From an optimization exercise on the open Yosys and OpenROAD flow, aimed at small area, a short achievable clock period and few clock cycles; shortcuts taken in it are not production practice.
At most, simulation tests tie the RTL to the original design; equivalence was not proved.
Not every run is shown, and edits may drop behaviour that the tests do not exercise.
The RTL of runs 2 to 6 and 9 was laid out without a check of its function.

Fig. 1: run 1, pin map
The bar under the picture is 200 µm long. Pins as bars across the die edge, other pins in grey.
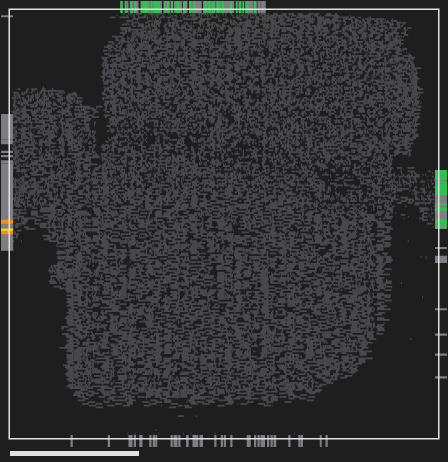
Fig. 2: run 1, sequential cells grouped by signal name
The bar under the picture is 200 µm long. Other sequential cells in the stronger grey, the rest of the logic in the fainter grey.
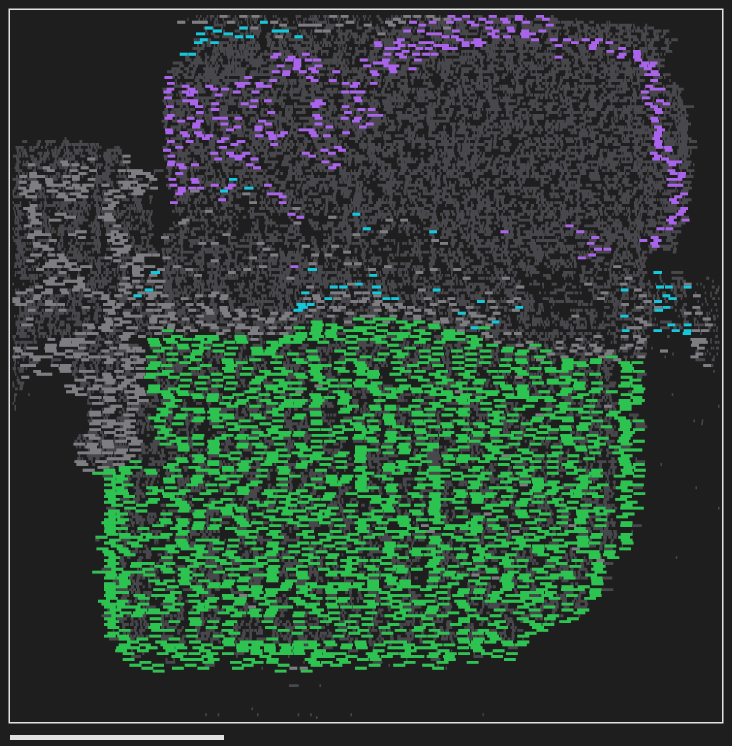
Fig. 3: run 1, the whole layout, all layers
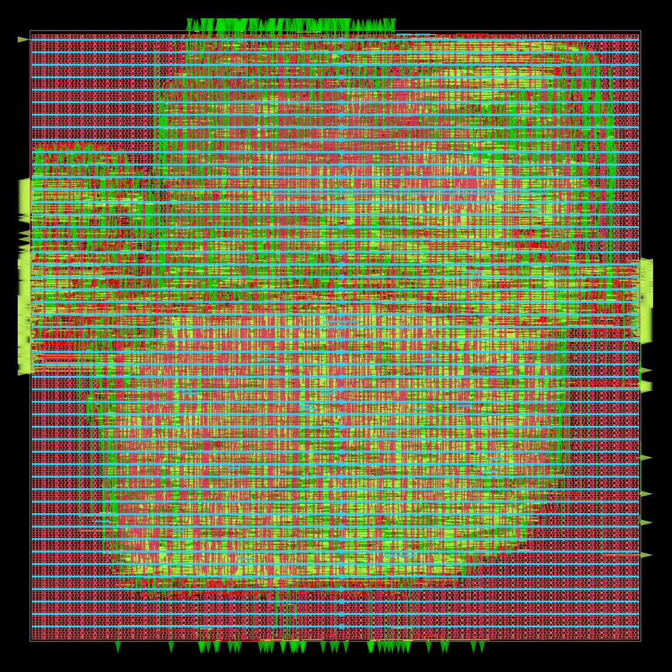
==> flow/design.v, too long to show whole: its modules and the start of the top module <==
// module MulPP: 3025 lines
// module MulFin: 477 lines
// module RegisterFile: 20 lines
// module CPU: 204 lines
module CPU(input  logic        clk_i, rst_i,
           output logic [63:0] imem_addr_o,
           input  logic [31:0] imem_data_i,
           output logic        dmem_we_o, dmem_re_o,
           output logic [2:0]  dmem_funct3_o,
           output logic [63:0] dmem_addr_o, dmem_wdata_o,
           input  logic [63:0] dmem_rdata_i,
           output logic        wb_we_o,
           output logic [4:0]  wb_rd_o,
           output logic [63:0] wb_data_o);
  // ...
==> flow/flow/run.sh <==
#!/bin/bash
# The standard synthesis, then the standard layout (standard.sh) with these changes:
#  - the delay cells (clkdlybuf4s*, dlygate*, dlymetal*) are kept out of the layout steps,
#    so the port buffers and the resizer's buffers are plain buffers;
#  - the resizer's timing repair (after CTS and after global routing) works to a setup
#    margin, so that paths end well inside the clock period (the SDC is the standard flow's, unchanged).
set -euo pipefail
PLATFORM_DONT_USE="sky130_fd_sc_hd__probe_p_8 sky130_fd_sc_hd__probec_p_8 sky130_fd_sc_hd__lpflow_bleeder_1 sky130_fd_sc_hd__lpflow_clkbufkapwr_1 sky130_fd_sc_hd__lpflow_clkbufkapwr_16 sky130_fd_sc_hd__lpflow_clkbufkapwr_2 sky130_fd_sc_hd__lpflow_clkbufkapwr_4 sky130_fd_sc_hd__lpflow_clkbufkapwr_8 sky130_fd_sc_hd__lpflow_clkinvkapwr_1 sky130_fd_sc_hd__lpflow_clkinvkapwr_16 sky130_fd_sc_hd__lpflow_clkinvkapwr_2 sky130_fd_sc_hd__lpflow_clkinvkapwr_4 sky130_fd_sc_hd__lpflow_clkinvkapwr_8 sky130_fd_sc_hd__lpflow_decapkapwr_12 sky130_fd_sc_hd__lpflow_decapkapwr_3 sky130_fd_sc_hd__lpflow_decapkapwr_4 sky130_fd_sc_hd__lpflow_decapkapwr_6 sky130_fd_sc_hd__lpflow_decapkapwr_8 sky130_fd_sc_hd__lpflow_inputiso0n_1 sky130_fd_sc_hd__lpflow_inputiso0p_1 sky130_fd_sc_hd__lpflow_inputiso1n_1 sky130_fd_sc_hd__lpflow_inputiso1p_1 sky130_fd_sc_hd__lpflow_inputisolatch_1 sky130_fd_sc_hd__lpflow_isobufsrc_1 sky130_fd_sc_hd__lpflow_isobufsrc_16 sky130_fd_sc_hd__lpflow_isobufsrc_2 sky130_fd_sc_hd__lpflow_isobufsrc_4 sky130_fd_sc_hd__lpflow_isobufsrc_8 sky130_fd_sc_hd__lpflow_isobufsrckapwr_16 sky130_fd_sc_hd__lpflow_lsbuf_lh_hl_isowell_tap_1 sky130_fd_sc_hd__lpflow_lsbuf_lh_hl_isowell_tap_2 sky130_fd_sc_hd__lpflow_lsbuf_lh_hl_isowell_tap_4 sky130_fd_sc_hd__lpflow_lsbuf_lh_isowell_4 sky130_fd_sc_hd__lpflow_lsbuf_lh_isowell_tap_1 sky130_fd_sc_hd__lpflow_lsbuf_lh_isowell_tap_2 sky130_fd_sc_hd__lpflow_lsbuf_lh_isowell_tap_4"
EXTRA_DONT_USE="sky130_fd_sc_hd__clkdlybuf4s* sky130_fd_sc_hd__dlygate* sky130_fd_sc_hd__dlymetal*"
MARGIN=$(cat flow/margin.txt)
bash standard.sh synth > synth.log 2>&1
bash standard.sh "DONT_USE_CELLS=$PLATFORM_DONT_USE $EXTRA_DONT_USE" "SETUP_SLACK_MARGIN=$MARGIN" finish > layout.log 2>&1
==> flow/flow/margin.txt <==
10.5
==> flow/standard.sh <==
#!/bin/bash
# synth_recipe.tcl (not shown) runs the flow's synth.tcl, then flattens the netlist and writes it again
# the make line also repeats each setting of config.mk as NAME=value (left out here)
make -C /OpenROAD-flow-scripts/flow DESIGN_CONFIG=/design/flow/config.mk WORK_HOME=/design/flow/orfs CLKGATE_MAP_FILE= SYNTH_SCRIPT=/design/flow/synth_recipe.tcl "${@:-finish}"
==> flow/config.mk <==
export PLATFORM = sky130hd
export DESIGN_NAME = CPU
export DESIGN_NICKNAME = CPU
export VERILOG_FILES = /design/flow/design.v
export SDC_FILE = /design/flow/constraint.sdc
export NUM_CORES = 8
export LEC_CHECK = 0
export CAP_MARGIN = 20
export CORE_MARGIN = 2
export CORE_UTILIZATION = 40
export SLEW_MARGIN = 20
==> flow/constraint.sdc <==
create_clock -name core_clock -period 16.0 [get_ports {clk_i}]
set_input_delay 3.2000 -clock core_clock [delete_from_list [all_inputs] [get_ports {clk_i}]]
set_output_delay 3.2000 -clock core_clock [all_outputs]
set_load 0.01 [all_outputs]
==> flow_summary.ini, run 1 <==
[finish]
drive_gt1_share_pct = 9.771
fillCellCount = 40030
flops_and_latches = 3091
multi_input_area_share_pct = 42.70
final-clk-cell-share_pct = 5.765
antennaDiodeCount = 120
final_common_cell = edfxtp_1
signal_buffers = 1059
final_nets = 16900
multi_input_cells = 9912
buffer_area_share_pct = 3.280
n_all_inverters = 1157
syn2layout_area_growth_pct = 12.93
regArea_mm2 = 0.08356
dominant_cells = multi-input gates
largest_reg_flops = 1984
multi_input_area_mm2 = 0.08442
n_clock_buffer = 420
final_cell_mix = edfxtp_1, a22oi_1, inv_1, xnor2_1, fa_1

[yosys]
synth_warnings = 3
avgSynthCellArea_um2 = 11.35
synth_top_family_by_area = compound AO/OA/AOI/OAI gates
synth.top_cell.area_share_pct = 36.75
synth_xor_area_share_pct = 6.827
synth-compound-area-share_pct = 18.46
ys_seq_area_share_pct = 47.59
synth.mux.area_fraction_pct = 1.886
ys_ff_latch = 3091
yosysUniqueCellTypes = 97
synthCells = 15430
yosys.area_share.simple_pct = 7.167
async_reset_ff_share_pct = 0
synth_top_area_cell = edfxtp_1

[floorplanning]
design.core.area_mm2 = 0.4351
floorplan.initialDensity_pct = 40.24
fp-row-count = 242

[clock_network]
clockRootBuffer = clkbuf_16
clk_pin_slew_worst_paths_ps = 60
cts_tree = built
ctsResizeCount = 399
max-clock-path-buffers = 4
clock_latency_ps = 1010
post_cts_buffers = 77
htreeDepth = 5
clock_sinks = 3091
cts_buffers = 334
hold_buffers = 0

[place]
io_buffers = 362
gp_congestion = 0.9914
dp_hpwl_um = 533200

[worst_setup_path]
reg2reg_depth = 16
crit_buf_inv = 4
cp_slowest_stage_delay_ps = 560
crit_fanout = 21
reg2reg_slack_ps = 10440
cp-start-kind = register
crit_slowest_cell = fa_1
path_depth = 16
cp_top_family = adder cells
required_ps = 16890
criticalPathCategory = register to register
worstPathCellList = buf_4, clkbuf_16, mux2i_1, nor2_1, a21oi_4, nand3_1, o31ai_1, buf_1, nand2_4, o21ai_0, xor2_1, fa_1, fa_1, inv_1, fa_1, fa_1
cp.arrival_ps = 6450
cpMostUsedCell = fa_1

[sta]
clock.fmax_ghz = 0.1799
drv_slew = 0
fin_skew_ps = 79.61
setup_tns_ps = 0
whs_ps = 331.7
finalCritPeriodShare_pct = 34.74
rsz0062_at_grt = yes
max-slew-margin-rel_pct = 6.026
fin_crit_ps = 5558
report.final.hold_viol_count = 0
worst_pin_slew_ps = 1410

[hold_path]
min_path_type = register to register
min_path_cells = 0

[global_route]
track_usage_pct = 36.95
grt_pass1_vias = 141900
grt_max_degree = 123
grt_pass1_wl_um = 1151000
use_met2_pct = 50.50
busiest_layer = met2
met3_usage_pct = 14.98
antenna_found_initial = 86

[routing]
drt_iter0_drc = 30950
dr_wl_met2_um = 333700
first_pass_iters = 16
met1Wirelength_um = 295700
num_vias = 149300
wl_met3_um = 142500

[run_status]
run_status = timing/DRC/antenna clean

[flow_run]
maxCapViolations = 0
Testbench counts for the RTL of run 1, summed over its fixed seeds: cycles 45,035.
About Fig. 1:
Yellow stands for `rst_i`, pins 1, direction input, edge left. Orange stands for `wb_rd_o`, pins 5, direction output, edge left. Green stands for `dmem_addr_o`, pins 64, direction output, edge 40 top, 24 right.
All pins by edge: 131 left, 111 top, 78 right, 45 bottom.
Die W: 665.6 µm
Die Ht: 665.6 µm

About Fig. 2:
Green stands for `rf.regs`, flops 1984. Cyan stands for `w_data`, flops 64. Purple stands for `m_pp`, flops 359, where a horizontal strip, top.
sequential share of cell area: 42.26%

About Fig. 3:
I/O Pins: 365
fin area: 0.1977 mm²
Post-Route WL: 853200 µm
die area: 0.4430 mm²
post-layout util: 45.44%

[run 1: metrics by stage]
| step | std cells | area [µm²] | worst slack [ps] |
|---|---|---|---|
| final | 21690 | 197700 | 10440 |
| after detailed placement | 20740 | 182200 | 7414 |
| after global placement | 20740 | 182100 | 7338 |
| after global routing | 21650 | 197600 | 10380 |
| after CTS | 21440 | 195600 | 10450 |
| after floorplan | 15430 | 175200 | 10370 |
[run 1: cell usage after synthesis, types with 131 or more instances]
cell type  count
a221oi_1     395
and2_1       131
o21ai_0      536
clkbuf_1     929
inv_1       1151
nand4_1      262
ha_1         344
edfxtp_1    2143
nand2_1      897
buf_1        281
a21oi_1      254
xnor2_1      948
nor3_1       165
fa_1         899
nor2_1       324
a21o_1       150
mux2i_1      319
nand3_1      423
xor2_1       415
a22o_1       413
a22oi_1     1872
dfxtp_1      948
==> inputs of run 2 (changes only) <==
--- a/flow/design.v
+++ b/flow/design.v
@@ -3502,25 +3502,17 @@
     wire [63:0] rb = {m470, m468, m466, m464, m462, m460, m458, m456, m454, m452, m450, m448, m446, m444, m442, m440, m438, m436, m434, m432, m430, m428, m426, m424, m422, m420, m418, m416, m414, m412, m410, m408, m406, m404, m402, m400, m398, m396, m394, m392, m390, m388, m386, m384, m382, m380, m378, m376, m374, m372, m370, m368, m366, m364, m362, m360, m358, m356, m354, m352, m350, pp[5], 1'b0, pp[1]};
     assign p = ra + rb;
 endmodule
-module RegisterFile(input  logic        clk_i,
-                    input  logic [31:1] we_i,
+module RegisterFile(input  logic        clk_i, we_i,
+                    input  logic [4:0]  wa_i, ra1_i, ra2_i,
                     input  logic [63:0] wd_i,
-                    input  logic [31:1] rs1_i, rs2_i,
                     output logic [63:0] rd1_o, rd2_o);
     logic [63:0] regs [1:31];
     always_ff @(posedge clk_i) begin
-        for (int i = 1; i < 32; i++)
-            if (we_i[i])
-                regs[i] <= wd_i;
-    end
-    always_comb begin
-        rd1_o = 64'd0;
-        rd2_o = 64'd0;
-        for (int i = 1; i < 32; i++) begin
-            rd1_o = rd1_o | (regs[i] & {64{rs1_i[i]}});
-            rd2_o = rd2_o | (regs[i] & {64{rs2_i[i]}});
-        end
+        if (we_i && wa_i != 5'd0)
+            regs[wa_i] <= wd_i;
     end
+    assign rd1_o = (ra1_i == 5'd0) ? 64'd0 : regs[ra1_i];
+    assign rd2_o = (ra2_i == 5'd0) ? 64'd0 : regs[ra2_i];
 endmodule
 module CPU(input  logic        clk_i, rst_i,
            output logic [63:0] imem_addr_o,
@@ -3532,43 +3524,36 @@
            output logic        wb_we_o,
            output logic [4:0]  wb_rd_o,
            output logic [63:0] wb_data_o);
-    logic [13:2]  pc_lo;
-    logic [63:14] pc_hi;
-    logic [1:0]   pc_adj;         
-    logic         d_v;
-    logic [31:0]  d_ins;
-    logic [31:1]  d_rs1oh, d_rs2oh;
-    logic         d_pred;
-    logic [13:2]  d_alt_lo;
-    logic [1:0]   d_alt_adj;
-    logic [63:14] d_pchi;
-    logic         e_v;
-    logic [63:0]  e_a, e_b, e_sd;
-    logic         e_fa_m, e_fa_w, e_fb_m, e_fb_w, e_fs_m, e_fs_w;
-    logic         e_sub, e_and, e_or, e_mul;
-    logic         e_ld, e_st, e_br, e_wr;
-    logic [4:0]   e_rd;
-    logic [2:0]   e_f3;
-    logic         e_beq, e_bne, e_blt, e_bge;
-    logic         e_pred;
-    logic [63:2]  e_alt;
-    logic         m_wr, m_ld, m_mul, m_we, m_re;
-    logic [4:0]   m_rd;
-    logic [2:0]   m_f3;
-    logic [63:0]  m_res, m_sd;
-    logic         w_wr;
-    logic [4:0]   w_rd;
-    logic [31:1]  w_oh;
-    logic [63:0]  w_data;
+    logic [63:2] pc_q;
+    logic        d_v;
+    logic [31:0] d_ins;
+    logic        d_pred;
+    logic [63:2] d_alt;
+    logic        e_v;
+    logic [63:0] e_a, e_b, e_sd;
+    logic        e_fa_m, e_fa_w, e_fb_m, e_fb_w, e_fs_m, e_fs_w;
+    logic        e_add, e_sub, e_and, e_or, e_mul;
+    logic        e_ld, e_st, e_br, e_wr;
+    logic [4:0]  e_rd;
+    logic [2:0]  e_f3;
+    logic        e_beq, e_bne, e_blt, e_bge;
+    logic        e_pred;
+    logic [63:2] e_alt;
+    logic        m_wr, m_ld, m_mul, m_we, m_re;
+    logic [4:0]  m_rd;
+    logic [2:0]  m_f3;
+    logic [63:0] m_res, m_sd;
+    logic        w_wr;
+    logic [4:0]  w_rd;
+    logic [63:0] w_data;
     logic [31:0] ins;
     assign ins = imem_data_i;
-    assign imem_addr_o = {pc_hi, pc_lo, 2'b00};
-    logic        f_immok, f_isbr, f_same, f_pred, f_busy;
+    assign imem_addr_o = {pc_q, 2'b00};
+    logic        f_immok, f_isbr, f_same, f_pred;
     logic [13:2] f_off;           
-    logic [14:2] f_seq, f_tgt;    
-    logic [1:0]  f_seq_adj, f_tgt_adj;
-    logic [31:1] f_rs1oh, f_rs2oh;
-    assign f_busy  = pc_adj != 2'b00;
+    logic [63:2] f_seq, f_tgt;
+    logic [14:2] f_lo;
+    logic [63:14] f_hi, f_hi_p1, f_hi_m1;
     assign f_immok = ins[1:0] == 2'b11;
     assign f_isbr  = ins[6:2] == 5'b11000;
     assign f_off   = f_immok ? {ins[31], ins[7], ins[30:25], ins[11:8]} : 12'b0;
@@ -3581,23 +3566,19 @@
                      && ins[14:13] != 2'b01;
         f_pred = f_pred && f_isbr && !(f_off == 12'd1);
     end
-    assign f_seq     = {1'b0, pc_lo} + 13'd1;
-    assign f_seq_adj = {1'b0, f_seq[14]};
-    assign f_tgt     = {1'b0, pc_lo} + {1'b0, f_off};
-    assign f_tgt_adj = f_off[13] ? {~f_tgt[14], 1'b0} : {1'b0, f_tgt[14]};
-    always_comb begin
-        for (int i = 1; i < 32; i++) begin
-            f_rs1oh[i] = ins[19:15] == i[4:0];
-            f_rs2oh[i] = ins[24:20] == i[4:0];
-        end
-    end
+    assign f_seq   = pc_q + 62'd1;
+    assign f_hi    = pc_q[63:14];
+    assign f_hi_p1 = pc_q[63:14] + 50'd1;
+    assign f_hi_m1 = pc_q[63:14] - 50'd1;
+    assign f_lo    = {1'b0, pc_q[13:2]} + {1'b0, f_off};
+    assign f_tgt[13:2]  = f_lo[13:2];
+    assign f_tgt[63:14] = f_off[13] ? (f_lo[14] ? f_hi : f_hi_m1) : (f_lo[14] ? f_hi_p1 : f_hi);
     logic [4:0]  d_op, d_rs1, d_rs2, d_rd;
     logic [2:0]  d_f3;
     logic [6:0]  d_f7;
-    logic        d_immok, d_r, d_i, d_ld, d_st, d_br, d_alu, d_wr, d_use1, d_use2, d_useimm;
+    logic        d_immok, d_r, d_i, d_ld, d_st, d_br, d_alu, d_wr, d_use1, d_use2;
     logic [11:0] d_imm;
     logic [63:0] d_rf1, d_rf2, d_v1, d_v2;
-    logic        d_byp1, d_byp2;
     logic        stall;
     assign d_op    = d_ins[6:2];
     assign d_rs1   = d_ins[19:15];
@@ -3615,18 +3596,16 @@
     assign d_wr    = (d_alu | d_ld) && d_rd != 5'd0;
     assign d_use1  = d_alu | d_ld | d_st | d_br;
     assign d_use2  = d_r | d_st | d_br;
-    assign d_useimm = d_i | d_ld | d_st;
     assign d_imm   = !d_immok ? 12'd0 : d_st ? {d_ins[31:25], d_ins[11:7]} : d_ins[31:20];
-    RegisterFile rf(.clk_i, .we_i(w_oh), .wd_i(w_data),
-                    .rs1_i(d_rs1oh), .rs2_i(d_rs2oh), .rd1_o(d_rf1), .rd2_o(d_rf2));
-    assign d_byp1 = |(w_oh & d_rs1oh);
-    assign d_byp2 = |(w_oh & d_rs2oh);
-    assign d_v1 = d_byp1 ? w_data : d_rf1;
-    assign d_v2 = d_byp2 ? w_data : d_rf2;
+    RegisterFile rf(.clk_i, .we_i(w_wr), .wa_i(w_rd), .wd_i(w_data),
+                    .ra1_i(d_rs1), .ra2_i(d_rs2), .rd1_o(d_rf1), .rd2_o(d_rf2));
+    assign d_v1 = (w_wr && w_rd == d_rs1) ? w_data : d_rf1;
+    assign d_v2 = (w_wr && w_rd == d_rs2) ? w_data : d_rf2;
     assign stall = d_v && e_v && e_wr && (e_ld || e_mul) &&
                    ((d_use1 && d_rs1 == e_rd) || (d_use2 && d_rs2 == e_rd));
-    logic [63:0] x_a, x_b, x_s, x_sum, x_res, x_op2, x_ma, x_mb;
+    logic [63:0] x_a, x_b, x_s, x_sum, x_res;
     logic        x_eq, x_ltu, x_taken, x_redir;
+    logic [63:0] x_op2;
     assign x_a = e_fa_m ? m_res : e_fa_w ? w_data : e_a;
     assign x_b = e_fb_m ? m_res : e_fb_w ? w_data : e_b;
     assign x_s = e_fs_m ? m_res : e_fs_w ? w_data : e_sd;
@@ -3641,10 +3620,8 @@
     assign x_ltu = x_a < x_s;
     assign x_taken = (e_beq & x_eq) | (e_bne & ~x_eq) | (e_blt & x_ltu) | (e_bge & ~x_ltu);
     assign x_redir = e_v && e_br && (x_taken != e_pred);
-    assign x_ma = x_a & {64{e_mul}};
-    assign x_mb = x_b & {64{e_mul}};
     logic [358:0] x_pp, m_pp;
-    MulPP mul_pp(.a(x_ma), .b(x_mb), .pp(x_pp));
+    MulPP mul_pp(.a(x_a), .b(x_b), .pp(x_pp));
     logic [63:0] m_prod;
     MulFin mul_fin(.pp(m_pp), .p(m_prod));
     assign dmem_we_o     = m_we;
@@ -3656,59 +3633,47 @@
     assign wb_rd_o   = w_rd;
     assign wb_data_o = w_data;
     always_ff @(posedge clk_i) begin
-        if (rst_i) begin
-            pc_lo  <= 12'd0;
-            pc_hi  <= 50'd0;
-            pc_adj <= 2'b00;
-        end else if (x_redir) begin
-            {pc_hi, pc_lo} <= e_alt;
-            pc_adj <= 2'b00;
-        end else if (f_busy) begin
-            pc_hi  <= pc_adj[0] ? pc_hi + 50'd1 : pc_hi - 50'd1;
-            pc_adj <= 2'b00;
-        end else if (!stall) begin
-            pc_lo  <= f_pred ? f_tgt[13:2] : f_seq[13:2];
-            pc_adj <= f_pred ? f_tgt_adj : f_seq_adj;
-        end
+        if (rst_i)
+            pc_q <= 62'd0;
+        else if (x_redir)
+            pc_q <= e_alt;
+        else if (!stall)
+            pc_q <= f_pred ? f_tgt : f_seq;
         if (rst_i || x_redir)
             d_v <= 1'b0;
         else if (!stall)
-            d_v <= !f_busy;
+            d_v <= 1'b1;
         if (!stall) begin
-            d_ins     <= ins;
-            d_rs1oh   <= f_rs1oh;
-            d_rs2oh   <= f_rs2oh;
-            d_pred    <= f_pred;
-            d_alt_lo  <= f_pred ? f_seq[13:2] : f_tgt[13:2];
-            d_alt_adj <= f_pred ? f_seq_adj : f_tgt_adj;
-            d_pchi    <= pc_hi;
+            d_ins  <= ins;
+            d_pred <= f_pred;
+            d_alt  <= f_pred ? f_seq : f_tgt;
         end
-        e_v    <= !rst_i && !x_redir && d_v && !stall;
-        e_a    <= d_v1;
-        e_b    <= d_useimm ? {{52{d_imm[11]}}, d_imm} : d_v2;
-        e_sd   <= d_v2;
+        e_v   <= !rst_i && !x_redir && d_v && !stall;
+        e_a   <= d_v1;
+        e_b   <= (d_i | d_ld | d_st) ? {{52{d_imm[11]}}, d_imm} : d_v2;
+        e_sd  <= d_v2;
         e_fa_m <= e_v && e_wr && e_rd == d_rs1;
         e_fa_w <= m_wr && m_rd == d_rs1;
-        e_fb_m <= !d_useimm && e_v && e_wr && e_rd == d_rs2;
-        e_fb_w <= !d_useimm && m_wr && m_rd == d_rs2;
+        e_fb_m <= !(d_i | d_ld | d_st) && e_v && e_wr && e_rd == d_rs2;
+        e_fb_w <= !(d_i | d_ld | d_st) && m_wr && m_rd == d_rs2;
         e_fs_m <= e_v && e_wr && e_rd == d_rs2;
         e_fs_w <= m_wr && m_rd == d_rs2;
-        e_sub  <= d_alu && d_f7 == 7'b0100000 && d_f3 == 3'b000;
-        e_and  <= d_alu && d_f7 == 7'b0000000 && d_f3 == 3'b111;
-        e_or   <= d_alu && d_f7 == 7'b0000000 && d_f3 == 3'b110;
-        e_mul  <= d_alu && d_f7 == 7'b0000001 && d_f3 == 3'b000;
-        e_ld   <= d_ld;
-        e_st   <= d_st;
-        e_br   <= d_br;
-        e_wr   <= d_wr;
-        e_rd   <= d_rd;
-        e_f3   <= d_f3;
-        e_beq  <= d_f3 == 3'b000;
-        e_bne  <= d_f3 == 3'b001;
-        e_blt  <= d_f3 == 3'b100 || d_f3 == 3'b110;
-        e_bge  <= d_f3 == 3'b101 || d_f3 == 3'b111;
+        e_sub <= d_alu && d_f7 == 7'b0100000 && d_f3 == 3'b000;
+        e_and <= d_alu && d_f7 == 7'b0000000 && d_f3 == 3'b111;
+        e_or  <= d_alu && d_f7 == 7'b0000000 && d_f3 == 3'b110;
+        e_mul <= d_alu && d_f7 == 7'b0000001 && d_f3 == 3'b000;
+        e_ld  <= d_ld;
+        e_st  <= d_st;
+        e_br  <= d_br;
+        e_wr  <= d_wr;
+        e_rd  <= d_rd;
+        e_f3  <= d_f3;
+        e_beq <= d_f3 == 3'b000;
+        e_bne <= d_f3 == 3'b001;
+        e_blt <= d_f3 == 3'b100 || d_f3 == 3'b110;
+        e_bge <= d_f3 == 3'b101 || d_f3 == 3'b111;
         e_pred <= d_pred;
-        e_alt  <= {d_alt_adj[0] ? d_pchi + 50'd1 : d_alt_adj[1] ? d_pchi - 50'd1 : d_pchi, d_alt_lo};
+        e_alt  <= d_alt;
         m_wr  <= e_v && e_wr;
         m_we  <= e_v && e_st;
         m_re  <= e_v && e_ld;
@@ -3721,8 +3686,6 @@
         m_pp  <= x_pp;
         w_wr   <= !rst_i && m_wr;
         w_rd   <= m_rd;
-        for (int i = 1; i < 32; i++)
-            w_oh[i] <= !rst_i && m_wr && m_rd == i[4:0];
         w_data <= m_ld ? dmem_rdata_i : m_mul ? m_prod : m_res;
     end
 endmodule
==> flow/run.sh (new file) <==
#!/bin/bash
# synth_recipe.tcl (not shown) runs the flow's synth.tcl, then flattens the netlist and writes it again
# the make line also repeats each setting of config.mk as NAME=value (left out here)
make -C /OpenROAD-flow-scripts/flow DESIGN_CONFIG=/design/flow/config.mk WORK_HOME=/design/flow/orfs CLKGATE_MAP_FILE= SYNTH_SCRIPT=/design/flow/synth_recipe.tcl finish
removed: flow/flow/run.sh
removed: flow/flow/margin.txt
removed: flow/standard.sh
Fig. 4: run 2, sequential cells grouped by signal name
The bar under the picture is 200 µm long. Other sequential cells in the stronger grey, the rest of the logic in the fainter grey.
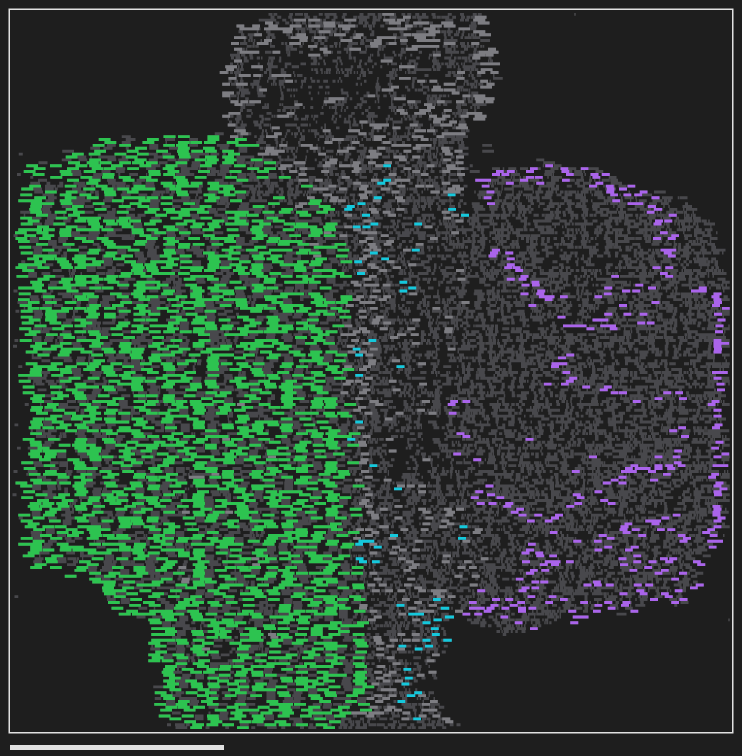
Purple stands for `m_pp`, flops 359. Green stands for `rf.regs`, flops 1984. Cyan stands for `w_data`, flops 64, where a vertical strip down the middle.
Another 597 sequential cells are not coloured.
post-layout util: 45.21%
sequential share of cell area: 39.97%
sequential cell area: 0.08103 mm²

Fig. 5: run 2, the whole layout, all layers
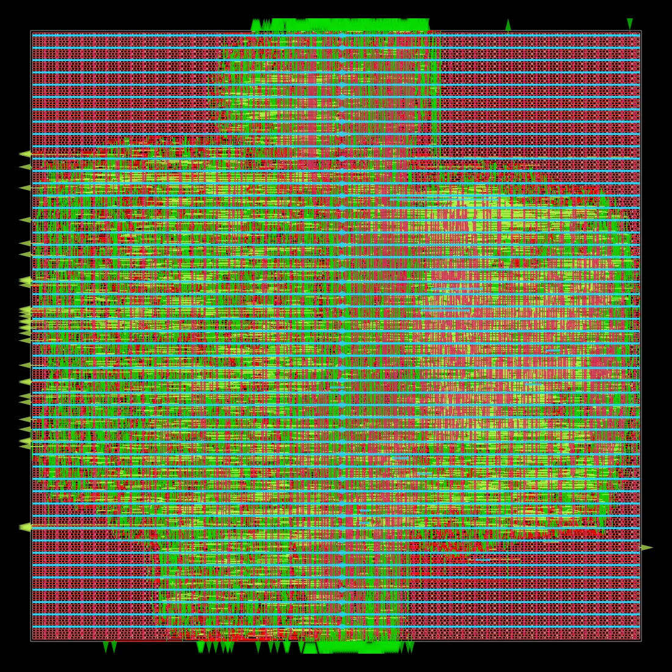
die area: 0.4550 mm²
Post-Route WL: 732700 µm
Die W: 674.5 µm
fin area: 0.2028 mm²
Rows: 246

Fig. 6: run 2, close-up of the layout
The bar under the picture is 5 µm long. Window x 496 to 516, y 496 to 516 µm. Cells in grey, sequential cells in the stronger grey; small squares are vias.
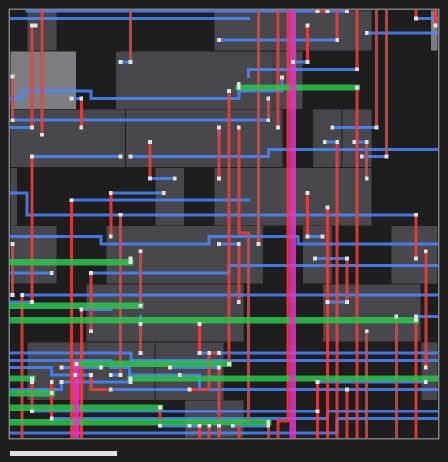
Blue stands for met1. Green stands for met3. Magenta stands for met4. Red stands for met2.
Sequential cells in the window: 0. 19 logic cells have their middle in the window. Most frequent: fa_1 (7), inv_1 (6), xnor2_1 (3).

==> run 2 against run 1 <==
Via count shrank 14%. Sequential cell count shrank 87. Still clean. First-iteration DRC count shrank 38%. Cell count shrank 6.1%. Critical path type unchanged.
==> flow_summary.ini, run 2 <==
[global_route]
grt_pass1_vias = 126800
track_usage_pct = 31.63
busiest_layer = met2
grt_pass1_wl_um = 1010000
use_met2_pct = 47.06
met3_usage_pct = 9.376
antenna_found_initial = 77

[routing]
first_pass_iters = 10
drc = 0
drt_iter0_drc = 19330
wl_met3_um = 89800
num_vias = 129200
dr_wl_met2_um = 318900
met1Wirelength_um = 261900

[sta]
fin_skew_ps = 117.2
whs_ps = 299.1
setup_slack_ps = 8202
fin_crit_ps = 7798
worst_pin_slew_ps = 1361
setup_tns_ps = 0
rsz0062_at_grt = no
drv_slew = 0
report.final.hold_viol_count = 0
setup_viol = 0
finalCritPeriodShare_pct = 48.74
clock.fmax_ghz = 0.1282

[finish]
fillCellCount = 40100
final_cell_mix = edfxtp_1, mux4_2, inv_1, xnor2_1, nand2_1
fin_cells = 20360
drive_gt1_share_pct = 16.38
final_nets = 15330
multi_input_area_mm2 = 0.09141
largest_reg_flops = 1984

[place]
io_buffers = 362
dp_hpwl_um = 463200
gp_congestion = 1.009
place_inst = 19640
place_ws_ps = 7383
place_area_mm2 = 0.1912

[clock_network]
clk_pin_slew_worst_paths_ps = 70
clockRootBuffer = clkbuf_16
ctsResizeCount = 0
cts_buffers = 343
htreeDepth = 5
clock_latency_ps = 1030
cts_tree = built
max-clock-path-buffers = 4
post_cts_buffers = 0
hold_buffers = 0

[worst_setup_path]
crit_buf_inv = 4
worstPathCellList = buf_4, mux2i_1, o21a_1, clkinv_2, or3_1, nand2_2, buf_4, a22oi_1, xor2_1, fa_1, inv_1, fa_1, xnor2_1, xnor2_1, xnor2_1, xnor2_1, xnor2_1, xnor2_1, xnor2_1, xnor2_1, xnor2_1, xnor2_1, xnor2_1
cp_slowest_stage_delay_ps = 870
criticalPathCategory = register to register
cp-start-kind = register
cpMostUsedCell = xnor2_1
reg2reg_slack_ps = 8200
cp.arrival_ps = 8690
crit_slowest_cell = o21a_1
reg2reg_depth = 23
cp_top_family = XOR/XNOR gates
crit_fanout = 37
required_ps = 16890

[yosys]
synth_top_area_cell = edfxtp_1
synth_xor_area_share_pct = 6.789
async_reset_ff_share_pct = 0
synth.mux.area_fraction_pct = 17.26
synth_most_common_cell = edfxtp_1
synth_warnings = 2
avgSynthCellArea_um2 = 12.83
synth.top_cell.area_share_pct = 34.71
synth-compound-area-share_pct = 9.262
ys_seq_area_share_pct = 45.01
synth_ff_type = edfxtp_1
synth_top_family_by_area = multiplexers
ys_ff_latch = 3004

[flow_run]
maxCapViolations = 0

[floorplanning]
ioPinCount = 365
floorplan.initialDensity_pct = 40.10
design.core.area_mm2 = 0.4485

[run_status]
run_status = timing/DRC/antenna clean

[hold_path]
min_path_cells = 0
min_path_type = register to register
[run 2: cell types whose count changed in the layout (fill, tap and decap cells not counted), moves of 197 or more]
cell	change
mux4_2	+1152
clkdlybuf4s50_1	+361
nand4_1	-200
buf_4	+242
buf_2	-233
a22o_1	-407
a221oi_1	-387
buf_1	-473
mux2i_1	+197
a22oi_1	-964
nand3_1	-224
[run 2: worst register-to-register path, cell delays in order, from the launching register on]
cell and delay [ps]:
dfxtp_1 290, buf_4 260, mux2i_1 330, o21a_1 870, clkinv_2 800, or3_1 570, nand2_2 660, buf_4 600
a22oi_1 230, xor2_1 190, fa_1 550, inv_1 80, fa_1 410, xnor2_1 210, xnor2_1 160, xnor2_1 160
xnor2_1 110, xnor2_1 270, xnor2_1 130, xnor2_1 240, xnor2_1 170, xnor2_1 160, xnor2_1 150, xnor2_1 140
[run 2: layout make-up]
class                   count  share of cell area [%]
clock buffers             433                   4.485
clock inverters           196                   1.097
diodes                     85                  0.1049
well taps                5952                   3.673
repair buffers            805                   3.530
flip-flops and latches   3004                   39.97
multi-input cells        8768                   45.08
inverters                1112                   2.062
==> inputs of run 3 (changes only) <==
--- a/flow/config.mk
+++ b/flow/config.mk
@@ -5,7 +5,7 @@
 export SDC_FILE = /design/flow/constraint.sdc
 export NUM_CORES = 8
 export LEC_CHECK = 0
-export CAP_MARGIN = 20
+export CAP_MARGIN = 60
 export CORE_MARGIN = 2
 export CORE_UTILIZATION = 40
-export SLEW_MARGIN = 20
+export SLEW_MARGIN = 60
Fig. 7: run 3, close-up of the layout
The bar under the picture is 5 µm long. Window x 496 to 516, y 496 to 516 µm. Cells in grey, sequential cells in the stronger grey; small squares are vias.
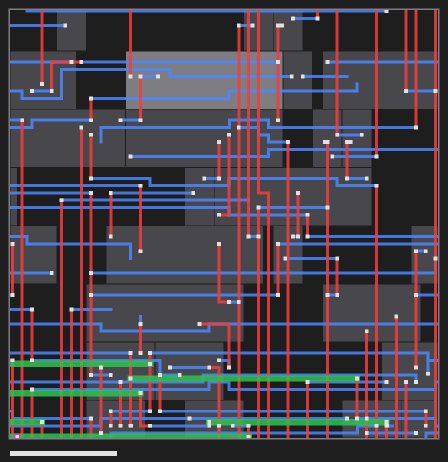

Fig. 8: run 3, the whole layout, all layers
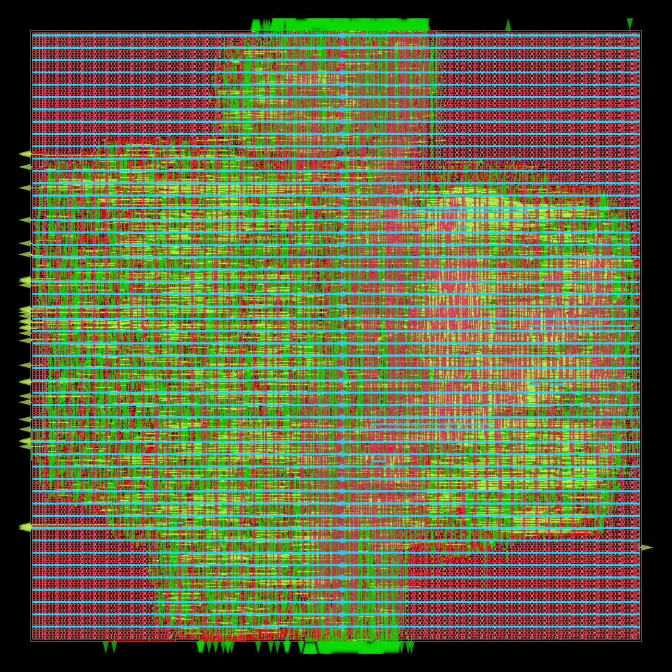
non-filler cells, final: 20470
fin area: 0.2074 mm²
Die Ht: 674.5 µm
Post-Route WL: 733700 µm
post-layout util: 46.24%

Fig. 9: run 3, the clock network
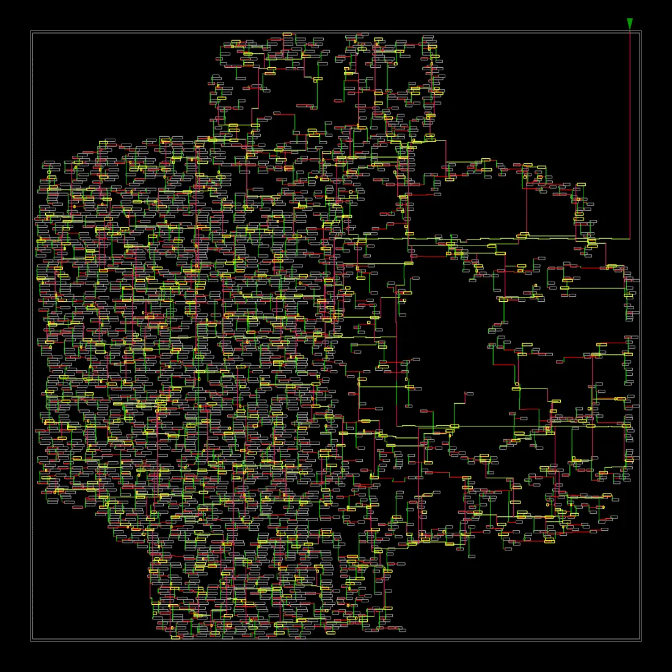
worst skew pair latency: 1020 ps
# clock sinks: 3004
worst clock skew: 92.41 ps

==> run 3 against run 2 <==
Sequential share of layout area shrank 0.88 points. Synthesized cell count is the same. Cell area grew 2.3%. Still clean.
==> flow_summary.ini, run 3 <==
[worst_setup_path]
end_kind = register
required_ps = 16930
cp_top_family = compound AO/OA/AOI/OAI gates
reg2reg_slack_ps = 8850
cp-start-kind = input pin
criticalPathCategory = input pin to register
worstPathCellList = clkdlybuf4s50_1, nand3_1, inv_1, ha_1, inv_1, fa_1, nor2b_1, o21ai_0, a21oi_1, o21ai_0, a21oi_1, o21ai_0, o211ai_1, buf_2, buf_2, clkdlybuf4s15_2, buf_1, nand4_1, o21ai_0, a31oi_1, nor2_1, xnor2_1, a211oi_1
reg2reg_depth = 24
crit_slowest_cell = clkdlybuf4s50_1
path_depth = 23
crit_fanout = 13
crit_buf_inv = 7
cp_slowest_stage_delay_ps = 790
cpMostUsedCell = o21ai_0
cp.arrival_ps = 8550

[clock_network]
clk_pin_slew_worst_paths_ps = 60
hold_buffers = 0
post_cts_buffers = 0
htreeDepth = 5
max-clock-path-buffers = 4
ctsResizeCount = 0
cts_tree = built
clockRootBuffer = clkbuf_16
cts_buffers = 343

[global_route]
grt_pass1_wl_um = 1011000
overflow = 0
grt_max_degree = 86
grt_pass1_vias = 127700
track_usage_pct = 31.65
antenna_found_initial = 76

[finish]
drive_gt1_share_pct = 18.38
largest_reg_flops = 1984
final_cell_mix = edfxtp_1, mux4_2, inv_1, xnor2_1, nand2_1
final_common_cell = edfxtp_1
final_nets = 15430
syn2layout_area_growth_pct = 15.31

[sta]
setup_slack_ps = 8380
fin_crit_ps = 7620
report.final.hold_viol_count = 0
max-slew-margin-rel_pct = 53.45
setup_tns_ps = 0
setup_viol = 0
rsz0062_at_grt = no
finalCritPeriodShare_pct = 47.63
worst_pin_slew_ps = 684.7
whs_ps = 312.8
drv_slew = 0
clock.fmax_ghz = 0.1312

[yosys]
synth-compound-area-share_pct = 9.262
synth_xor_area_share_pct = 6.789
synth_ff_type = edfxtp_1
synth.top_cell.area_share_pct = 34.71
synth_top_family_by_area = multiplexers
synthCells = 14020
yosys.area_share.simple_pct = 4.889
synth_fa_ha_area_share_pct = 12.06
synth_most_common_cell = edfxtp_1
synthesis.area_mm2 = 0.1798
synth_commonest_cells = edfxtp_1, mux4_2, inv_1, xnor2_1, dfxtp_1
ys_ff_latch = 3004
synth_edf_count = 2079
ys_seq_area_share_pct = 45.01
avgSynthCellArea_um2 = 12.83
synth_top_area_cell = edfxtp_1
synth.mux.area_fraction_pct = 17.26
ys_top_cells_by_area = edfxtp_1, mux4_2, dfxtp_1
async_reset_ff_share_pct = 0
synth_warnings = 2
yosysUniqueCellTypes = 93

[floorplanning]
die_x_um = 674.5
floorplan.initialDensity_pct = 40.10
ioPinCount = 365
die-area_mm2 = 0.4550
fp-row-count = 246
design.core.area_mm2 = 0.4485

[place]
io_buffers = 362
place_ws_ps = 7608
place_area_mm2 = 0.1949
dp_hpwl_um = 476000
gp_congestion = 1.009
place_inst = 19730

[routing]
drc = 0
wl_per_cell_um = 35.85
num_vias = 129900
ant_nets = 0
drt_iter0_drc = 19480
first_pass_iters = 9
avgViaCountPerCell = 6.344

[flow_run]
maxCapViolations = 0

[hold_path]
min_path_type = register to register
min_path_cells = 0

[run_status]
run_status = timing/DRC/antenna clean
run 3: cell families (layout without fill, tap and decap cells):
kind of cell | Yosys count | count (layout)
flops | 3004 | 3004
compound gates | 2524 | 2524
buf+inv | 2250 | 2646
simple gates | 1994 | 1994
mux | 1660 | 1660
xor+xnor | 1394 | 1394
fa+ha+maj | 1194 | 1194
other cells | 1 | 100
run 3: routing by layer:
metal / track usage [%] / routed length [µm] / up-vias / part of all wire (%)
met5: 0.4145 / 455 / - / 0.062
met4: 21.92 / 62370 / 18 / 8.5
met3: 9.761 / 89140 / 2635 / 12
met2: 46.98 / 319600 / 9414 / 44
met1: 39.50 / 262200 / 66140 / 36
li1: - / - / 51650 / -
run 3: final cells by class:
class	count	area, µm²
flip-flops and latches	3004	81050
repair buffers	908	10170
inverters	1112	4213
fillers	39560	241100
clock inverters	189	2479
clock buffers	437	9169
well taps	5952	7447
diodes	98	245.2
multi-input cells	8768	92590
==> inputs of run 4 (changes only) <==
==> flow/flow/run.sh (new file) <==
#!/bin/bash
# Standard synthesis and layout (standard.sh), with one change: the delay cells
# (clkdlybuf4s*, dlygate*, dlymetal*) are kept out of the layout steps, so the port
# buffers and the resizer's buffers are plain buffers.
set -euo pipefail
PLATFORM_DONT_USE="sky130_fd_sc_hd__probe_p_8 sky130_fd_sc_hd__probec_p_8 sky130_fd_sc_hd__lpflow_bleeder_1 sky130_fd_sc_hd__lpflow_clkbufkapwr_1 sky130_fd_sc_hd__lpflow_clkbufkapwr_16 sky130_fd_sc_hd__lpflow_clkbufkapwr_2 sky130_fd_sc_hd__lpflow_clkbufkapwr_4 sky130_fd_sc_hd__lpflow_clkbufkapwr_8 sky130_fd_sc_hd__lpflow_clkinvkapwr_1 sky130_fd_sc_hd__lpflow_clkinvkapwr_16 sky130_fd_sc_hd__lpflow_clkinvkapwr_2 sky130_fd_sc_hd__lpflow_clkinvkapwr_4 sky130_fd_sc_hd__lpflow_clkinvkapwr_8 sky130_fd_sc_hd__lpflow_decapkapwr_12 sky130_fd_sc_hd__lpflow_decapkapwr_3 sky130_fd_sc_hd__lpflow_decapkapwr_4 sky130_fd_sc_hd__lpflow_decapkapwr_6 sky130_fd_sc_hd__lpflow_decapkapwr_8 sky130_fd_sc_hd__lpflow_inputiso0n_1 sky130_fd_sc_hd__lpflow_inputiso0p_1 sky130_fd_sc_hd__lpflow_inputiso1n_1 sky130_fd_sc_hd__lpflow_inputiso1p_1 sky130_fd_sc_hd__lpflow_inputisolatch_1 sky130_fd_sc_hd__lpflow_isobufsrc_1 sky130_fd_sc_hd__lpflow_isobufsrc_16 sky130_fd_sc_hd__lpflow_isobufsrc_2 sky130_fd_sc_hd__lpflow_isobufsrc_4 sky130_fd_sc_hd__lpflow_isobufsrc_8 sky130_fd_sc_hd__lpflow_isobufsrckapwr_16 sky130_fd_sc_hd__lpflow_lsbuf_lh_hl_isowell_tap_1 sky130_fd_sc_hd__lpflow_lsbuf_lh_hl_isowell_tap_2 sky130_fd_sc_hd__lpflow_lsbuf_lh_hl_isowell_tap_4 sky130_fd_sc_hd__lpflow_lsbuf_lh_isowell_4 sky130_fd_sc_hd__lpflow_lsbuf_lh_isowell_tap_1 sky130_fd_sc_hd__lpflow_lsbuf_lh_isowell_tap_2 sky130_fd_sc_hd__lpflow_lsbuf_lh_isowell_tap_4"
EXTRA_DONT_USE="sky130_fd_sc_hd__clkdlybuf4s* sky130_fd_sc_hd__dlygate* sky130_fd_sc_hd__dlymetal*"
bash standard.sh synth > synth.log 2>&1
bash standard.sh "DONT_USE_CELLS=$PLATFORM_DONT_USE $EXTRA_DONT_USE" finish > layout.log 2>&1
==> flow/standard.sh (new file) <==
#!/bin/bash
# synth_recipe.tcl (not shown) runs the flow's synth.tcl, then flattens the netlist and writes it again
# the make line also repeats each setting of config.mk as NAME=value (left out here)
make -C /OpenROAD-flow-scripts/flow DESIGN_CONFIG=/design/flow/config.mk WORK_HOME=/design/flow/orfs CLKGATE_MAP_FILE= SYNTH_SCRIPT=/design/flow/synth_recipe.tcl "${@:-finish}"
--- a/flow/config.mk
+++ b/flow/config.mk
@@ -5,7 +5,7 @@
 export SDC_FILE = /design/flow/constraint.sdc
 export NUM_CORES = 8
 export LEC_CHECK = 0
-export CAP_MARGIN = 60
+export CAP_MARGIN = 20
 export CORE_MARGIN = 2
 export CORE_UTILIZATION = 40
-export SLEW_MARGIN = 60
+export SLEW_MARGIN = 20
removed: flow/run.sh
Fig. 10: run 4, close-up of the layout
The bar under the picture is 5 µm long. Window x 496 to 516, y 496 to 516 µm. Cells in grey, sequential cells in the stronger grey; small squares are vias.
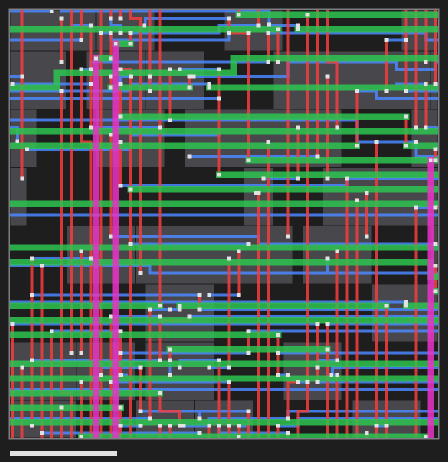

Fig. 11: run 4, sequential cells grouped by signal name
The bar under the picture is 200 µm long. Other sequential cells in the stronger grey, the rest of the logic in the fainter grey.
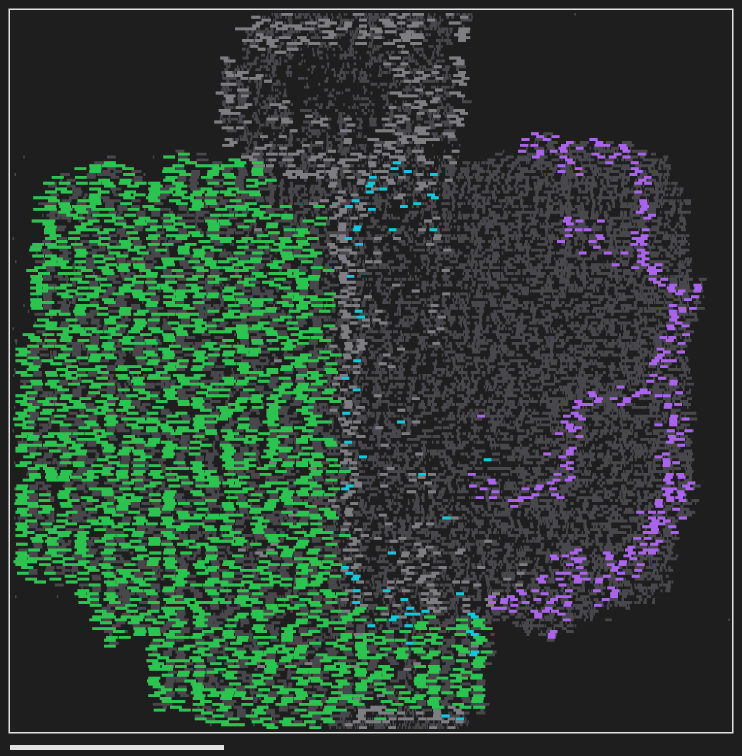
Purple stands for `m_pp`, flops 359. Cyan stands for `w_data`, flops 64, where a vertical strip down the middle. Green stands for `rf.regs`, flops 1984.
Another 597 sequential cells are not coloured.
sequential cell area: 0.08103 mm²

Fig. 12: run 4, the whole layout, all layers
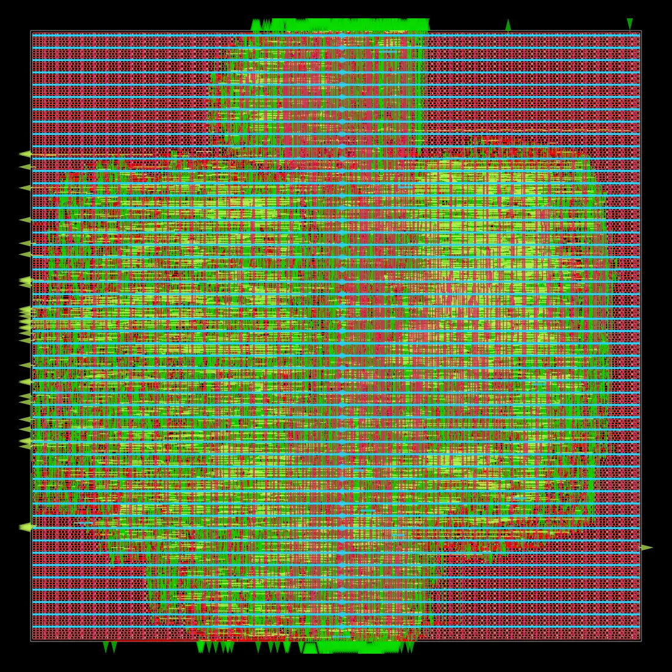
fin area: 0.1993 mm²
post-layout util: 44.45%
Post-Route WL: 713300 µm
non-filler cells, final: 20360

==> run 4 against run 3 <==
Clock-buffer cell count decreased by 3. Cell count fell by 0.53%. Register-to-register slack lost 1100 ps. Worst setup slack worse by 680 ps. Hold slack lost 52 ps. Clock skew grew 4.0 ps. Cell area decreased by 3.9%. First-iteration DRC count down 7.0%. Via count shrank 2.1%. Critical endpoint is now pc_q[15]$_SDFFE_PP0P_.
==> flow_summary.ini, run 4 <==
[global_route]
overflow = 0
met3_usage_pct = 8.729
met1_usage_pct = 38.88
grt_pass1_wl_um = 985000
grt_max_degree = 117
use_met2_pct = 46.26

[routing]
met1Wirelength_um = 259300
drc = 0
ant_nets = 0
first_pass_iters = 6
dr_wl_met2_um = 315200
wl_per_cell_um = 35.03
drt_iter0_drc = 18120
wl_met3_um = 83270
avgViaCountPerCell = 6.247
num_vias = 127200
topRoutingLayerUsed = met5

[sta]
rsz0062_at_grt = no
fin_crit_ps = 8295
report.final.hold_viol_count = 0
drv_slew = 0
setup_tns_ps = 0
clock.fmax_ghz = 0.1205
finalCritPeriodShare_pct = 51.85
setup_viol = 0
fin_skew_ps = 96.40
worst_pin_slew_ps = 1345
max-slew-margin-rel_pct = 9.716
setup_slack_ps = 7705

[worst_setup_path]
reg2reg_depth = 19
cp.arrival_ps = 9070
required_ps = 16770
reg2reg_slack_ps = 7700
crit_fanout = 46
worstPathCellList = buf_2, buf_2, mux2i_1, o21ai_4, ha_1, a21oi_1, nor2b_1, o21ai_0, nand2b_1, a21oi_1, o21ai_0, o21bai_1, nor4b_2, mux2i_1, nand2_1, mux2_2, buf_2, mux2i_1, nor2_1
crit_slowest_cell = mux2_2
end_kind = register
cp-start-kind = register

[run_status]
run_status = timing/DRC/antenna clean

[finish]
final_cell_mix = edfxtp_1, mux4_2, inv_1, xnor2_1, nand2_1
multi_input_area_mm2 = 0.09142
syn2layout_area_growth_pct = 10.83
drive_gt1_share_pct = 15.77
final_common_cell = edfxtp_1
largest_reg_flops = 1984
final_nets = 15320

[yosys]
ys_ff_latch = 3004
synth_top_family_by_area = multiplexers
synth.top_cell.area_share_pct = 34.71
ys_seq_area_share_pct = 45.01
synth_warnings = 2
synthesis.area_mm2 = 0.1798
synth_edf_count = 2079
synth_ff_type = edfxtp_1
yosysUniqueCellTypes = 93
synth_most_common_cell = edfxtp_1
synth-compound-area-share_pct = 9.262
ys_top_cells_by_area = edfxtp_1, mux4_2, dfxtp_1
async_reset_ff_share_pct = 0
yosys.area_share.simple_pct = 4.889
synth.mux.area_fraction_pct = 17.26
synth_commonest_cells = edfxtp_1, mux4_2, inv_1, xnor2_1, dfxtp_1

[floorplanning]
floorplan.initialDensity_pct = 40.10
fp-row-count = 246
die-area_mm2 = 0.4550
die_x_um = 674.5
ioPinCount = 365
design.core.area_mm2 = 0.4485

[hold_path]
min_path_type = register to register
min_path_cells = 0

[clock_network]
cts_tree = built
cts_buffers = 328
htreeDepth = 5
clockRootBuffer = clkbuf_16
max-clock-path-buffers = 4
clock_latency_ps = 990
ctsResizeCount = 0

[place]
io_buffers = 362
gp_congestion = 1.047
dp_hpwl_um = 485900

[flow_run]
maxCapViolations = 0
-- run 4: metrics by stage --
| step | instance area (µm²) | util [%] | hold WS, ps |
|---|---|---|---|
| detailed placement | 187900 | 41.91 | 318.2 |
| CTS | 198900 | 44.36 | 281.7 |
| floorplan | 179900 | - | 309.6 |
| global route | 199300 | 44.44 | 298.5 |
| global placement | 187900 | 41.89 | 313.6 |
| finish | 199300 | 44.45 | 261.0 |
-- run 4: area by class of cell --
class                   count  area share (%)
flip-flops and latches   3004           40.65
clock inverters           164          0.9089
inverters                1112           2.097
repair buffers            809           1.992
diodes                    117          0.1469
well taps                5952           3.736
multi-input cells        8768           45.86
clock buffers             434           4.605
-- run 4: critical path, delay by kind of cell (launching register included) --
family          cells  cell delay [ps]
fa+ha+maj           1              360
flops               1              710
simple gates        5             1180
buf+inv             3             2300
compound gates      6             1610
mux                 4             1820
==> run 5: too many edits to list; what changed since run 4 <==
flow/design.v: 3691 -> 3557 lines; modules unchanged: 0
  MulPP: edited, 3025 -> 3045 lines
  MulFin: edited, 477 -> 249 lines
  RegisterFile: edited, 12 -> 20 lines
  CPU: edited, 175 -> 241 lines
==> module RegisterFile as of run 5 <==
module RegisterFile(input  logic        clk_i,
                    input  logic [31:1] we_i,
                    input  logic [63:0] wd_i,
                    input  logic [31:1] rs1_i, rs2_i,
                    output logic [63:0] rd1_o, rd2_o);
    logic [63:0] regs [1:31];
    always_ff @(posedge clk_i) begin
        for (int i = 1; i < 32; i++)
            if (we_i[i])
                regs[i] <= wd_i;
    end
    always_comb begin
        rd1_o = 64'd0;
        rd2_o = 64'd0;
        for (int i = 1; i < 32; i++) begin
            rd1_o = rd1_o | (regs[i] & {64{rs1_i[i]}});
            rd2_o = rd2_o | (regs[i] & {64{rs2_i[i]}});
        end
    end
endmodule
==> module CPU as of run 5 <==
module CPU(input  logic        clk_i, rst_i,
           output logic [63:0] imem_addr_o,
           input  logic [31:0] imem_data_i,
           output logic        dmem_we_o, dmem_re_o,
           output logic [2:0]  dmem_funct3_o,
           output logic [63:0] dmem_addr_o, dmem_wdata_o,
           input  logic [63:0] dmem_rdata_i,
           output logic        wb_we_o,
           output logic [4:0]  wb_rd_o,
           output logic [63:0] wb_data_o);
    logic [13:2]  pc_lo;
    logic [63:14] pc_hi;
    logic [1:0]   pc_adj;         
    logic         d_v;
    logic [31:0]  d_ins;
    logic [31:1]  d_rs1oh, d_rs2oh;
    logic         d_pred;
    logic [13:2]  d_alt_lo;
    logic [1:0]   d_alt_adj;
    logic         e_v;
    logic [63:0]  e_a, e_sd;
    logic [11:0]  e_imm;
    logic         e_fa_m, e_fa_w, e_fa_r, e_fs_m, e_fs_w, e_fs_r, e_fb_m, e_fb_w, e_fb_r, e_fb_i;
    logic         e_sub, e_and, e_or, e_mul;
    logic         e_ld, e_st, e_br, e_wr;
    logic [4:0]   e_rd;
    logic [2:0]   e_f3;
    logic         e_beq, e_bne, e_blt, e_bge;
    logic         e_pred;
    logic [13:2]  e_alt_lo;
    logic [1:0]   e_alt_adj;
    logic [31:0]  e_one, e_two, e_neg;
    logic         m_wr, m_ld, m_mul, m_we, m_re;
    logic [4:0]   m_rd;
    logic [2:0]   m_f3;
    logic [63:0]  m_res, m_sd;
    logic         w_wr;
    logic [4:0]   w_rd;
    logic [31:1]  w_oh;
    logic [63:0]  w_data;
    logic [63:0]  w_out;          
    logic [31:0] ins;
    assign ins = imem_data_i;
    assign imem_addr_o = {pc_hi, pc_lo, 2'b00};
    logic        f_immok, f_isbr, f_same, f_pred, f_busy, f_hold;
    logic [13:2] f_off;           
    logic [14:2] f_seq, f_tgt;    
    logic [1:0]  f_seq_adj, f_tgt_adj;
    logic [31:1] f_rs1oh, f_rs2oh;
    assign f_busy  = pc_adj != 2'b00;
    assign f_hold  = (d_v && d_ins[6:2] == 5'b11000) || (e_v && e_br);
    assign f_immok = ins[1:0] == 2'b11;
    assign f_isbr  = ins[6:2] == 5'b11000;
    assign f_off   = f_immok ? {ins[31], ins[7], ins[30:25], ins[11:8]} : 12'b0;
    assign f_same  = ins[19:15] == ins[24:20];
    always_comb begin
        if (f_same)
            f_pred = (ins[14:12] == 3'b000) || (ins[14:12] == 3'b101) || (ins[14:12] == 3'b111);
        else
            f_pred = (f_off[13] || ins[14:12] == 3'b001 || ins[14:12] == 3'b101 || ins[14:12] == 3'b111)
                     && ins[14:13] != 2'b01;
        f_pred = f_pred && f_isbr && !(f_off == 12'd1);
    end
    assign f_seq     = {1'b0, pc_lo} + 13'd1;
    assign f_seq_adj = {1'b0, f_seq[14]};
    assign f_tgt     = {1'b0, pc_lo} + {1'b0, f_off};
    assign f_tgt_adj = f_off[13] ? {~f_tgt[14], 1'b0} : {1'b0, f_tgt[14]};
    always_comb begin
        for (int i = 1; i < 32; i++) begin
            f_rs1oh[i] = ins[19:15] == i[4:0];
            f_rs2oh[i] = ins[24:20] == i[4:0];
        end
    end
    logic [4:0]  d_op, d_rs1, d_rs2, d_rd;
    logic [2:0]  d_f3;
    logic [6:0]  d_f7;
    logic        d_immok, d_r, d_i, d_ld, d_st, d_br, d_alu, d_mul, d_wr, d_use1, d_use2, d_useimm;
    logic [11:0] d_imm;
    logic [63:0] d_rf1, d_rf2, d_v1, d_v2, d_op2;
    logic [31:0] d_one, d_two, d_neg;
    logic        d_byp1, d_byp2;
    logic        stall;
    assign d_op    = d_ins[6:2];
    assign d_rs1   = d_ins[19:15];
    assign d_rs2   = d_ins[24:20];
    assign d_rd    = d_ins[11:7];
    assign d_f3    = d_ins[14:12];
    assign d_f7    = d_ins[31:25];
    assign d_immok = d_ins[1:0] == 2'b11;
    assign d_r     = d_op == 5'b01100;
    assign d_i     = d_op == 5'b00100;
    assign d_ld    = d_op == 5'b00000;
    assign d_st    = d_op == 5'b01000;
    assign d_br    = d_op == 5'b11000 && !(d_immok && {d_ins[31], d_ins[7], d_ins[30:25], d_ins[11:8]} == 12'd1);
    assign d_alu   = d_r | d_i;
    assign d_mul   = d_alu && d_f7 == 7'b0000001 && d_f3 == 3'b000;
    assign d_wr    = (d_alu | d_ld) && d_rd != 5'd0;
    assign d_use1  = d_alu | d_ld | d_st | d_br;
    assign d_use2  = d_r | d_st | d_br;
    assign d_useimm = d_i | d_ld | d_st;
    assign d_imm   = !d_immok ? 12'd0 : d_st ? {d_ins[31:25], d_ins[11:7]} : d_ins[31:20];
    RegisterFile rf(.clk_i, .we_i(w_oh), .wd_i(w_data),
                    .rs1_i(d_rs1oh), .rs2_i(d_rs2oh), .rd1_o(d_rf1), .rd2_o(d_rf2));
    assign d_byp1 = |(w_oh & d_rs1oh);
    assign d_byp2 = |(w_oh & d_rs2oh);
    assign d_v1 = d_byp1 ? w_data : d_rf1;
    assign d_v2 = d_byp2 ? w_data : d_rf2;
    assign d_op2 = d_useimm ? {{52{d_imm[11]}}, d_imm} : d_v2;
    always_comb begin
        for (int k = 0; k < 32; k++) begin
            logic b2, b1, b0;
            b2 = d_op2[2*k+1];
            b1 = d_op2[2*k];
            b0 = (k == 0) ? 1'b0 : d_op2[2*k-1];
            d_one[k] = b1 ^ b0;
            d_two[k] = (b2 & ~b1 & ~b0) | (~b2 & b1 & b0);
            d_neg[k] = b2 & ~(b1 & b0);
        end
    end
    assign stall = d_v && (
                   (e_v && e_wr && (e_ld || e_mul) &&
                    ((d_use1 && d_rs1 == e_rd) || (d_use2 && d_rs2 == e_rd))) ||
                   (d_mul && e_v && e_wr &&
                    ((d_use1 && d_rs1 == e_rd) || (d_use2 && d_rs2 == e_rd))) ||
                   (d_mul && m_wr &&
                    ((d_use1 && d_rs1 == m_rd) || (d_use2 && d_rs2 == m_rd))));
    logic d_fa_m, d_fa_w, d_fs_m, d_fs_w;
    assign d_fa_m = e_v && e_wr && e_rd == d_rs1;
    assign d_fa_w = !d_fa_m && m_wr && m_rd == d_rs1;
    assign d_fs_m = e_v && e_wr && e_rd == d_rs2;
    assign d_fs_w = !d_fs_m && m_wr && m_rd == d_rs2;
    logic [63:0] x_a, x_b, x_s, x_sum, x_res, x_op2;
    logic        x_eq, x_ltu, x_taken, x_redir;
    assign x_a = ({64{e_fa_m}} & m_res) | ({64{e_fa_w}} & w_data) | ({64{e_fa_r}} & e_a);
    assign x_s = ({64{e_fs_m}} & m_res) | ({64{e_fs_w}} & w_data) | ({64{e_fs_r}} & e_sd);
    assign x_b = ({64{e_fb_m}} & m_res) | ({64{e_fb_w}} & w_data) | ({64{e_fb_r}} & e_sd) |
                 ({64{e_fb_i}} & {{52{e_imm[11]}}, e_imm});
    assign x_op2 = e_sub ? ~x_b : x_b;
    assign x_sum = x_a + x_op2 + {63'd0, e_sub};
    always_comb begin
        x_res = x_sum;
        if (e_and) x_res = x_a & x_b;
        if (e_or)  x_res = x_a | x_b;
    end
    assign x_eq  = x_a == x_s;
    assign x_ltu = x_a < x_s;
    assign x_taken = (e_beq & x_eq) | (e_bne & ~x_eq) | (e_blt & x_ltu) | (e_bge & ~x_ltu);
    assign x_redir = e_v && e_br && (x_taken != e_pred);
    logic [246:0] x_pp, m_pp;
    MulPP mul_pp(.a(e_a & {64{e_mul}}), .one(e_one), .two(e_two), .neg(e_neg), .pp(x_pp));
    logic [63:0] m_prod;
    MulFin mul_fin(.pp(m_pp), .p(m_prod));
    assign dmem_we_o     = m_we;
    assign dmem_re_o     = m_re;
    assign dmem_funct3_o = m_f3;
    assign dmem_addr_o   = m_res;
    assign dmem_wdata_o  = m_sd;
    assign wb_we_o   = w_wr;
    assign wb_rd_o   = w_rd;
    assign wb_data_o = w_out;
    always_ff @(posedge clk_i) begin
        if (rst_i) begin
            pc_lo  <= 12'd0;
            pc_hi  <= 50'd0;
            pc_adj <= 2'b00;
        end else if (x_redir) begin
            pc_lo  <= e_alt_lo;
            pc_adj <= e_alt_adj;
        end else if (f_busy) begin
            if (!f_hold) begin
                pc_hi  <= pc_adj[0] ? pc_hi + 50'd1 : pc_hi - 50'd1;
                pc_adj <= 2'b00;
            end
        end else if (!stall) begin
            pc_lo  <= f_pred ? f_tgt[13:2] : f_seq[13:2];
            pc_adj <= f_pred ? f_tgt_adj : f_seq_adj;
        end
        if (rst_i || x_redir)
            d_v <= 1'b0;
        else if (!stall)
            d_v <= !f_busy;
        if (!stall) begin
            d_ins     <= ins;
            d_rs1oh   <= f_rs1oh;
            d_rs2oh   <= f_rs2oh;
            d_pred    <= f_pred;
            d_alt_lo  <= f_pred ? f_seq[13:2] : f_tgt[13:2];
            d_alt_adj <= f_pred ? f_seq_adj : f_tgt_adj;
        end
        e_v    <= !rst_i && !x_redir && d_v && !stall;
        e_a    <= d_v1;
        e_sd   <= d_v2;
        e_imm  <= d_imm;
        e_fa_m <= d_fa_m;
        e_fa_w <= d_fa_w;
        e_fa_r <= !d_fa_m && !d_fa_w;
        e_fs_m <= d_fs_m;
        e_fs_w <= d_fs_w;
        e_fs_r <= !d_fs_m && !d_fs_w;
        e_fb_m <= !d_useimm && d_fs_m;
        e_fb_w <= !d_useimm && d_fs_w;
        e_fb_r <= !d_useimm && !d_fs_m && !d_fs_w;
        e_fb_i <= d_useimm;
        e_sub  <= d_alu && d_f7 == 7'b0100000 && d_f3 == 3'b000;
        e_and  <= d_alu && d_f7 == 7'b0000000 && d_f3 == 3'b111;
        e_or   <= d_alu && d_f7 == 7'b0000000 && d_f3 == 3'b110;
        e_mul  <= d_mul;
        e_one  <= d_mul ? d_one : 32'd0;
        e_two  <= d_mul ? d_two : 32'd0;
        e_neg  <= d_mul ? d_neg : 32'd0;
        e_ld   <= d_ld;
        e_st   <= d_st;
        e_br   <= d_br;
        e_wr   <= d_wr;
        e_rd   <= d_rd;
        e_f3   <= d_f3;
        e_beq  <= d_f3 == 3'b000;
        e_bne  <= d_f3 == 3'b001;
        e_blt  <= d_f3 == 3'b100 || d_f3 == 3'b110;
        e_bge  <= d_f3 == 3'b101 || d_f3 == 3'b111;
        e_pred <= d_pred;
        e_alt_lo  <= d_alt_lo;
        e_alt_adj <= d_alt_adj;
        m_wr  <= e_v && e_wr;
        m_we  <= e_v && e_st;
        m_re  <= e_v && e_ld;
        m_ld  <= e_ld;
        m_mul <= e_mul;
        m_rd  <= e_rd;
        m_f3  <= e_f3;
        m_res <= x_res;
        m_sd  <= x_s;
        m_pp  <= x_pp;
        w_wr   <= !rst_i && m_wr;
        w_rd   <= m_rd;
        for (int i = 1; i < 32; i++)
            w_oh[i] <= !rst_i && m_wr && m_rd == i[4:0];
        w_data <= m_ld ? dmem_rdata_i : m_mul ? m_prod : m_res;
        w_out  <= (m_ld ? dmem_rdata_i : m_mul ? m_prod : m_res) & {64{m_wr}};
    end
endmodule
==> flow/flow/run.sh (replaced) <==
#!/bin/bash
# The standard synthesis, then the standard layout (standard.sh) with these changes:
#  - the delay cells (clkdlybuf4s*, dlygate*, dlymetal*) are kept out of the layout steps,
#    so the port buffers and the resizer's buffers are plain buffers;
#  - the resizer's timing repair (after CTS and after global routing) works to a setup
#    margin, so that paths end well inside the clock period (the SDC is the standard flow's, unchanged).
set -euo pipefail
PLATFORM_DONT_USE="sky130_fd_sc_hd__probe_p_8 sky130_fd_sc_hd__probec_p_8 sky130_fd_sc_hd__lpflow_bleeder_1 sky130_fd_sc_hd__lpflow_clkbufkapwr_1 sky130_fd_sc_hd__lpflow_clkbufkapwr_16 sky130_fd_sc_hd__lpflow_clkbufkapwr_2 sky130_fd_sc_hd__lpflow_clkbufkapwr_4 sky130_fd_sc_hd__lpflow_clkbufkapwr_8 sky130_fd_sc_hd__lpflow_clkinvkapwr_1 sky130_fd_sc_hd__lpflow_clkinvkapwr_16 sky130_fd_sc_hd__lpflow_clkinvkapwr_2 sky130_fd_sc_hd__lpflow_clkinvkapwr_4 sky130_fd_sc_hd__lpflow_clkinvkapwr_8 sky130_fd_sc_hd__lpflow_decapkapwr_12 sky130_fd_sc_hd__lpflow_decapkapwr_3 sky130_fd_sc_hd__lpflow_decapkapwr_4 sky130_fd_sc_hd__lpflow_decapkapwr_6 sky130_fd_sc_hd__lpflow_decapkapwr_8 sky130_fd_sc_hd__lpflow_inputiso0n_1 sky130_fd_sc_hd__lpflow_inputiso0p_1 sky130_fd_sc_hd__lpflow_inputiso1n_1 sky130_fd_sc_hd__lpflow_inputiso1p_1 sky130_fd_sc_hd__lpflow_inputisolatch_1 sky130_fd_sc_hd__lpflow_isobufsrc_1 sky130_fd_sc_hd__lpflow_isobufsrc_16 sky130_fd_sc_hd__lpflow_isobufsrc_2 sky130_fd_sc_hd__lpflow_isobufsrc_4 sky130_fd_sc_hd__lpflow_isobufsrc_8 sky130_fd_sc_hd__lpflow_isobufsrckapwr_16 sky130_fd_sc_hd__lpflow_lsbuf_lh_hl_isowell_tap_1 sky130_fd_sc_hd__lpflow_lsbuf_lh_hl_isowell_tap_2 sky130_fd_sc_hd__lpflow_lsbuf_lh_hl_isowell_tap_4 sky130_fd_sc_hd__lpflow_lsbuf_lh_isowell_4 sky130_fd_sc_hd__lpflow_lsbuf_lh_isowell_tap_1 sky130_fd_sc_hd__lpflow_lsbuf_lh_isowell_tap_2 sky130_fd_sc_hd__lpflow_lsbuf_lh_isowell_tap_4"
EXTRA_DONT_USE="sky130_fd_sc_hd__clkdlybuf4s* sky130_fd_sc_hd__dlygate* sky130_fd_sc_hd__dlymetal*"
MARGIN=$(cat flow/margin.txt)
bash standard.sh synth > synth.log 2>&1
bash standard.sh "DONT_USE_CELLS=$PLATFORM_DONT_USE $EXTRA_DONT_USE" "SETUP_SLACK_MARGIN=$MARGIN" finish > layout.log 2>&1
==> flow/flow/margin.txt (new file) <==
11
--- a/flow/config.mk
+++ b/flow/config.mk
@@ -6,6 +6,8 @@
 export NUM_CORES = 8
 export LEC_CHECK = 0
-export CAP_MARGIN = 20
+export CAP_MARGIN = 40
 export CORE_MARGIN = 2
 export CORE_UTILIZATION = 40
-export SLEW_MARGIN = 20
+export CTS_CLUSTER_DIAMETER = 100
+export CTS_CLUSTER_SIZE = 30
+export SLEW_MARGIN = 60
Fig. 13: run 5, the clock network
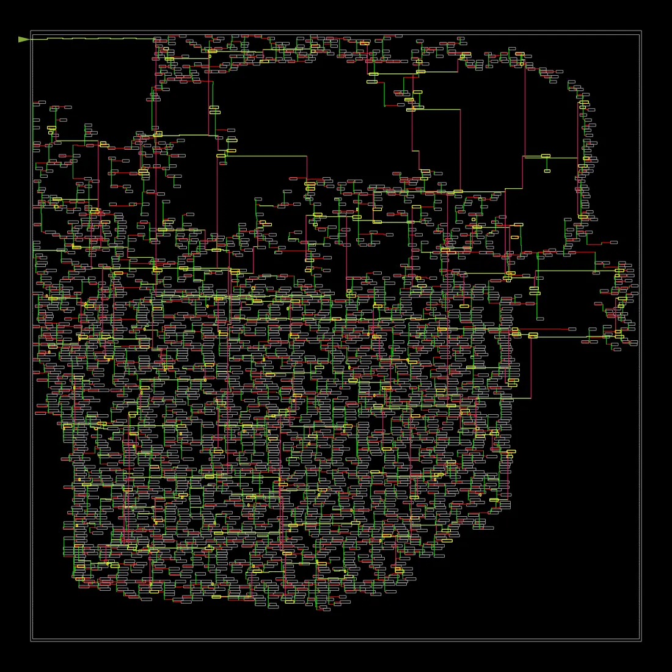
worst clock skew: 136.2 ps
Seq cells: 2993
TritonCTS Buffers: 139

Fig. 14: run 5, sequential cells grouped by signal name
The bar under the picture is 200 µm long. Other sequential cells in the stronger grey, the rest of the logic in the fainter grey.
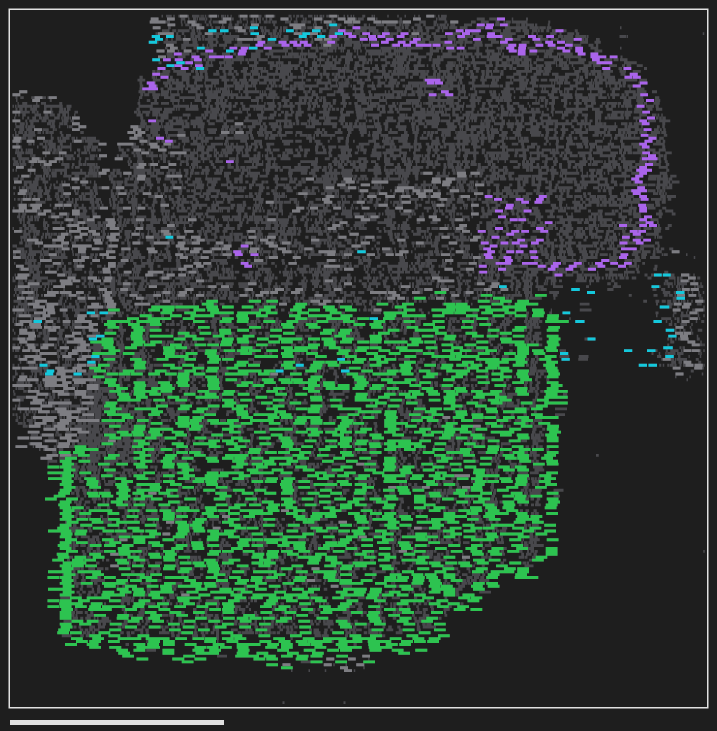
post-layout util: 44.73%
sequential cell area: 0.08141 mm²
sequential share of cell area: 43.62%

Fig. 15: run 5, close-up of the layout
The bar under the picture is 5 µm long. Window x 479 to 499, y 479 to 499 µm. Cells in grey, sequential cells in the stronger grey; small squares are vias.
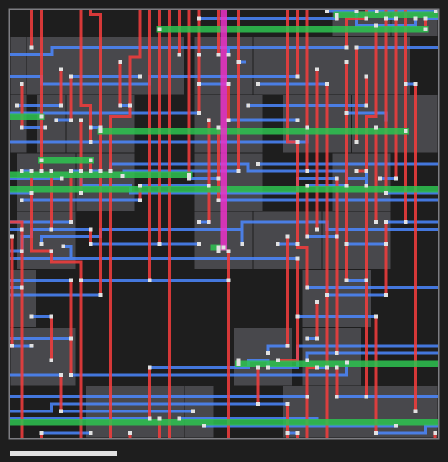

==> run 5 against run 4 <==
Worst setup slack better by 3300 ps. Non-clock buffer count is 351 higher. Clock skew is 40 ps higher. Highest routed layer unchanged. Via count is 13% higher. Cell area is 6.4% lower. Critical path type is now register to output port.
==> flow_summary.ini, run 5 <==
[routing]
drc = 0
ant_nets = 0
num_vias = 143500
first_pass_iters = 17
wirelength_um = 821300
drt_iter0_drc = 32210
wl_per_cell_um = 40.92
avgViaCountPerCell = 7.150

[global_route]
overflow = 0
grt_max_degree = 75
grt_pass1_wl_um = 1111000

[finish]
syn2layout_area_growth_pct = 11.20
fin_area_mm2 = 0.1866
largest_reg_flops = 1984
final_cell_mix = edfxtp_1, a22oi_1, fa_1, inv_1, xor2_1
fin_cells = 20070
drive_gt1_share_pct = 10.32
final_common_cell = edfxtp_1

[sta]
worst_pin_slew_ps = 944.1
drv_slew = 0
max-slew-margin-rel_pct = 37.06
finalCritPeriodShare_pct = 31.47
rsz0062_at_grt = yes
setup_slack_ps = 10970
setup_tns_ps = 0
clock.fmax_ghz = 0.1986
setup_viol = 0
fin_crit_ps = 5035
report.final.hold_viol_count = 0
whs_ps = 345.8

[floorplanning]
floorplan.initialDensity_pct = 40.22
design.core.area_mm2 = 0.4172
die-area_mm2 = 0.4248

[yosys]
synth_commonest_cells = edfxtp_1, a22oi_1, clkbuf_1, dfxtp_1, fa_1
synth_top_family_by_area = compound AO/OA/AOI/OAI gates
synth_edf_count = 2093
synth-compound-area-share_pct = 19.74
synthesis.area_mm2 = 0.1678
synthCells = 14360
yosys.area_share.simple_pct = 6.459
synth.mux.area_fraction_pct = 0.4615
synth_ff_type = edfxtp_1
synth_most_common_cell = edfxtp_1
yosysUniqueCellTypes = 101
ys_ff_latch = 2993
synth_xor_area_share_pct = 7.176
ys_top_cells_by_area = edfxtp_1, dfxtp_1, fa_1
synth.top_cell.area_share_pct = 37.45
synth_warnings = 3

[place]
dp_hpwl_um = 538200
io_buffers = 362
gp_congestion = 0.9973
place_area_mm2 = 0.1799

[worst_setup_path]
criticalPathCategory = register to output port
cp_top_family = flip-flops
crit_buf_inv = 1
end_kind = output port
reg2reg_slack_ps = 11020
required_ps = 12800
reg2reg_depth = 10
cp-start-kind = register
crit_slowest_cell = dfxtp_1
cp.arrival_ps = 1840
worstPathCellList = buf_2
path_depth = 1

[clock_network]
max-clock-path-buffers = 4
htreeDepth = 4
cts_tree = built
clock_latency_ps = 1020
clockRootBuffer = clkbuf_16

[flow_run]
maxCapViolations = 0

[hold_path]
min_path_cells = 0
min_path_type = register to register

[run_status]
run_status = timing/DRC/antenna clean
## run 5: changes by cell type in the layout (fill, tap and decap cells not counted), moves of 246 or more
cell / previous run / this run
xnor2_1: 948 / 606
mux2i_1: 502 / 58
xor2_1: 435 / 741
a22oi_1: 908 / 1839
a22o_1: 6 / 622
mux4_2: 1152 / 0
a221oi_1: 6 / 523
nand4_1: 62 / 308
inv_1: 1088 / 810
## run 5: per-layer routing
metal / up-vias / share of wire [%] / track usage (%)
met3: 3421 / 18 / 15.69
met5: - / 0.047 / 0
li1: 54090 / - / -
met2: 15140 / 38 / 49.98
met1: 70820 / 35 / 47.90
met4: 43 / 9.2 / 26.05
## run 5: layout make-up
cell class              instances  area, µm²
fillers                     38020     230600
flip-flops and latches       2993      81410
multi-input cells            9265      80610
repair buffers               1160       9767
well taps                    5497       6878
clock buffers                 201       3869
inverters                     818       3092
clock inverters                45      767.0
diodes                         93      232.7
## run 5: what timing repair did
item / CTS / global route
hold endpoints to repair: 0 / 0
setup buffers: 30 / 34
gates cloned: 1 / 6
setup endpoints to repair: 200 / 111
pin swaps: 16 / 46
gates resized for setup: 122 / 111
==> inputs of run 6 (changes only) <==
--- a/flow/config.mk
+++ b/flow/config.mk
@@ -8,6 +8,4 @@
 export CAP_MARGIN = 40
 export CORE_MARGIN = 2
 export CORE_UTILIZATION = 40
-export CTS_CLUSTER_DIAMETER = 100
-export CTS_CLUSTER_SIZE = 30
 export SLEW_MARGIN = 60
Fig. 16: run 6, sequential cells grouped by signal name
The bar under the picture is 200 µm long. Other sequential cells in the stronger grey, the rest of the logic in the fainter grey.
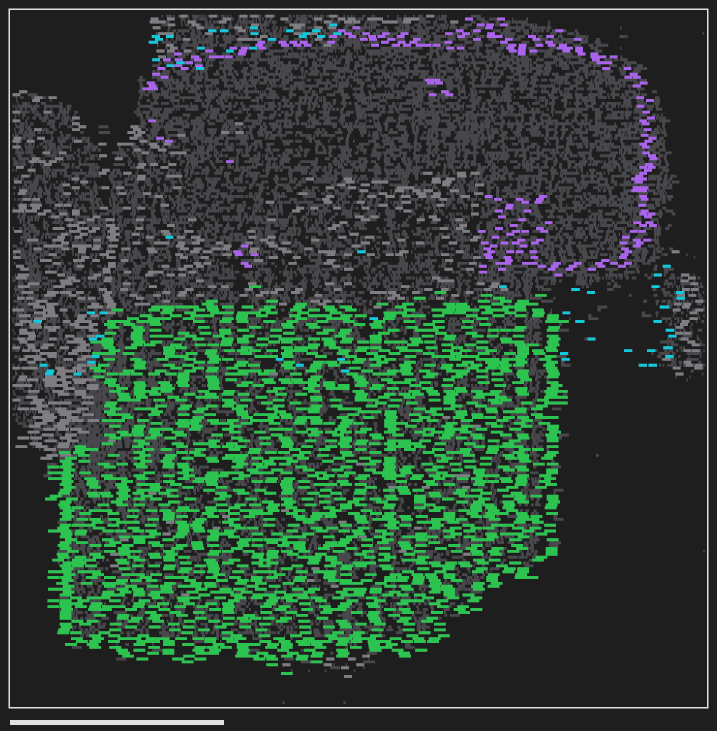
sequential share of cell area: 42.22%
post-layout util: 46.22%
sequential cell area: 0.08142 mm²

Fig. 17: run 6, the clock network
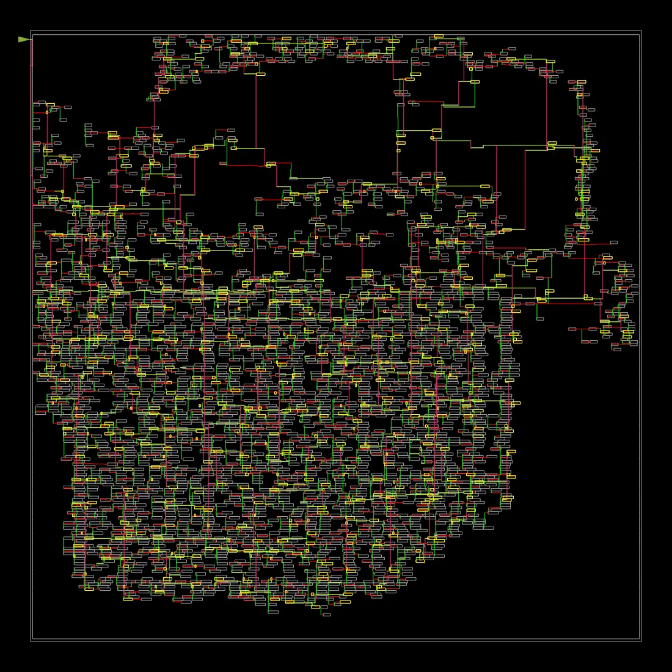
# clock sinks: 2993
TritonCTS Buffers: 328

Fig. 18: run 6, the whole layout, all layers
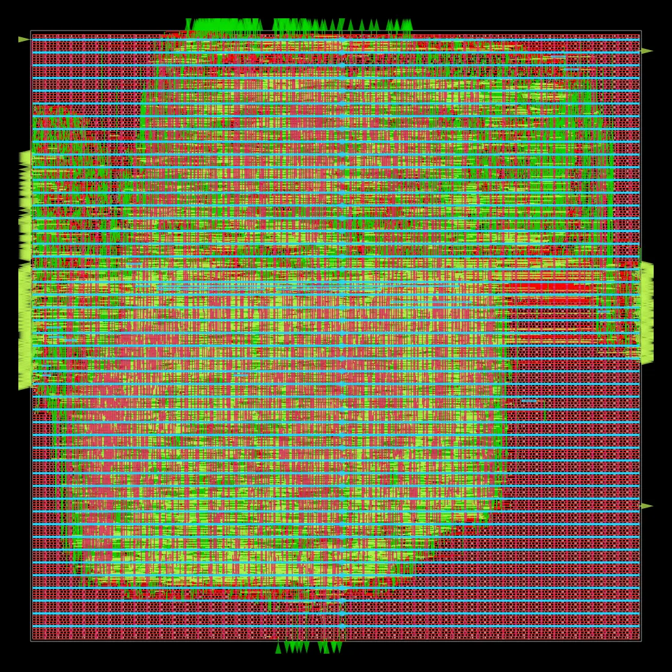
Die Ht: 651.7 µm
fin area: 0.1928 mm²
Post-Route WL: 825500 µm

==> run 6 against run 5 <==
Utilization up 1.5 points. Hold slack worse by 19 ps. First-iteration DRC count about the same. Clock skew down 28 ps. Synthesized cell count unchanged. Routed wire length up 0.51%. Worst setup slack better by 49 ps.
==> flow_summary.ini, run 6 <==
[finish]
largest_reg_flops = 1984
drive_gt1_share_pct = 12.05
final_common_cell = edfxtp_1
multi_input_area_mm2 = 0.08060
syn2layout_area_growth_pct = 14.90
final_cell_mix = edfxtp_1, a22oi_1, fa_1, inv_1, xor2_1
fillCellCount = 37470
fin_cells = 20420

[routing]
first_pass_iters = 16
met1Wirelength_um = 283900
wl_met3_um = 146500
drc = 0
avgViaCountPerCell = 7.090
ant_nets = 0
num_vias = 144800
wl_per_cell_um = 40.42
dr_wl_met2_um = 316900
topRoutingLayerUsed = met5
drt_iter0_drc = 32220

[worst_setup_path]
cp_top_family = flip-flops
criticalPathCategory = register to output port
cp-start-kind = register
crit_fanout = 6
cp.arrival_ps = 1790
path_depth = 1
reg2reg_slack_ps = 11020
end_kind = output port
reg2reg_depth = 13
required_ps = 12800
crit_buf_inv = 1
crit_slowest_cell = dfxtp_4
worstPathCellList = buf_1

[sta]
fin_skew_ps = 108.6
report.final.hold_viol_count = 0
rsz0062_at_grt = yes
fin_crit_ps = 4986
setup_tns_ps = 0
drv_slew = 0
setup_viol = 0
worst_pin_slew_ps = 1117
clock.fmax_ghz = 0.2006
max-slew-margin-rel_pct = 25.51
finalCritPeriodShare_pct = 31.16

[yosys]
ys_top_cells_by_area = edfxtp_1, dfxtp_1, fa_1
synth_top_family_by_area = compound AO/OA/AOI/OAI gates
synth_warnings = 3
synthCells = 14360
synth-compound-area-share_pct = 19.74
avgSynthCellArea_um2 = 11.69
synth_xor_area_share_pct = 7.176
synth_edf_count = 2093
synth_commonest_cells = edfxtp_1, a22oi_1, clkbuf_1, dfxtp_1, fa_1
yosysUniqueCellTypes = 101
ys_ff_latch = 2993
synthesis.area_mm2 = 0.1678
synth.mux.area_fraction_pct = 0.4615
synth_ff_type = edfxtp_1
synth_most_common_cell = edfxtp_1
synth.top_cell.area_share_pct = 37.45
yosys.area_share.simple_pct = 6.459

[clock_network]
max-clock-path-buffers = 4
clockRootBuffer = clkbuf_16
clock_latency_ps = 1010
htreeDepth = 5
cts_tree = built

[place]
place_area_mm2 = 0.1799
io_buffers = 362
gp_congestion = 0.9973
dp_hpwl_um = 538200

[run_status]
run_status = timing/DRC/antenna clean

[floorplanning]
floorplan.initialDensity_pct = 40.22
die_x_um = 651.7
die-area_mm2 = 0.4248
design.core.area_mm2 = 0.4172

[global_route]
busiest_layer = met2
grt_max_degree = 75
use_met2_pct = 50.17
overflow = 0
met3_usage_pct = 16.04
grt_pass1_wl_um = 1121000
met1_usage_pct = 47.97

[flow_run]
maxCapViolations = 0

[hold_path]
min_path_cells = 0
min_path_type = register to register
## run 6: cell counts after synthesis
No cell type changed its count.
## run 6: final cells by class
type | instances | area share (%)
Clock buffer | 439 | 4.733
Timing Repair Buffer | 1157 | 5.049
Antenna cell | 98 | 0.1272
Sequential cell | 2993 | 42.22
Clock inverter | 157 | 0.9006
Multi-Input combinational cell | 9262 | 41.80
Inverter | 818 | 1.603
Tap cell | 5497 | 3.567
## run 6: timing repair
action	in CTS	in global routing
cloned	1	3
gates resized for setup	121	113
setup endpoints to repair	205	110
pin swaps	13	47
setup buffers	29	32
## run 6: per-stage QoR
step           hold slack [ps]  setup slack, ps
2_1_floorplan            309.6            10290
3_3_place_gp             312.6             8601
3_5_place_dp             313.5             9651
4_1_cts                  328.1            10880
5_1_grt                  333.2            10920
6_report                 327.2            11010
==> inputs of run 7 (changes only) <==
--- a/flow/design.v
+++ b/flow/design.v
@@ -3350,6 +3350,7 @@
     logic [4:0]   m_rd;
     logic [2:0]   m_f3;
     logic [63:0]  m_res, m_sd;
+    logic [63:0]  m_addr;         
     logic         w_wr;
     logic [4:0]   w_rd;
     logic [31:1]  w_oh;
@@ -3419,8 +3420,11 @@
                     .rs1_i(d_rs1oh), .rs2_i(d_rs2oh), .rd1_o(d_rf1), .rd2_o(d_rf2));
     assign d_byp1 = |(w_oh & d_rs1oh);
     assign d_byp2 = |(w_oh & d_rs2oh);
-    assign d_v1 = d_byp1 ? w_data : d_rf1;
-    assign d_v2 = d_byp2 ? w_data : d_rf2;
+    logic d_mbyp1, d_mbyp2;
+    assign d_mbyp1 = m_wr && !m_ld && !m_mul && m_rd == d_rs1;
+    assign d_mbyp2 = m_wr && !m_ld && !m_mul && m_rd == d_rs2;
+    assign d_v1 = d_mbyp1 ? m_res : d_byp1 ? w_data : d_rf1;
+    assign d_v2 = d_mbyp2 ? m_res : d_byp2 ? w_data : d_rf2;
     assign d_op2 = d_useimm ? {{52{d_imm[11]}}, d_imm} : d_v2;
     always_comb begin
         for (int k = 0; k < 32; k++) begin
@@ -3438,7 +3442,7 @@
                     ((d_use1 && d_rs1 == e_rd) || (d_use2 && d_rs2 == e_rd))) ||
                    (d_mul && e_v && e_wr &&
                     ((d_use1 && d_rs1 == e_rd) || (d_use2 && d_rs2 == e_rd))) ||
-                   (d_mul && m_wr &&
+                   (d_mul && m_wr && (m_ld || m_mul) &&
                     ((d_use1 && d_rs1 == m_rd) || (d_use2 && d_rs2 == m_rd))));
     logic d_fa_m, d_fa_w, d_fs_m, d_fs_w;
     assign d_fa_m = e_v && e_wr && e_rd == d_rs1;
@@ -3469,7 +3473,7 @@
     assign dmem_we_o     = m_we;
     assign dmem_re_o     = m_re;
     assign dmem_funct3_o = m_f3;
-    assign dmem_addr_o   = m_res;
+    assign dmem_addr_o   = m_addr;
     assign dmem_wdata_o  = m_sd;
     assign wb_we_o   = w_wr;
     assign wb_rd_o   = w_rd;
@@ -3545,6 +3549,8 @@
         m_rd  <= e_rd;
         m_f3  <= e_f3;
         m_res <= x_res;
+        if (e_ld || e_st)
+            m_addr <= x_sum;
         m_sd  <= x_s;
         m_pp  <= x_pp;
         w_wr   <= !rst_i && m_wr;
--- a/flow/config.mk
+++ b/flow/config.mk
@@ -8,4 +8,6 @@
 export CAP_MARGIN = 40
 export CORE_MARGIN = 2
 export CORE_UTILIZATION = 40
+export CTS_CLUSTER_DIAMETER = 100
+export CTS_CLUSTER_SIZE = 28
 export SLEW_MARGIN = 60
Fig. 19: run 7, the clock network
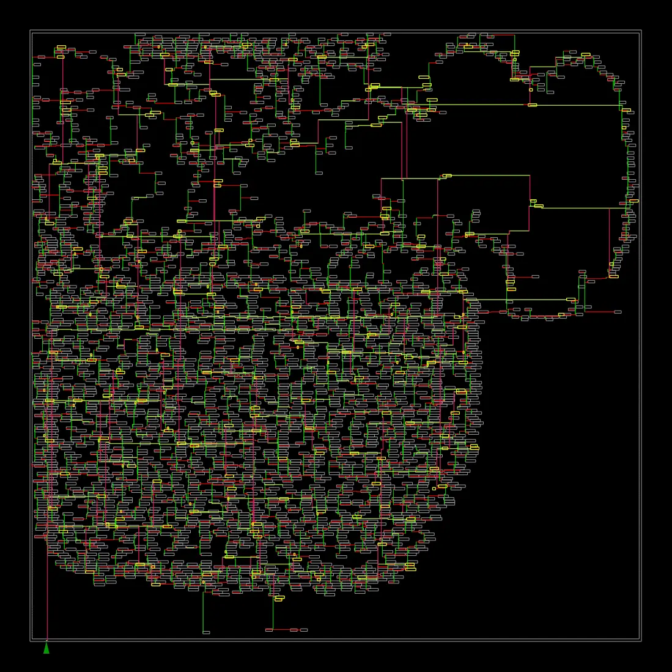
Seq cells: 3057
TritonCTS Buffers: 151
worst skew pair latency: 1010 ps

Fig. 20: run 7, close-up of the layout
The bar under the picture is 5 µm long. Window x 484 to 504, y 484 to 504 µm. Cells in grey, sequential cells in the stronger grey; small squares are vias.
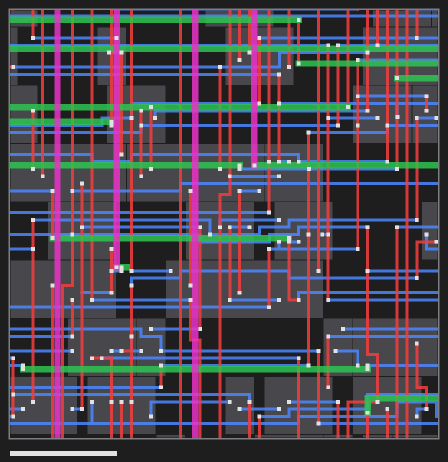
Red stands for met2. Green stands for met3. Magenta stands for met4. Blue stands for met1.
Sequential cells in the window: 0. Most frequent: xor2_1 (5), a22oi_1 (4), fa_1 (4). 22 logic cells have their middle in the window.

Fig. 21: run 7, pin map
The bar under the picture is 200 µm long. Pins as bars across the die edge, other pins in grey.
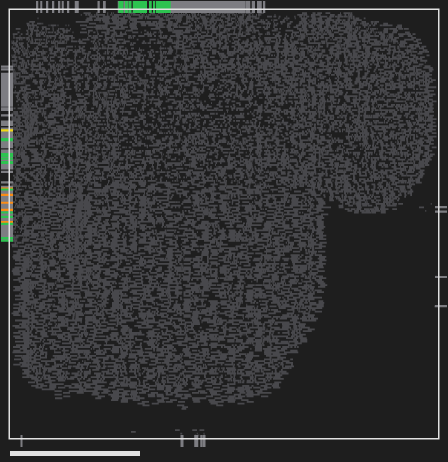
Green stands for `dmem_addr_o`, pins 64, direction output, edge 51 top, 13 left. Yellow stands for `rst_i`, pins 1, direction input, edge left. Orange stands for `wb_rd_o`, pins 5, direction output, edge left.
I/O Buffers: 362
Die W: 658.8 µm

==> run 7 against run 6 <==
Sequential cell count up 64. Synthesized area grew 2.2%. Critical endpoint is now pc_adj[0]$_SDFFE_PP0P_. First-iteration DRC count fell by 4.5%. Hold slack better by 11 ps. Die area grew 2.2%. Still clean. Highest routed layer unchanged.
==> flow_summary.ini, run 7 <==
[yosys]
synth_edf_count = 2157
synthCells = 14860
ys_ff_latch = 3057
synth_ff_type = edfxtp_1
yosysUniqueCellTypes = 92
synth_commonest_cells = edfxtp_1, a22oi_1, clkbuf_1, nand2_1, dfxtp_1
synthesis.area_mm2 = 0.1715
synth_warnings = 3
synth.top_cell.area_share_pct = 37.76
ys_top_cells_by_area = edfxtp_1, dfxtp_1, fa_1

[worst_setup_path]
crit_slowest_cell = ha_1
crit_buf_inv = 6
path_depth = 18
worstPathCellList = buf_12, buf_6, buf_1, and3_1, ha_1, inv_1, a21oi_2, o21ai_2, buf_2, a21oi_2, o21ai_2, a21oi_2, o21a_2, o41ai_4, buf_6, nor3_4, a2111oi_4, nor3_1
end_kind = register
cp-start-kind = input pin
cp_top_family = compound AO/OA/AOI/OAI gates
cp.arrival_ps = 5870
criticalPathCategory = input pin to register

[finish]
drive_gt1_share_pct = 10.73
finish.utilization_pct = 44.81
syn2layout_area_growth_pct = 11.55
final_common_cell = edfxtp_1
fin_area_mm2 = 0.1913
final_cell_mix = edfxtp_1, a22oi_1, nand2_1, fa_1, inv_1
fin_cells = 20760
largest_reg_flops = 1984
fillCellCount = 39420

[run_status]
run_status = timing/DRC/antenna clean

[routing]
avgViaCountPerCell = 7.118
met1Wirelength_um = 296700
topRoutingLayerUsed = met5
first_pass_iters = 14
wl_met3_um = 140100
num_vias = 147800
drc = 0
dr_wl_met2_um = 338300
wl_per_cell_um = 41.37
ant_nets = 0

[sta]
max-slew-margin-rel_pct = 51.69
rsz0062_at_grt = yes
setup_slack_ps = 10960
setup_viol = 0
worst_pin_slew_ps = 724.6
drv_slew = 0
fin_crit_ps = 5044
finalCritPeriodShare_pct = 31.53
fin_skew_ps = 91.03

[global_route]
met1_usage_pct = 48.08
use_met2_pct = 52.41
met3_usage_pct = 15.05
busiest_layer = met2
overflow = 0

[clock_network]
clock_sinks = 3057
cts_tree = built
htreeDepth = 4

[place]
dp_hpwl_um = 578700
place_ws_ps = 9460
place_area_mm2 = 0.1840
gp_congestion = 1.022

[floorplanning]
floorplan.initialDensity_pct = 40.17
design.core.area_mm2 = 0.4270

[hold_path]
min_path_type = register to register
min_path_cells = 0

[flow_run]
maxCapViolations = 0
Testbench counts for the RTL of run 7, summed over its fixed seeds: cycles 45,344.
## run 7: cell families after synthesis
family | Yosys count | synth area share (%)
AND/OR/NAND/NOR | 2545 | 7.076
XOR/XNOR | 1372 | 7.006
buffers and inverters | 2139 | 4.696
adder cells (fa/ha/maj) | 1239 | 12.96
AO/OA/AOI/OAI | 4435 | 19.57
multiplexers | 70 | 0.4143
other | 1 | 0.002186
flip-flops | 3057 | 48.27
## run 7: area by class of cell
cell class | count | area [µm²] | share of cell area, %
inverters | 800 | 3027 | 1.582
clock inverters | 48 | 765.7 | 0.4002
multi-input cells | 9667 | 82970 | 43.37
clock buffers | 202 | 4096 | 2.141
flip-flops and latches | 3057 | 83260 | 43.52
repair buffers | 1225 | 9902 | 5.175
well taps | 5687 | 7116 | 3.719
diodes | 74 | 185.2 | 0.09679
## run 7: repair_timing
action / in CTS / in global routing
gates cloned: 0 / 5
setup buffers: 38 / 47
resized for setup: 96 / 135
setup endpoints to repair: 165 / 133
pin swaps: 24 / 30
==> inputs of run 8 (changes only) <==
--- a/flow/config.mk
+++ b/flow/config.mk
@@ -8,6 +8,6 @@
 export CAP_MARGIN = 40
 export CORE_MARGIN = 2
 export CORE_UTILIZATION = 40
-export CTS_CLUSTER_DIAMETER = 100
-export CTS_CLUSTER_SIZE = 28
+export CTS_CLUSTER_DIAMETER = 80
+export CTS_CLUSTER_SIZE = 20
 export SLEW_MARGIN = 60
Fig. 22: run 8, the clock network
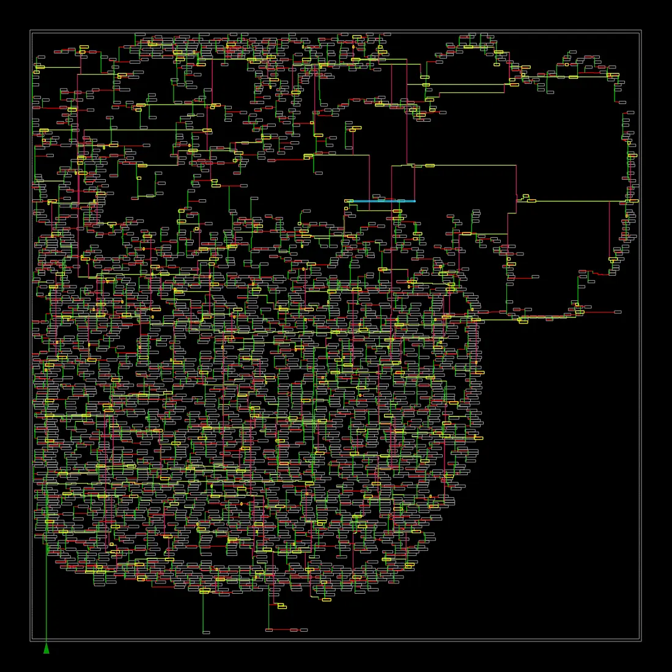
Clock Buffer Count: 261
# clock sinks: 3057
TritonCTS Buffers: 196

Fig. 23: run 8, pin map
The bar under the picture is 200 µm long. Pins as bars across the die edge, other pins in grey.
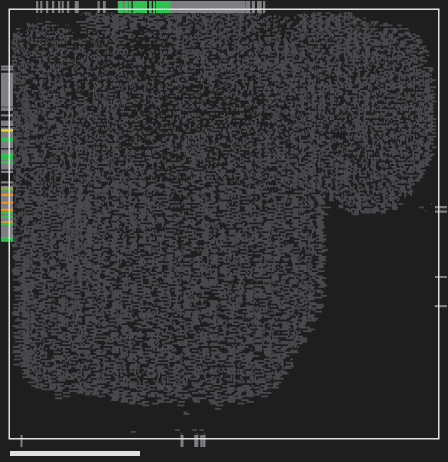
Yellow stands for `rst_i`, pins 1, direction input, edge left. Green stands for `dmem_addr_o`, pins 64, direction output, edge 51 top, 13 left. Orange stands for `wb_rd_o`, pins 5, direction output, edge left.
All pins by edge: 204 top, 149 left, 8 bottom, 4 right.
Die Ht: 658.8 µm

Fig. 24: run 8, close-up of the layout
The bar under the picture is 5 µm long. Window x 484 to 504, y 484 to 504 µm. Cells in grey, sequential cells in the stronger grey; small squares are vias.
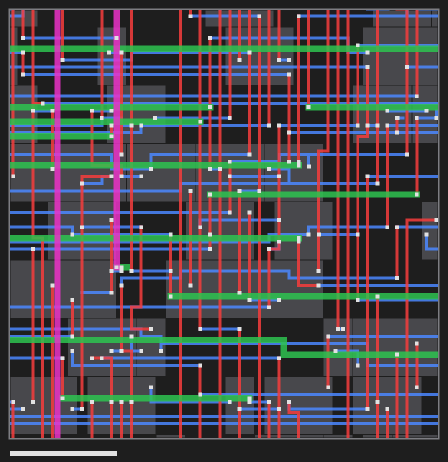
Red stands for met2. Green stands for met3. Blue stands for met1. Magenta stands for met4.
Sequential cells in the window: 0. 22 logic cells have their middle in the window. Most frequent: xor2_1 (5), a22oi_1 (4), fa_1 (4).

==> run 8 against run 7 <==
Still clean on timing, DRC and antenna. Utilization up 0.25 points. Non-clock buffer count decreased by 6. Critical path type unchanged. Largest cell class unchanged.
==> flow_summary.ini, run 8 <==
[sta]
fin_skew_ps = 111.8
drv_slew = 0
worst_pin_slew_ps = 1040
report.final.hold_viol_count = 0
max-slew-margin-rel_pct = 30.68
clock.fmax_ghz = 0.1927
fin_crit_ps = 5190
whs_ps = 324.5
setup_viol = 0
rsz0062_at_grt = yes
finalCritPeriodShare_pct = 32.44

[yosys]
synth_most_common_cell = edfxtp_1
synth_warnings = 3
ys_top_cells_by_area = edfxtp_1, dfxtp_1, fa_1
yosysUniqueCellTypes = 92
synth_edf_count = 2157
ys_ff_latch = 3057
synthesis.area_mm2 = 0.1715
synth_top_area_cell = edfxtp_1
synth_ff_type = edfxtp_1
ys_seq_area_share_pct = 48.27
avgSynthCellArea_um2 = 11.54
synth.top_cell.area_share_pct = 37.76
synthCells = 14860
synth_commonest_cells = edfxtp_1, a22oi_1, clkbuf_1, nand2_1, dfxtp_1

[global_route]
overflow = 0
met3_usage_pct = 15.80
met1_usage_pct = 47.73
grt_pass1_wl_um = 1164000
use_met2_pct = 52.51
track_usage_pct = 38.31
antenna_found_initial = 71
busiest_layer = met2
grt_pass1_vias = 141300

[routing]
num_vias = 148100
wl_per_cell_um = 41.37
drt_iter0_drc = 31000
ant_nets = 0
drc = 0
first_pass_iters = 17
dr_wl_met2_um = 338900
met1Wirelength_um = 294000
avgViaCountPerCell = 7.115
topRoutingLayerUsed = met5
wl_met3_um = 144100

[clock_network]
max-clock-path-buffers = 4
post_cts_buffers = 29
cts_tree = built
ctsResizeCount = 96
clk_pin_slew_worst_paths_ps = 80
hold_buffers = 0
clock_latency_ps = 1060
htreeDepth = 4

[worst_setup_path]
crit_slowest_cell = or3_4
cp_slowest_stage_delay_ps = 350
cp.arrival_ps = 6100
cp-start-kind = input pin
crit_buf_inv = 4
worstPathCellList = buf_12, and3_4, ha_4, inv_2, fa_2, nor2b_2, o21ai_2, a21oi_2, o21ai_2, a21oi_2, o21ai_1, a21oi_1, o21a_2, buf_1, buf_6, or3_4, a31oi_4, a2111oi_4, a31o_1
required_ps = 16910
cp_top_family = compound AO/OA/AOI/OAI gates
criticalPathCategory = input pin to register
reg2reg_depth = 15
end_kind = register
path_depth = 19

[finish]
fillCellCount = 39330
final_common_cell = edfxtp_1
syn2layout_area_growth_pct = 12.17
fin_cells = 20810
regArea_mm2 = 0.08327
largest_reg_flops = 1984
drive_gt1_share_pct = 10.93
final_cell_mix = edfxtp_1, a22oi_1, nand2_1, fa_1, inv_1
multi_input_area_mm2 = 0.08299
fin_area_mm2 = 0.1924

[place]
place_area_mm2 = 0.1840
gp_congestion = 1.022
io_buffers = 362
dp_hpwl_um = 578700
place_inst = 20310

[hold_path]
min_path_type = register to register
min_path_cells = 0

[run_status]
run_status = timing/DRC/antenna clean

[floorplanning]
floorplan.initialDensity_pct = 40.17
design.core.area_mm2 = 0.4270
die_x_um = 658.8
ioPinCount = 365

[flow_run]
maxCapViolations = 0
-- run 8: changes by cell type in the layout (fill, tap and decap cells not counted), sizes merged --
cell and delta:
clkbuf +57, inv +4, diode -8, bufinv +1, clkinv +1, buf -4
-- run 8: area by class of cell --
| type | instances | share of cell area (%) |
|---|---|---|
| flip-flops and latches | 3057 | 43.28 |
| multi-input cells | 9667 | 43.14 |
| repair buffers | 1219 | 5.131 |
| well taps | 5687 | 3.699 |
| clock buffers | 261 | 2.715 |
| inverters | 800 | 1.573 |
| clock inverters | 54 | 0.3766 |
| diodes | 66 | 0.08585 |
-- run 8: stage by stage --
step	worst slack (ps)	utilization, %
after floorplan	10210	-
after global placement	9249	41.80
after detailed placement	9460	43.10
after CTS	11000	44.60
after global routing	10710	45.02
final	10810	45.05
-- run 8: kinds of logic (layout without fill, tap and decap cells) --
kind of cell,count (synthesis),after routing,synth area share [%]
AO/OA/AOI/OAI,4435,4435,19.57
XOR/XNOR,1372,1372,7.006
adder cells (fa/ha/maj),1239,1239,12.96
multiplexers,70,70,0.4143
flip-flops,3057,3057,48.27
AND/OR/NAND/NOR,2545,2549,7.076
other,1,68,0.002186
buffers and inverters,2139,2334,4.696
==> inputs of run 9 (changes only) <==
--- a/flow/design.v
+++ b/flow/design.v
@@ -3329,7 +3329,6 @@
     logic [1:0]   pc_adj;         
     logic         d_v;
     logic [31:0]  d_ins;
-    logic [31:1]  d_rs1oh, d_rs2oh;
     logic         d_pred;
     logic [13:2]  d_alt_lo;
     logic [1:0]   d_alt_adj;
@@ -3363,7 +3362,7 @@
     logic [13:2] f_off;           
     logic [14:2] f_seq, f_tgt;    
     logic [1:0]  f_seq_adj, f_tgt_adj;
-    logic [31:1] f_rs1oh, f_rs2oh;
+    logic [31:1] d_rs1oh, d_rs2oh;
     assign f_busy  = pc_adj != 2'b00;
     assign f_hold  = (d_v && d_ins[6:2] == 5'b11000) || (e_v && e_br);
     assign f_immok = ins[1:0] == 2'b11;
@@ -3384,8 +3383,8 @@
     assign f_tgt_adj = f_off[13] ? {~f_tgt[14], 1'b0} : {1'b0, f_tgt[14]};
     always_comb begin
         for (int i = 1; i < 32; i++) begin
-            f_rs1oh[i] = ins[19:15] == i[4:0];
-            f_rs2oh[i] = ins[24:20] == i[4:0];
+            d_rs1oh[i] = d_ins[19:15] == i[4:0];
+            d_rs2oh[i] = d_ins[24:20] == i[4:0];
         end
     end
     logic [4:0]  d_op, d_rs1, d_rs2, d_rd;
@@ -3501,8 +3500,6 @@
             d_v <= !f_busy;
         if (!stall) begin
             d_ins     <= ins;
-            d_rs1oh   <= f_rs1oh;
-            d_rs2oh   <= f_rs2oh;
             d_pred    <= f_pred;
             d_alt_lo  <= f_pred ? f_seq[13:2] : f_tgt[13:2];
             d_alt_adj <= f_pred ? f_seq_adj : f_tgt_adj;
--- a/flow/config.mk
+++ b/flow/config.mk
@@ -8,6 +8,6 @@
 export CAP_MARGIN = 40
 export CORE_MARGIN = 2
 export CORE_UTILIZATION = 40
-export CTS_CLUSTER_DIAMETER = 80
-export CTS_CLUSTER_SIZE = 20
+export CTS_CLUSTER_DIAMETER = 100
+export CTS_CLUSTER_SIZE = 28
 export SLEW_MARGIN = 60
Fig. 25: run 9, pin map
The bar under the picture is 200 µm long. Pins as bars across the die edge, other pins in grey.
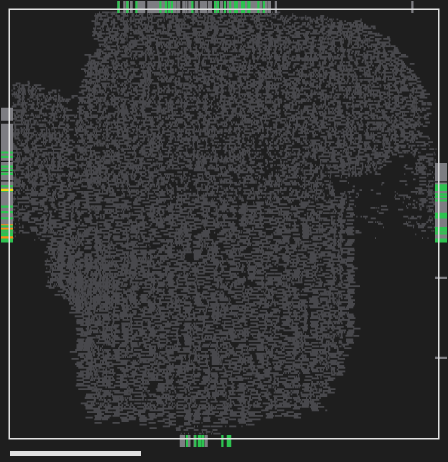
Yellow stands for `rst_i`, pins 1, direction input, edge left. Green stands for `dmem_addr_o`, pins 64, direction output, edge 20 top, 18 right, 17 left, 9 bottom. Orange stands for `wb_rd_o`, pins 5, direction output, edge left.
All pins by edge: 134 left, 129 top, 83 right, 19 bottom.
Die W: 654.9 µm
Die Ht: 654.9 µm

Fig. 26: run 9, the whole layout, all layers
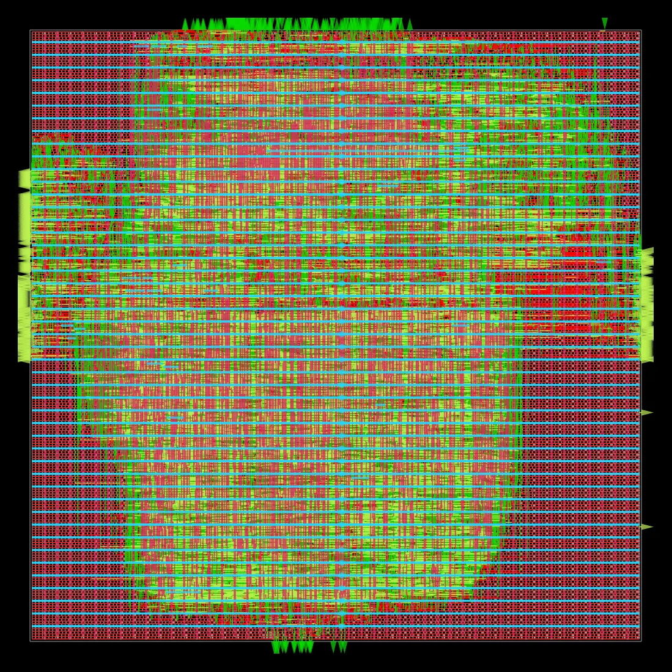
fin area: 0.1900 mm²
post-layout util: 44.93%

Fig. 27: run 9, the clock network
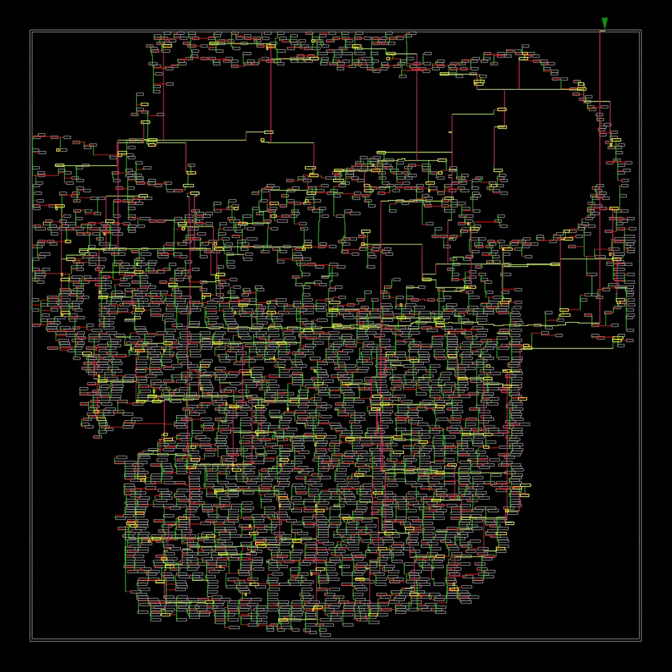
Clock Buffer Count: 189
# clock sinks: 2995

==> run 9 against run 8 <==
Cell area decreased by 1.3%. Cell count increased by 0.26%. Sequential share of layout area decreased by 0.41 points. Clock-buffer cell count decreased by 72. Still clean. Hold slack improved by 13 ps. Via count decreased by 0.70%. Die area decreased by 1.2%. Routed wire length decreased by 1.5%. Critical path depth decreased by 18. Critical path type is now register to output port. Maximum frequency increased by 1.7%.
==> flow_summary.ini, run 9 <==
[clock_network]
max-clock-path-buffers = 4
post_cts_buffers = 20
cts_tree = built
cts_buffers = 147
ctsResizeCount = 91
hold_buffers = 0
clk_pin_slew_worst_paths_ps = 110

[yosys]
ys_seq_area_share_pct = 47.75
avgSynthCellArea_um2 = 11.37
synth_ff_type = edfxtp_1
synth_commonest_cells = a22oi_1, edfxtp_1, clkbuf_1, nand2_1, dfxtp_1
yosysUniqueCellTypes = 90
ys_top_cells_by_area = edfxtp_1, dfxtp_1, fa_1
synth.top_cell.area_share_pct = 37.12
ys_ff_latch = 2995
synth_top_area_cell = edfxtp_1
synth_edf_count = 2095

[sta]
drv_slew = 0
fin_skew_ps = 114.5
setup_viol = 0
report.final.hold_viol_count = 0
rsz0062_at_grt = yes
whs_ps = 338.0
finalCritPeriodShare_pct = 31.90
fin_crit_ps = 5104
clock.fmax_ghz = 0.1959
max-slew-margin-rel_pct = 30.80

[routing]
drt_iter0_drc = 33680
avgViaCountPerCell = 7.046
num_vias = 147000
dr_wl_met2_um = 320100
first_pass_iters = 13
wl_met3_um = 152400
ant_nets = 0
met1Wirelength_um = 293700
topRoutingLayerUsed = met5
drc = 0

[global_route]
overflow = 0
met3_usage_pct = 16.39
track_usage_pct = 38.27
antenna_found_initial = 76
use_met2_pct = 49.92
met1_usage_pct = 49.76
busiest_layer = met2
grt_pass1_wl_um = 1145000
grt_pass1_vias = 138300

[worst_setup_path]
path_depth = 1
crit_buf_inv = 1
cp.arrival_ps = 1900
cp_slowest_stage_delay_ps = 720
crit_slowest_cell = edfxtp_1
criticalPathCategory = register to output port
required_ps = 12800
reg2reg_depth = 16

[floorplanning]
design.core.area_mm2 = 0.4228

[place]
dp_hpwl_um = 568500
place_ws_ps = 9678
gp_congestion = 1.056
io_buffers = 362

[finish]
final_common_cell = a22oi_1
largest_reg_flops = 1984
final_cell_mix = a22oi_1, edfxtp_1, nand2_1, fa_1, inv_1
fillCellCount = 39190

[hold_path]
min_path_type = register to register

[flow_run]
maxCapViolations = 0

[run_status]
run_status = timing/DRC/antenna clean
## run 9: kinds of logic after synthesis
group | count (synthesis) | share of synthesized area [%]
other | 1 | 0.002213
and+or+nand+nor | 2621 | 7.429
DFF | 2995 | 47.75
buffers and inverters | 2144 | 4.785
AOI/OAI and AO/OA | 4452 | 19.35
adders and majority gates | 1239 | 13.12
xor gates and xnor gates | 1390 | 7.183
muxes | 64 | 0.3831
## run 9: metrics by stage
stage / utilization [%] / cells
2_1_floorplan: - / 14910
3_3_place_gp: 41.81 / 20120
3_5_place_dp: 43.29 / 20410
4_1_cts: 44.54 / 20680
5_1_grt: 44.91 / 20820
6_report: 44.93 / 20870
## run 9: layout make-up
cell class	count	area (µm²)	area share, %
inverters	821	3090	1.627
repair buffers	1252	10510	5.534
multi-input cells	9771	82760	43.56
diodes	120	300.3	0.1581
flip-flops and latches	2995	81450	42.87
clock inverters	54	779.5	0.4103
well taps	5663	7086	3.730
clock buffers	189	4004	2.107

==> what the ideal ports hide <==
The results above use ideal ports. As a check the final layouts listed here were re-extracted and re-timed, cells and wires unchanged.
Step 1, drivers: a clkbuf_16 drives clk_i and a buf_2 each remaining input, both assumed.
Step 2, shift: input delay + t, output delay - t, t = (earliest + latest rising clock arrival at the registers) / 2. This alone moves slack from input paths to output paths.
Three values: ideal ports, drivers, drivers and shift; two values: the first two.
| run | t (ns) | slack for setup (ns) | pins driven straight from the clock port |
|---|---|---|---|
| run 1 | 1.096 | 10.442 / 10.389 / 9.689 | 1 |
| run 2 | 1.089 | 8.202 / 8.202 / 7.206 | 1 |
| run 3 | 1.102 | 8.380 / 8.482 / 7.380 | 1 |
| run 4 | 1.067 | 7.705 / 7.705 / 7.583 | 1 |
| run 5 | 1.075 | 10.965 / 10.836 / 10.017 | 1 |
| run 6 | 1.088 | 11.014 / 10.881 / 10.089 | 1 |
| run 7 | 1.092 | 10.956 / 10.896 / 9.951 | 1 |
| run 8 | 1.123 | 10.810 / 10.850 / 9.727 | 1 |
| run 9 | 1.127 | 10.896 / 10.766 / 10.141 | 1 |
After both steps setup and hold are still met in every run listed. For run 8, which loses most, drivers alone change the setup slack by +0.040 ns; drivers and shift together by -1.083 ns.
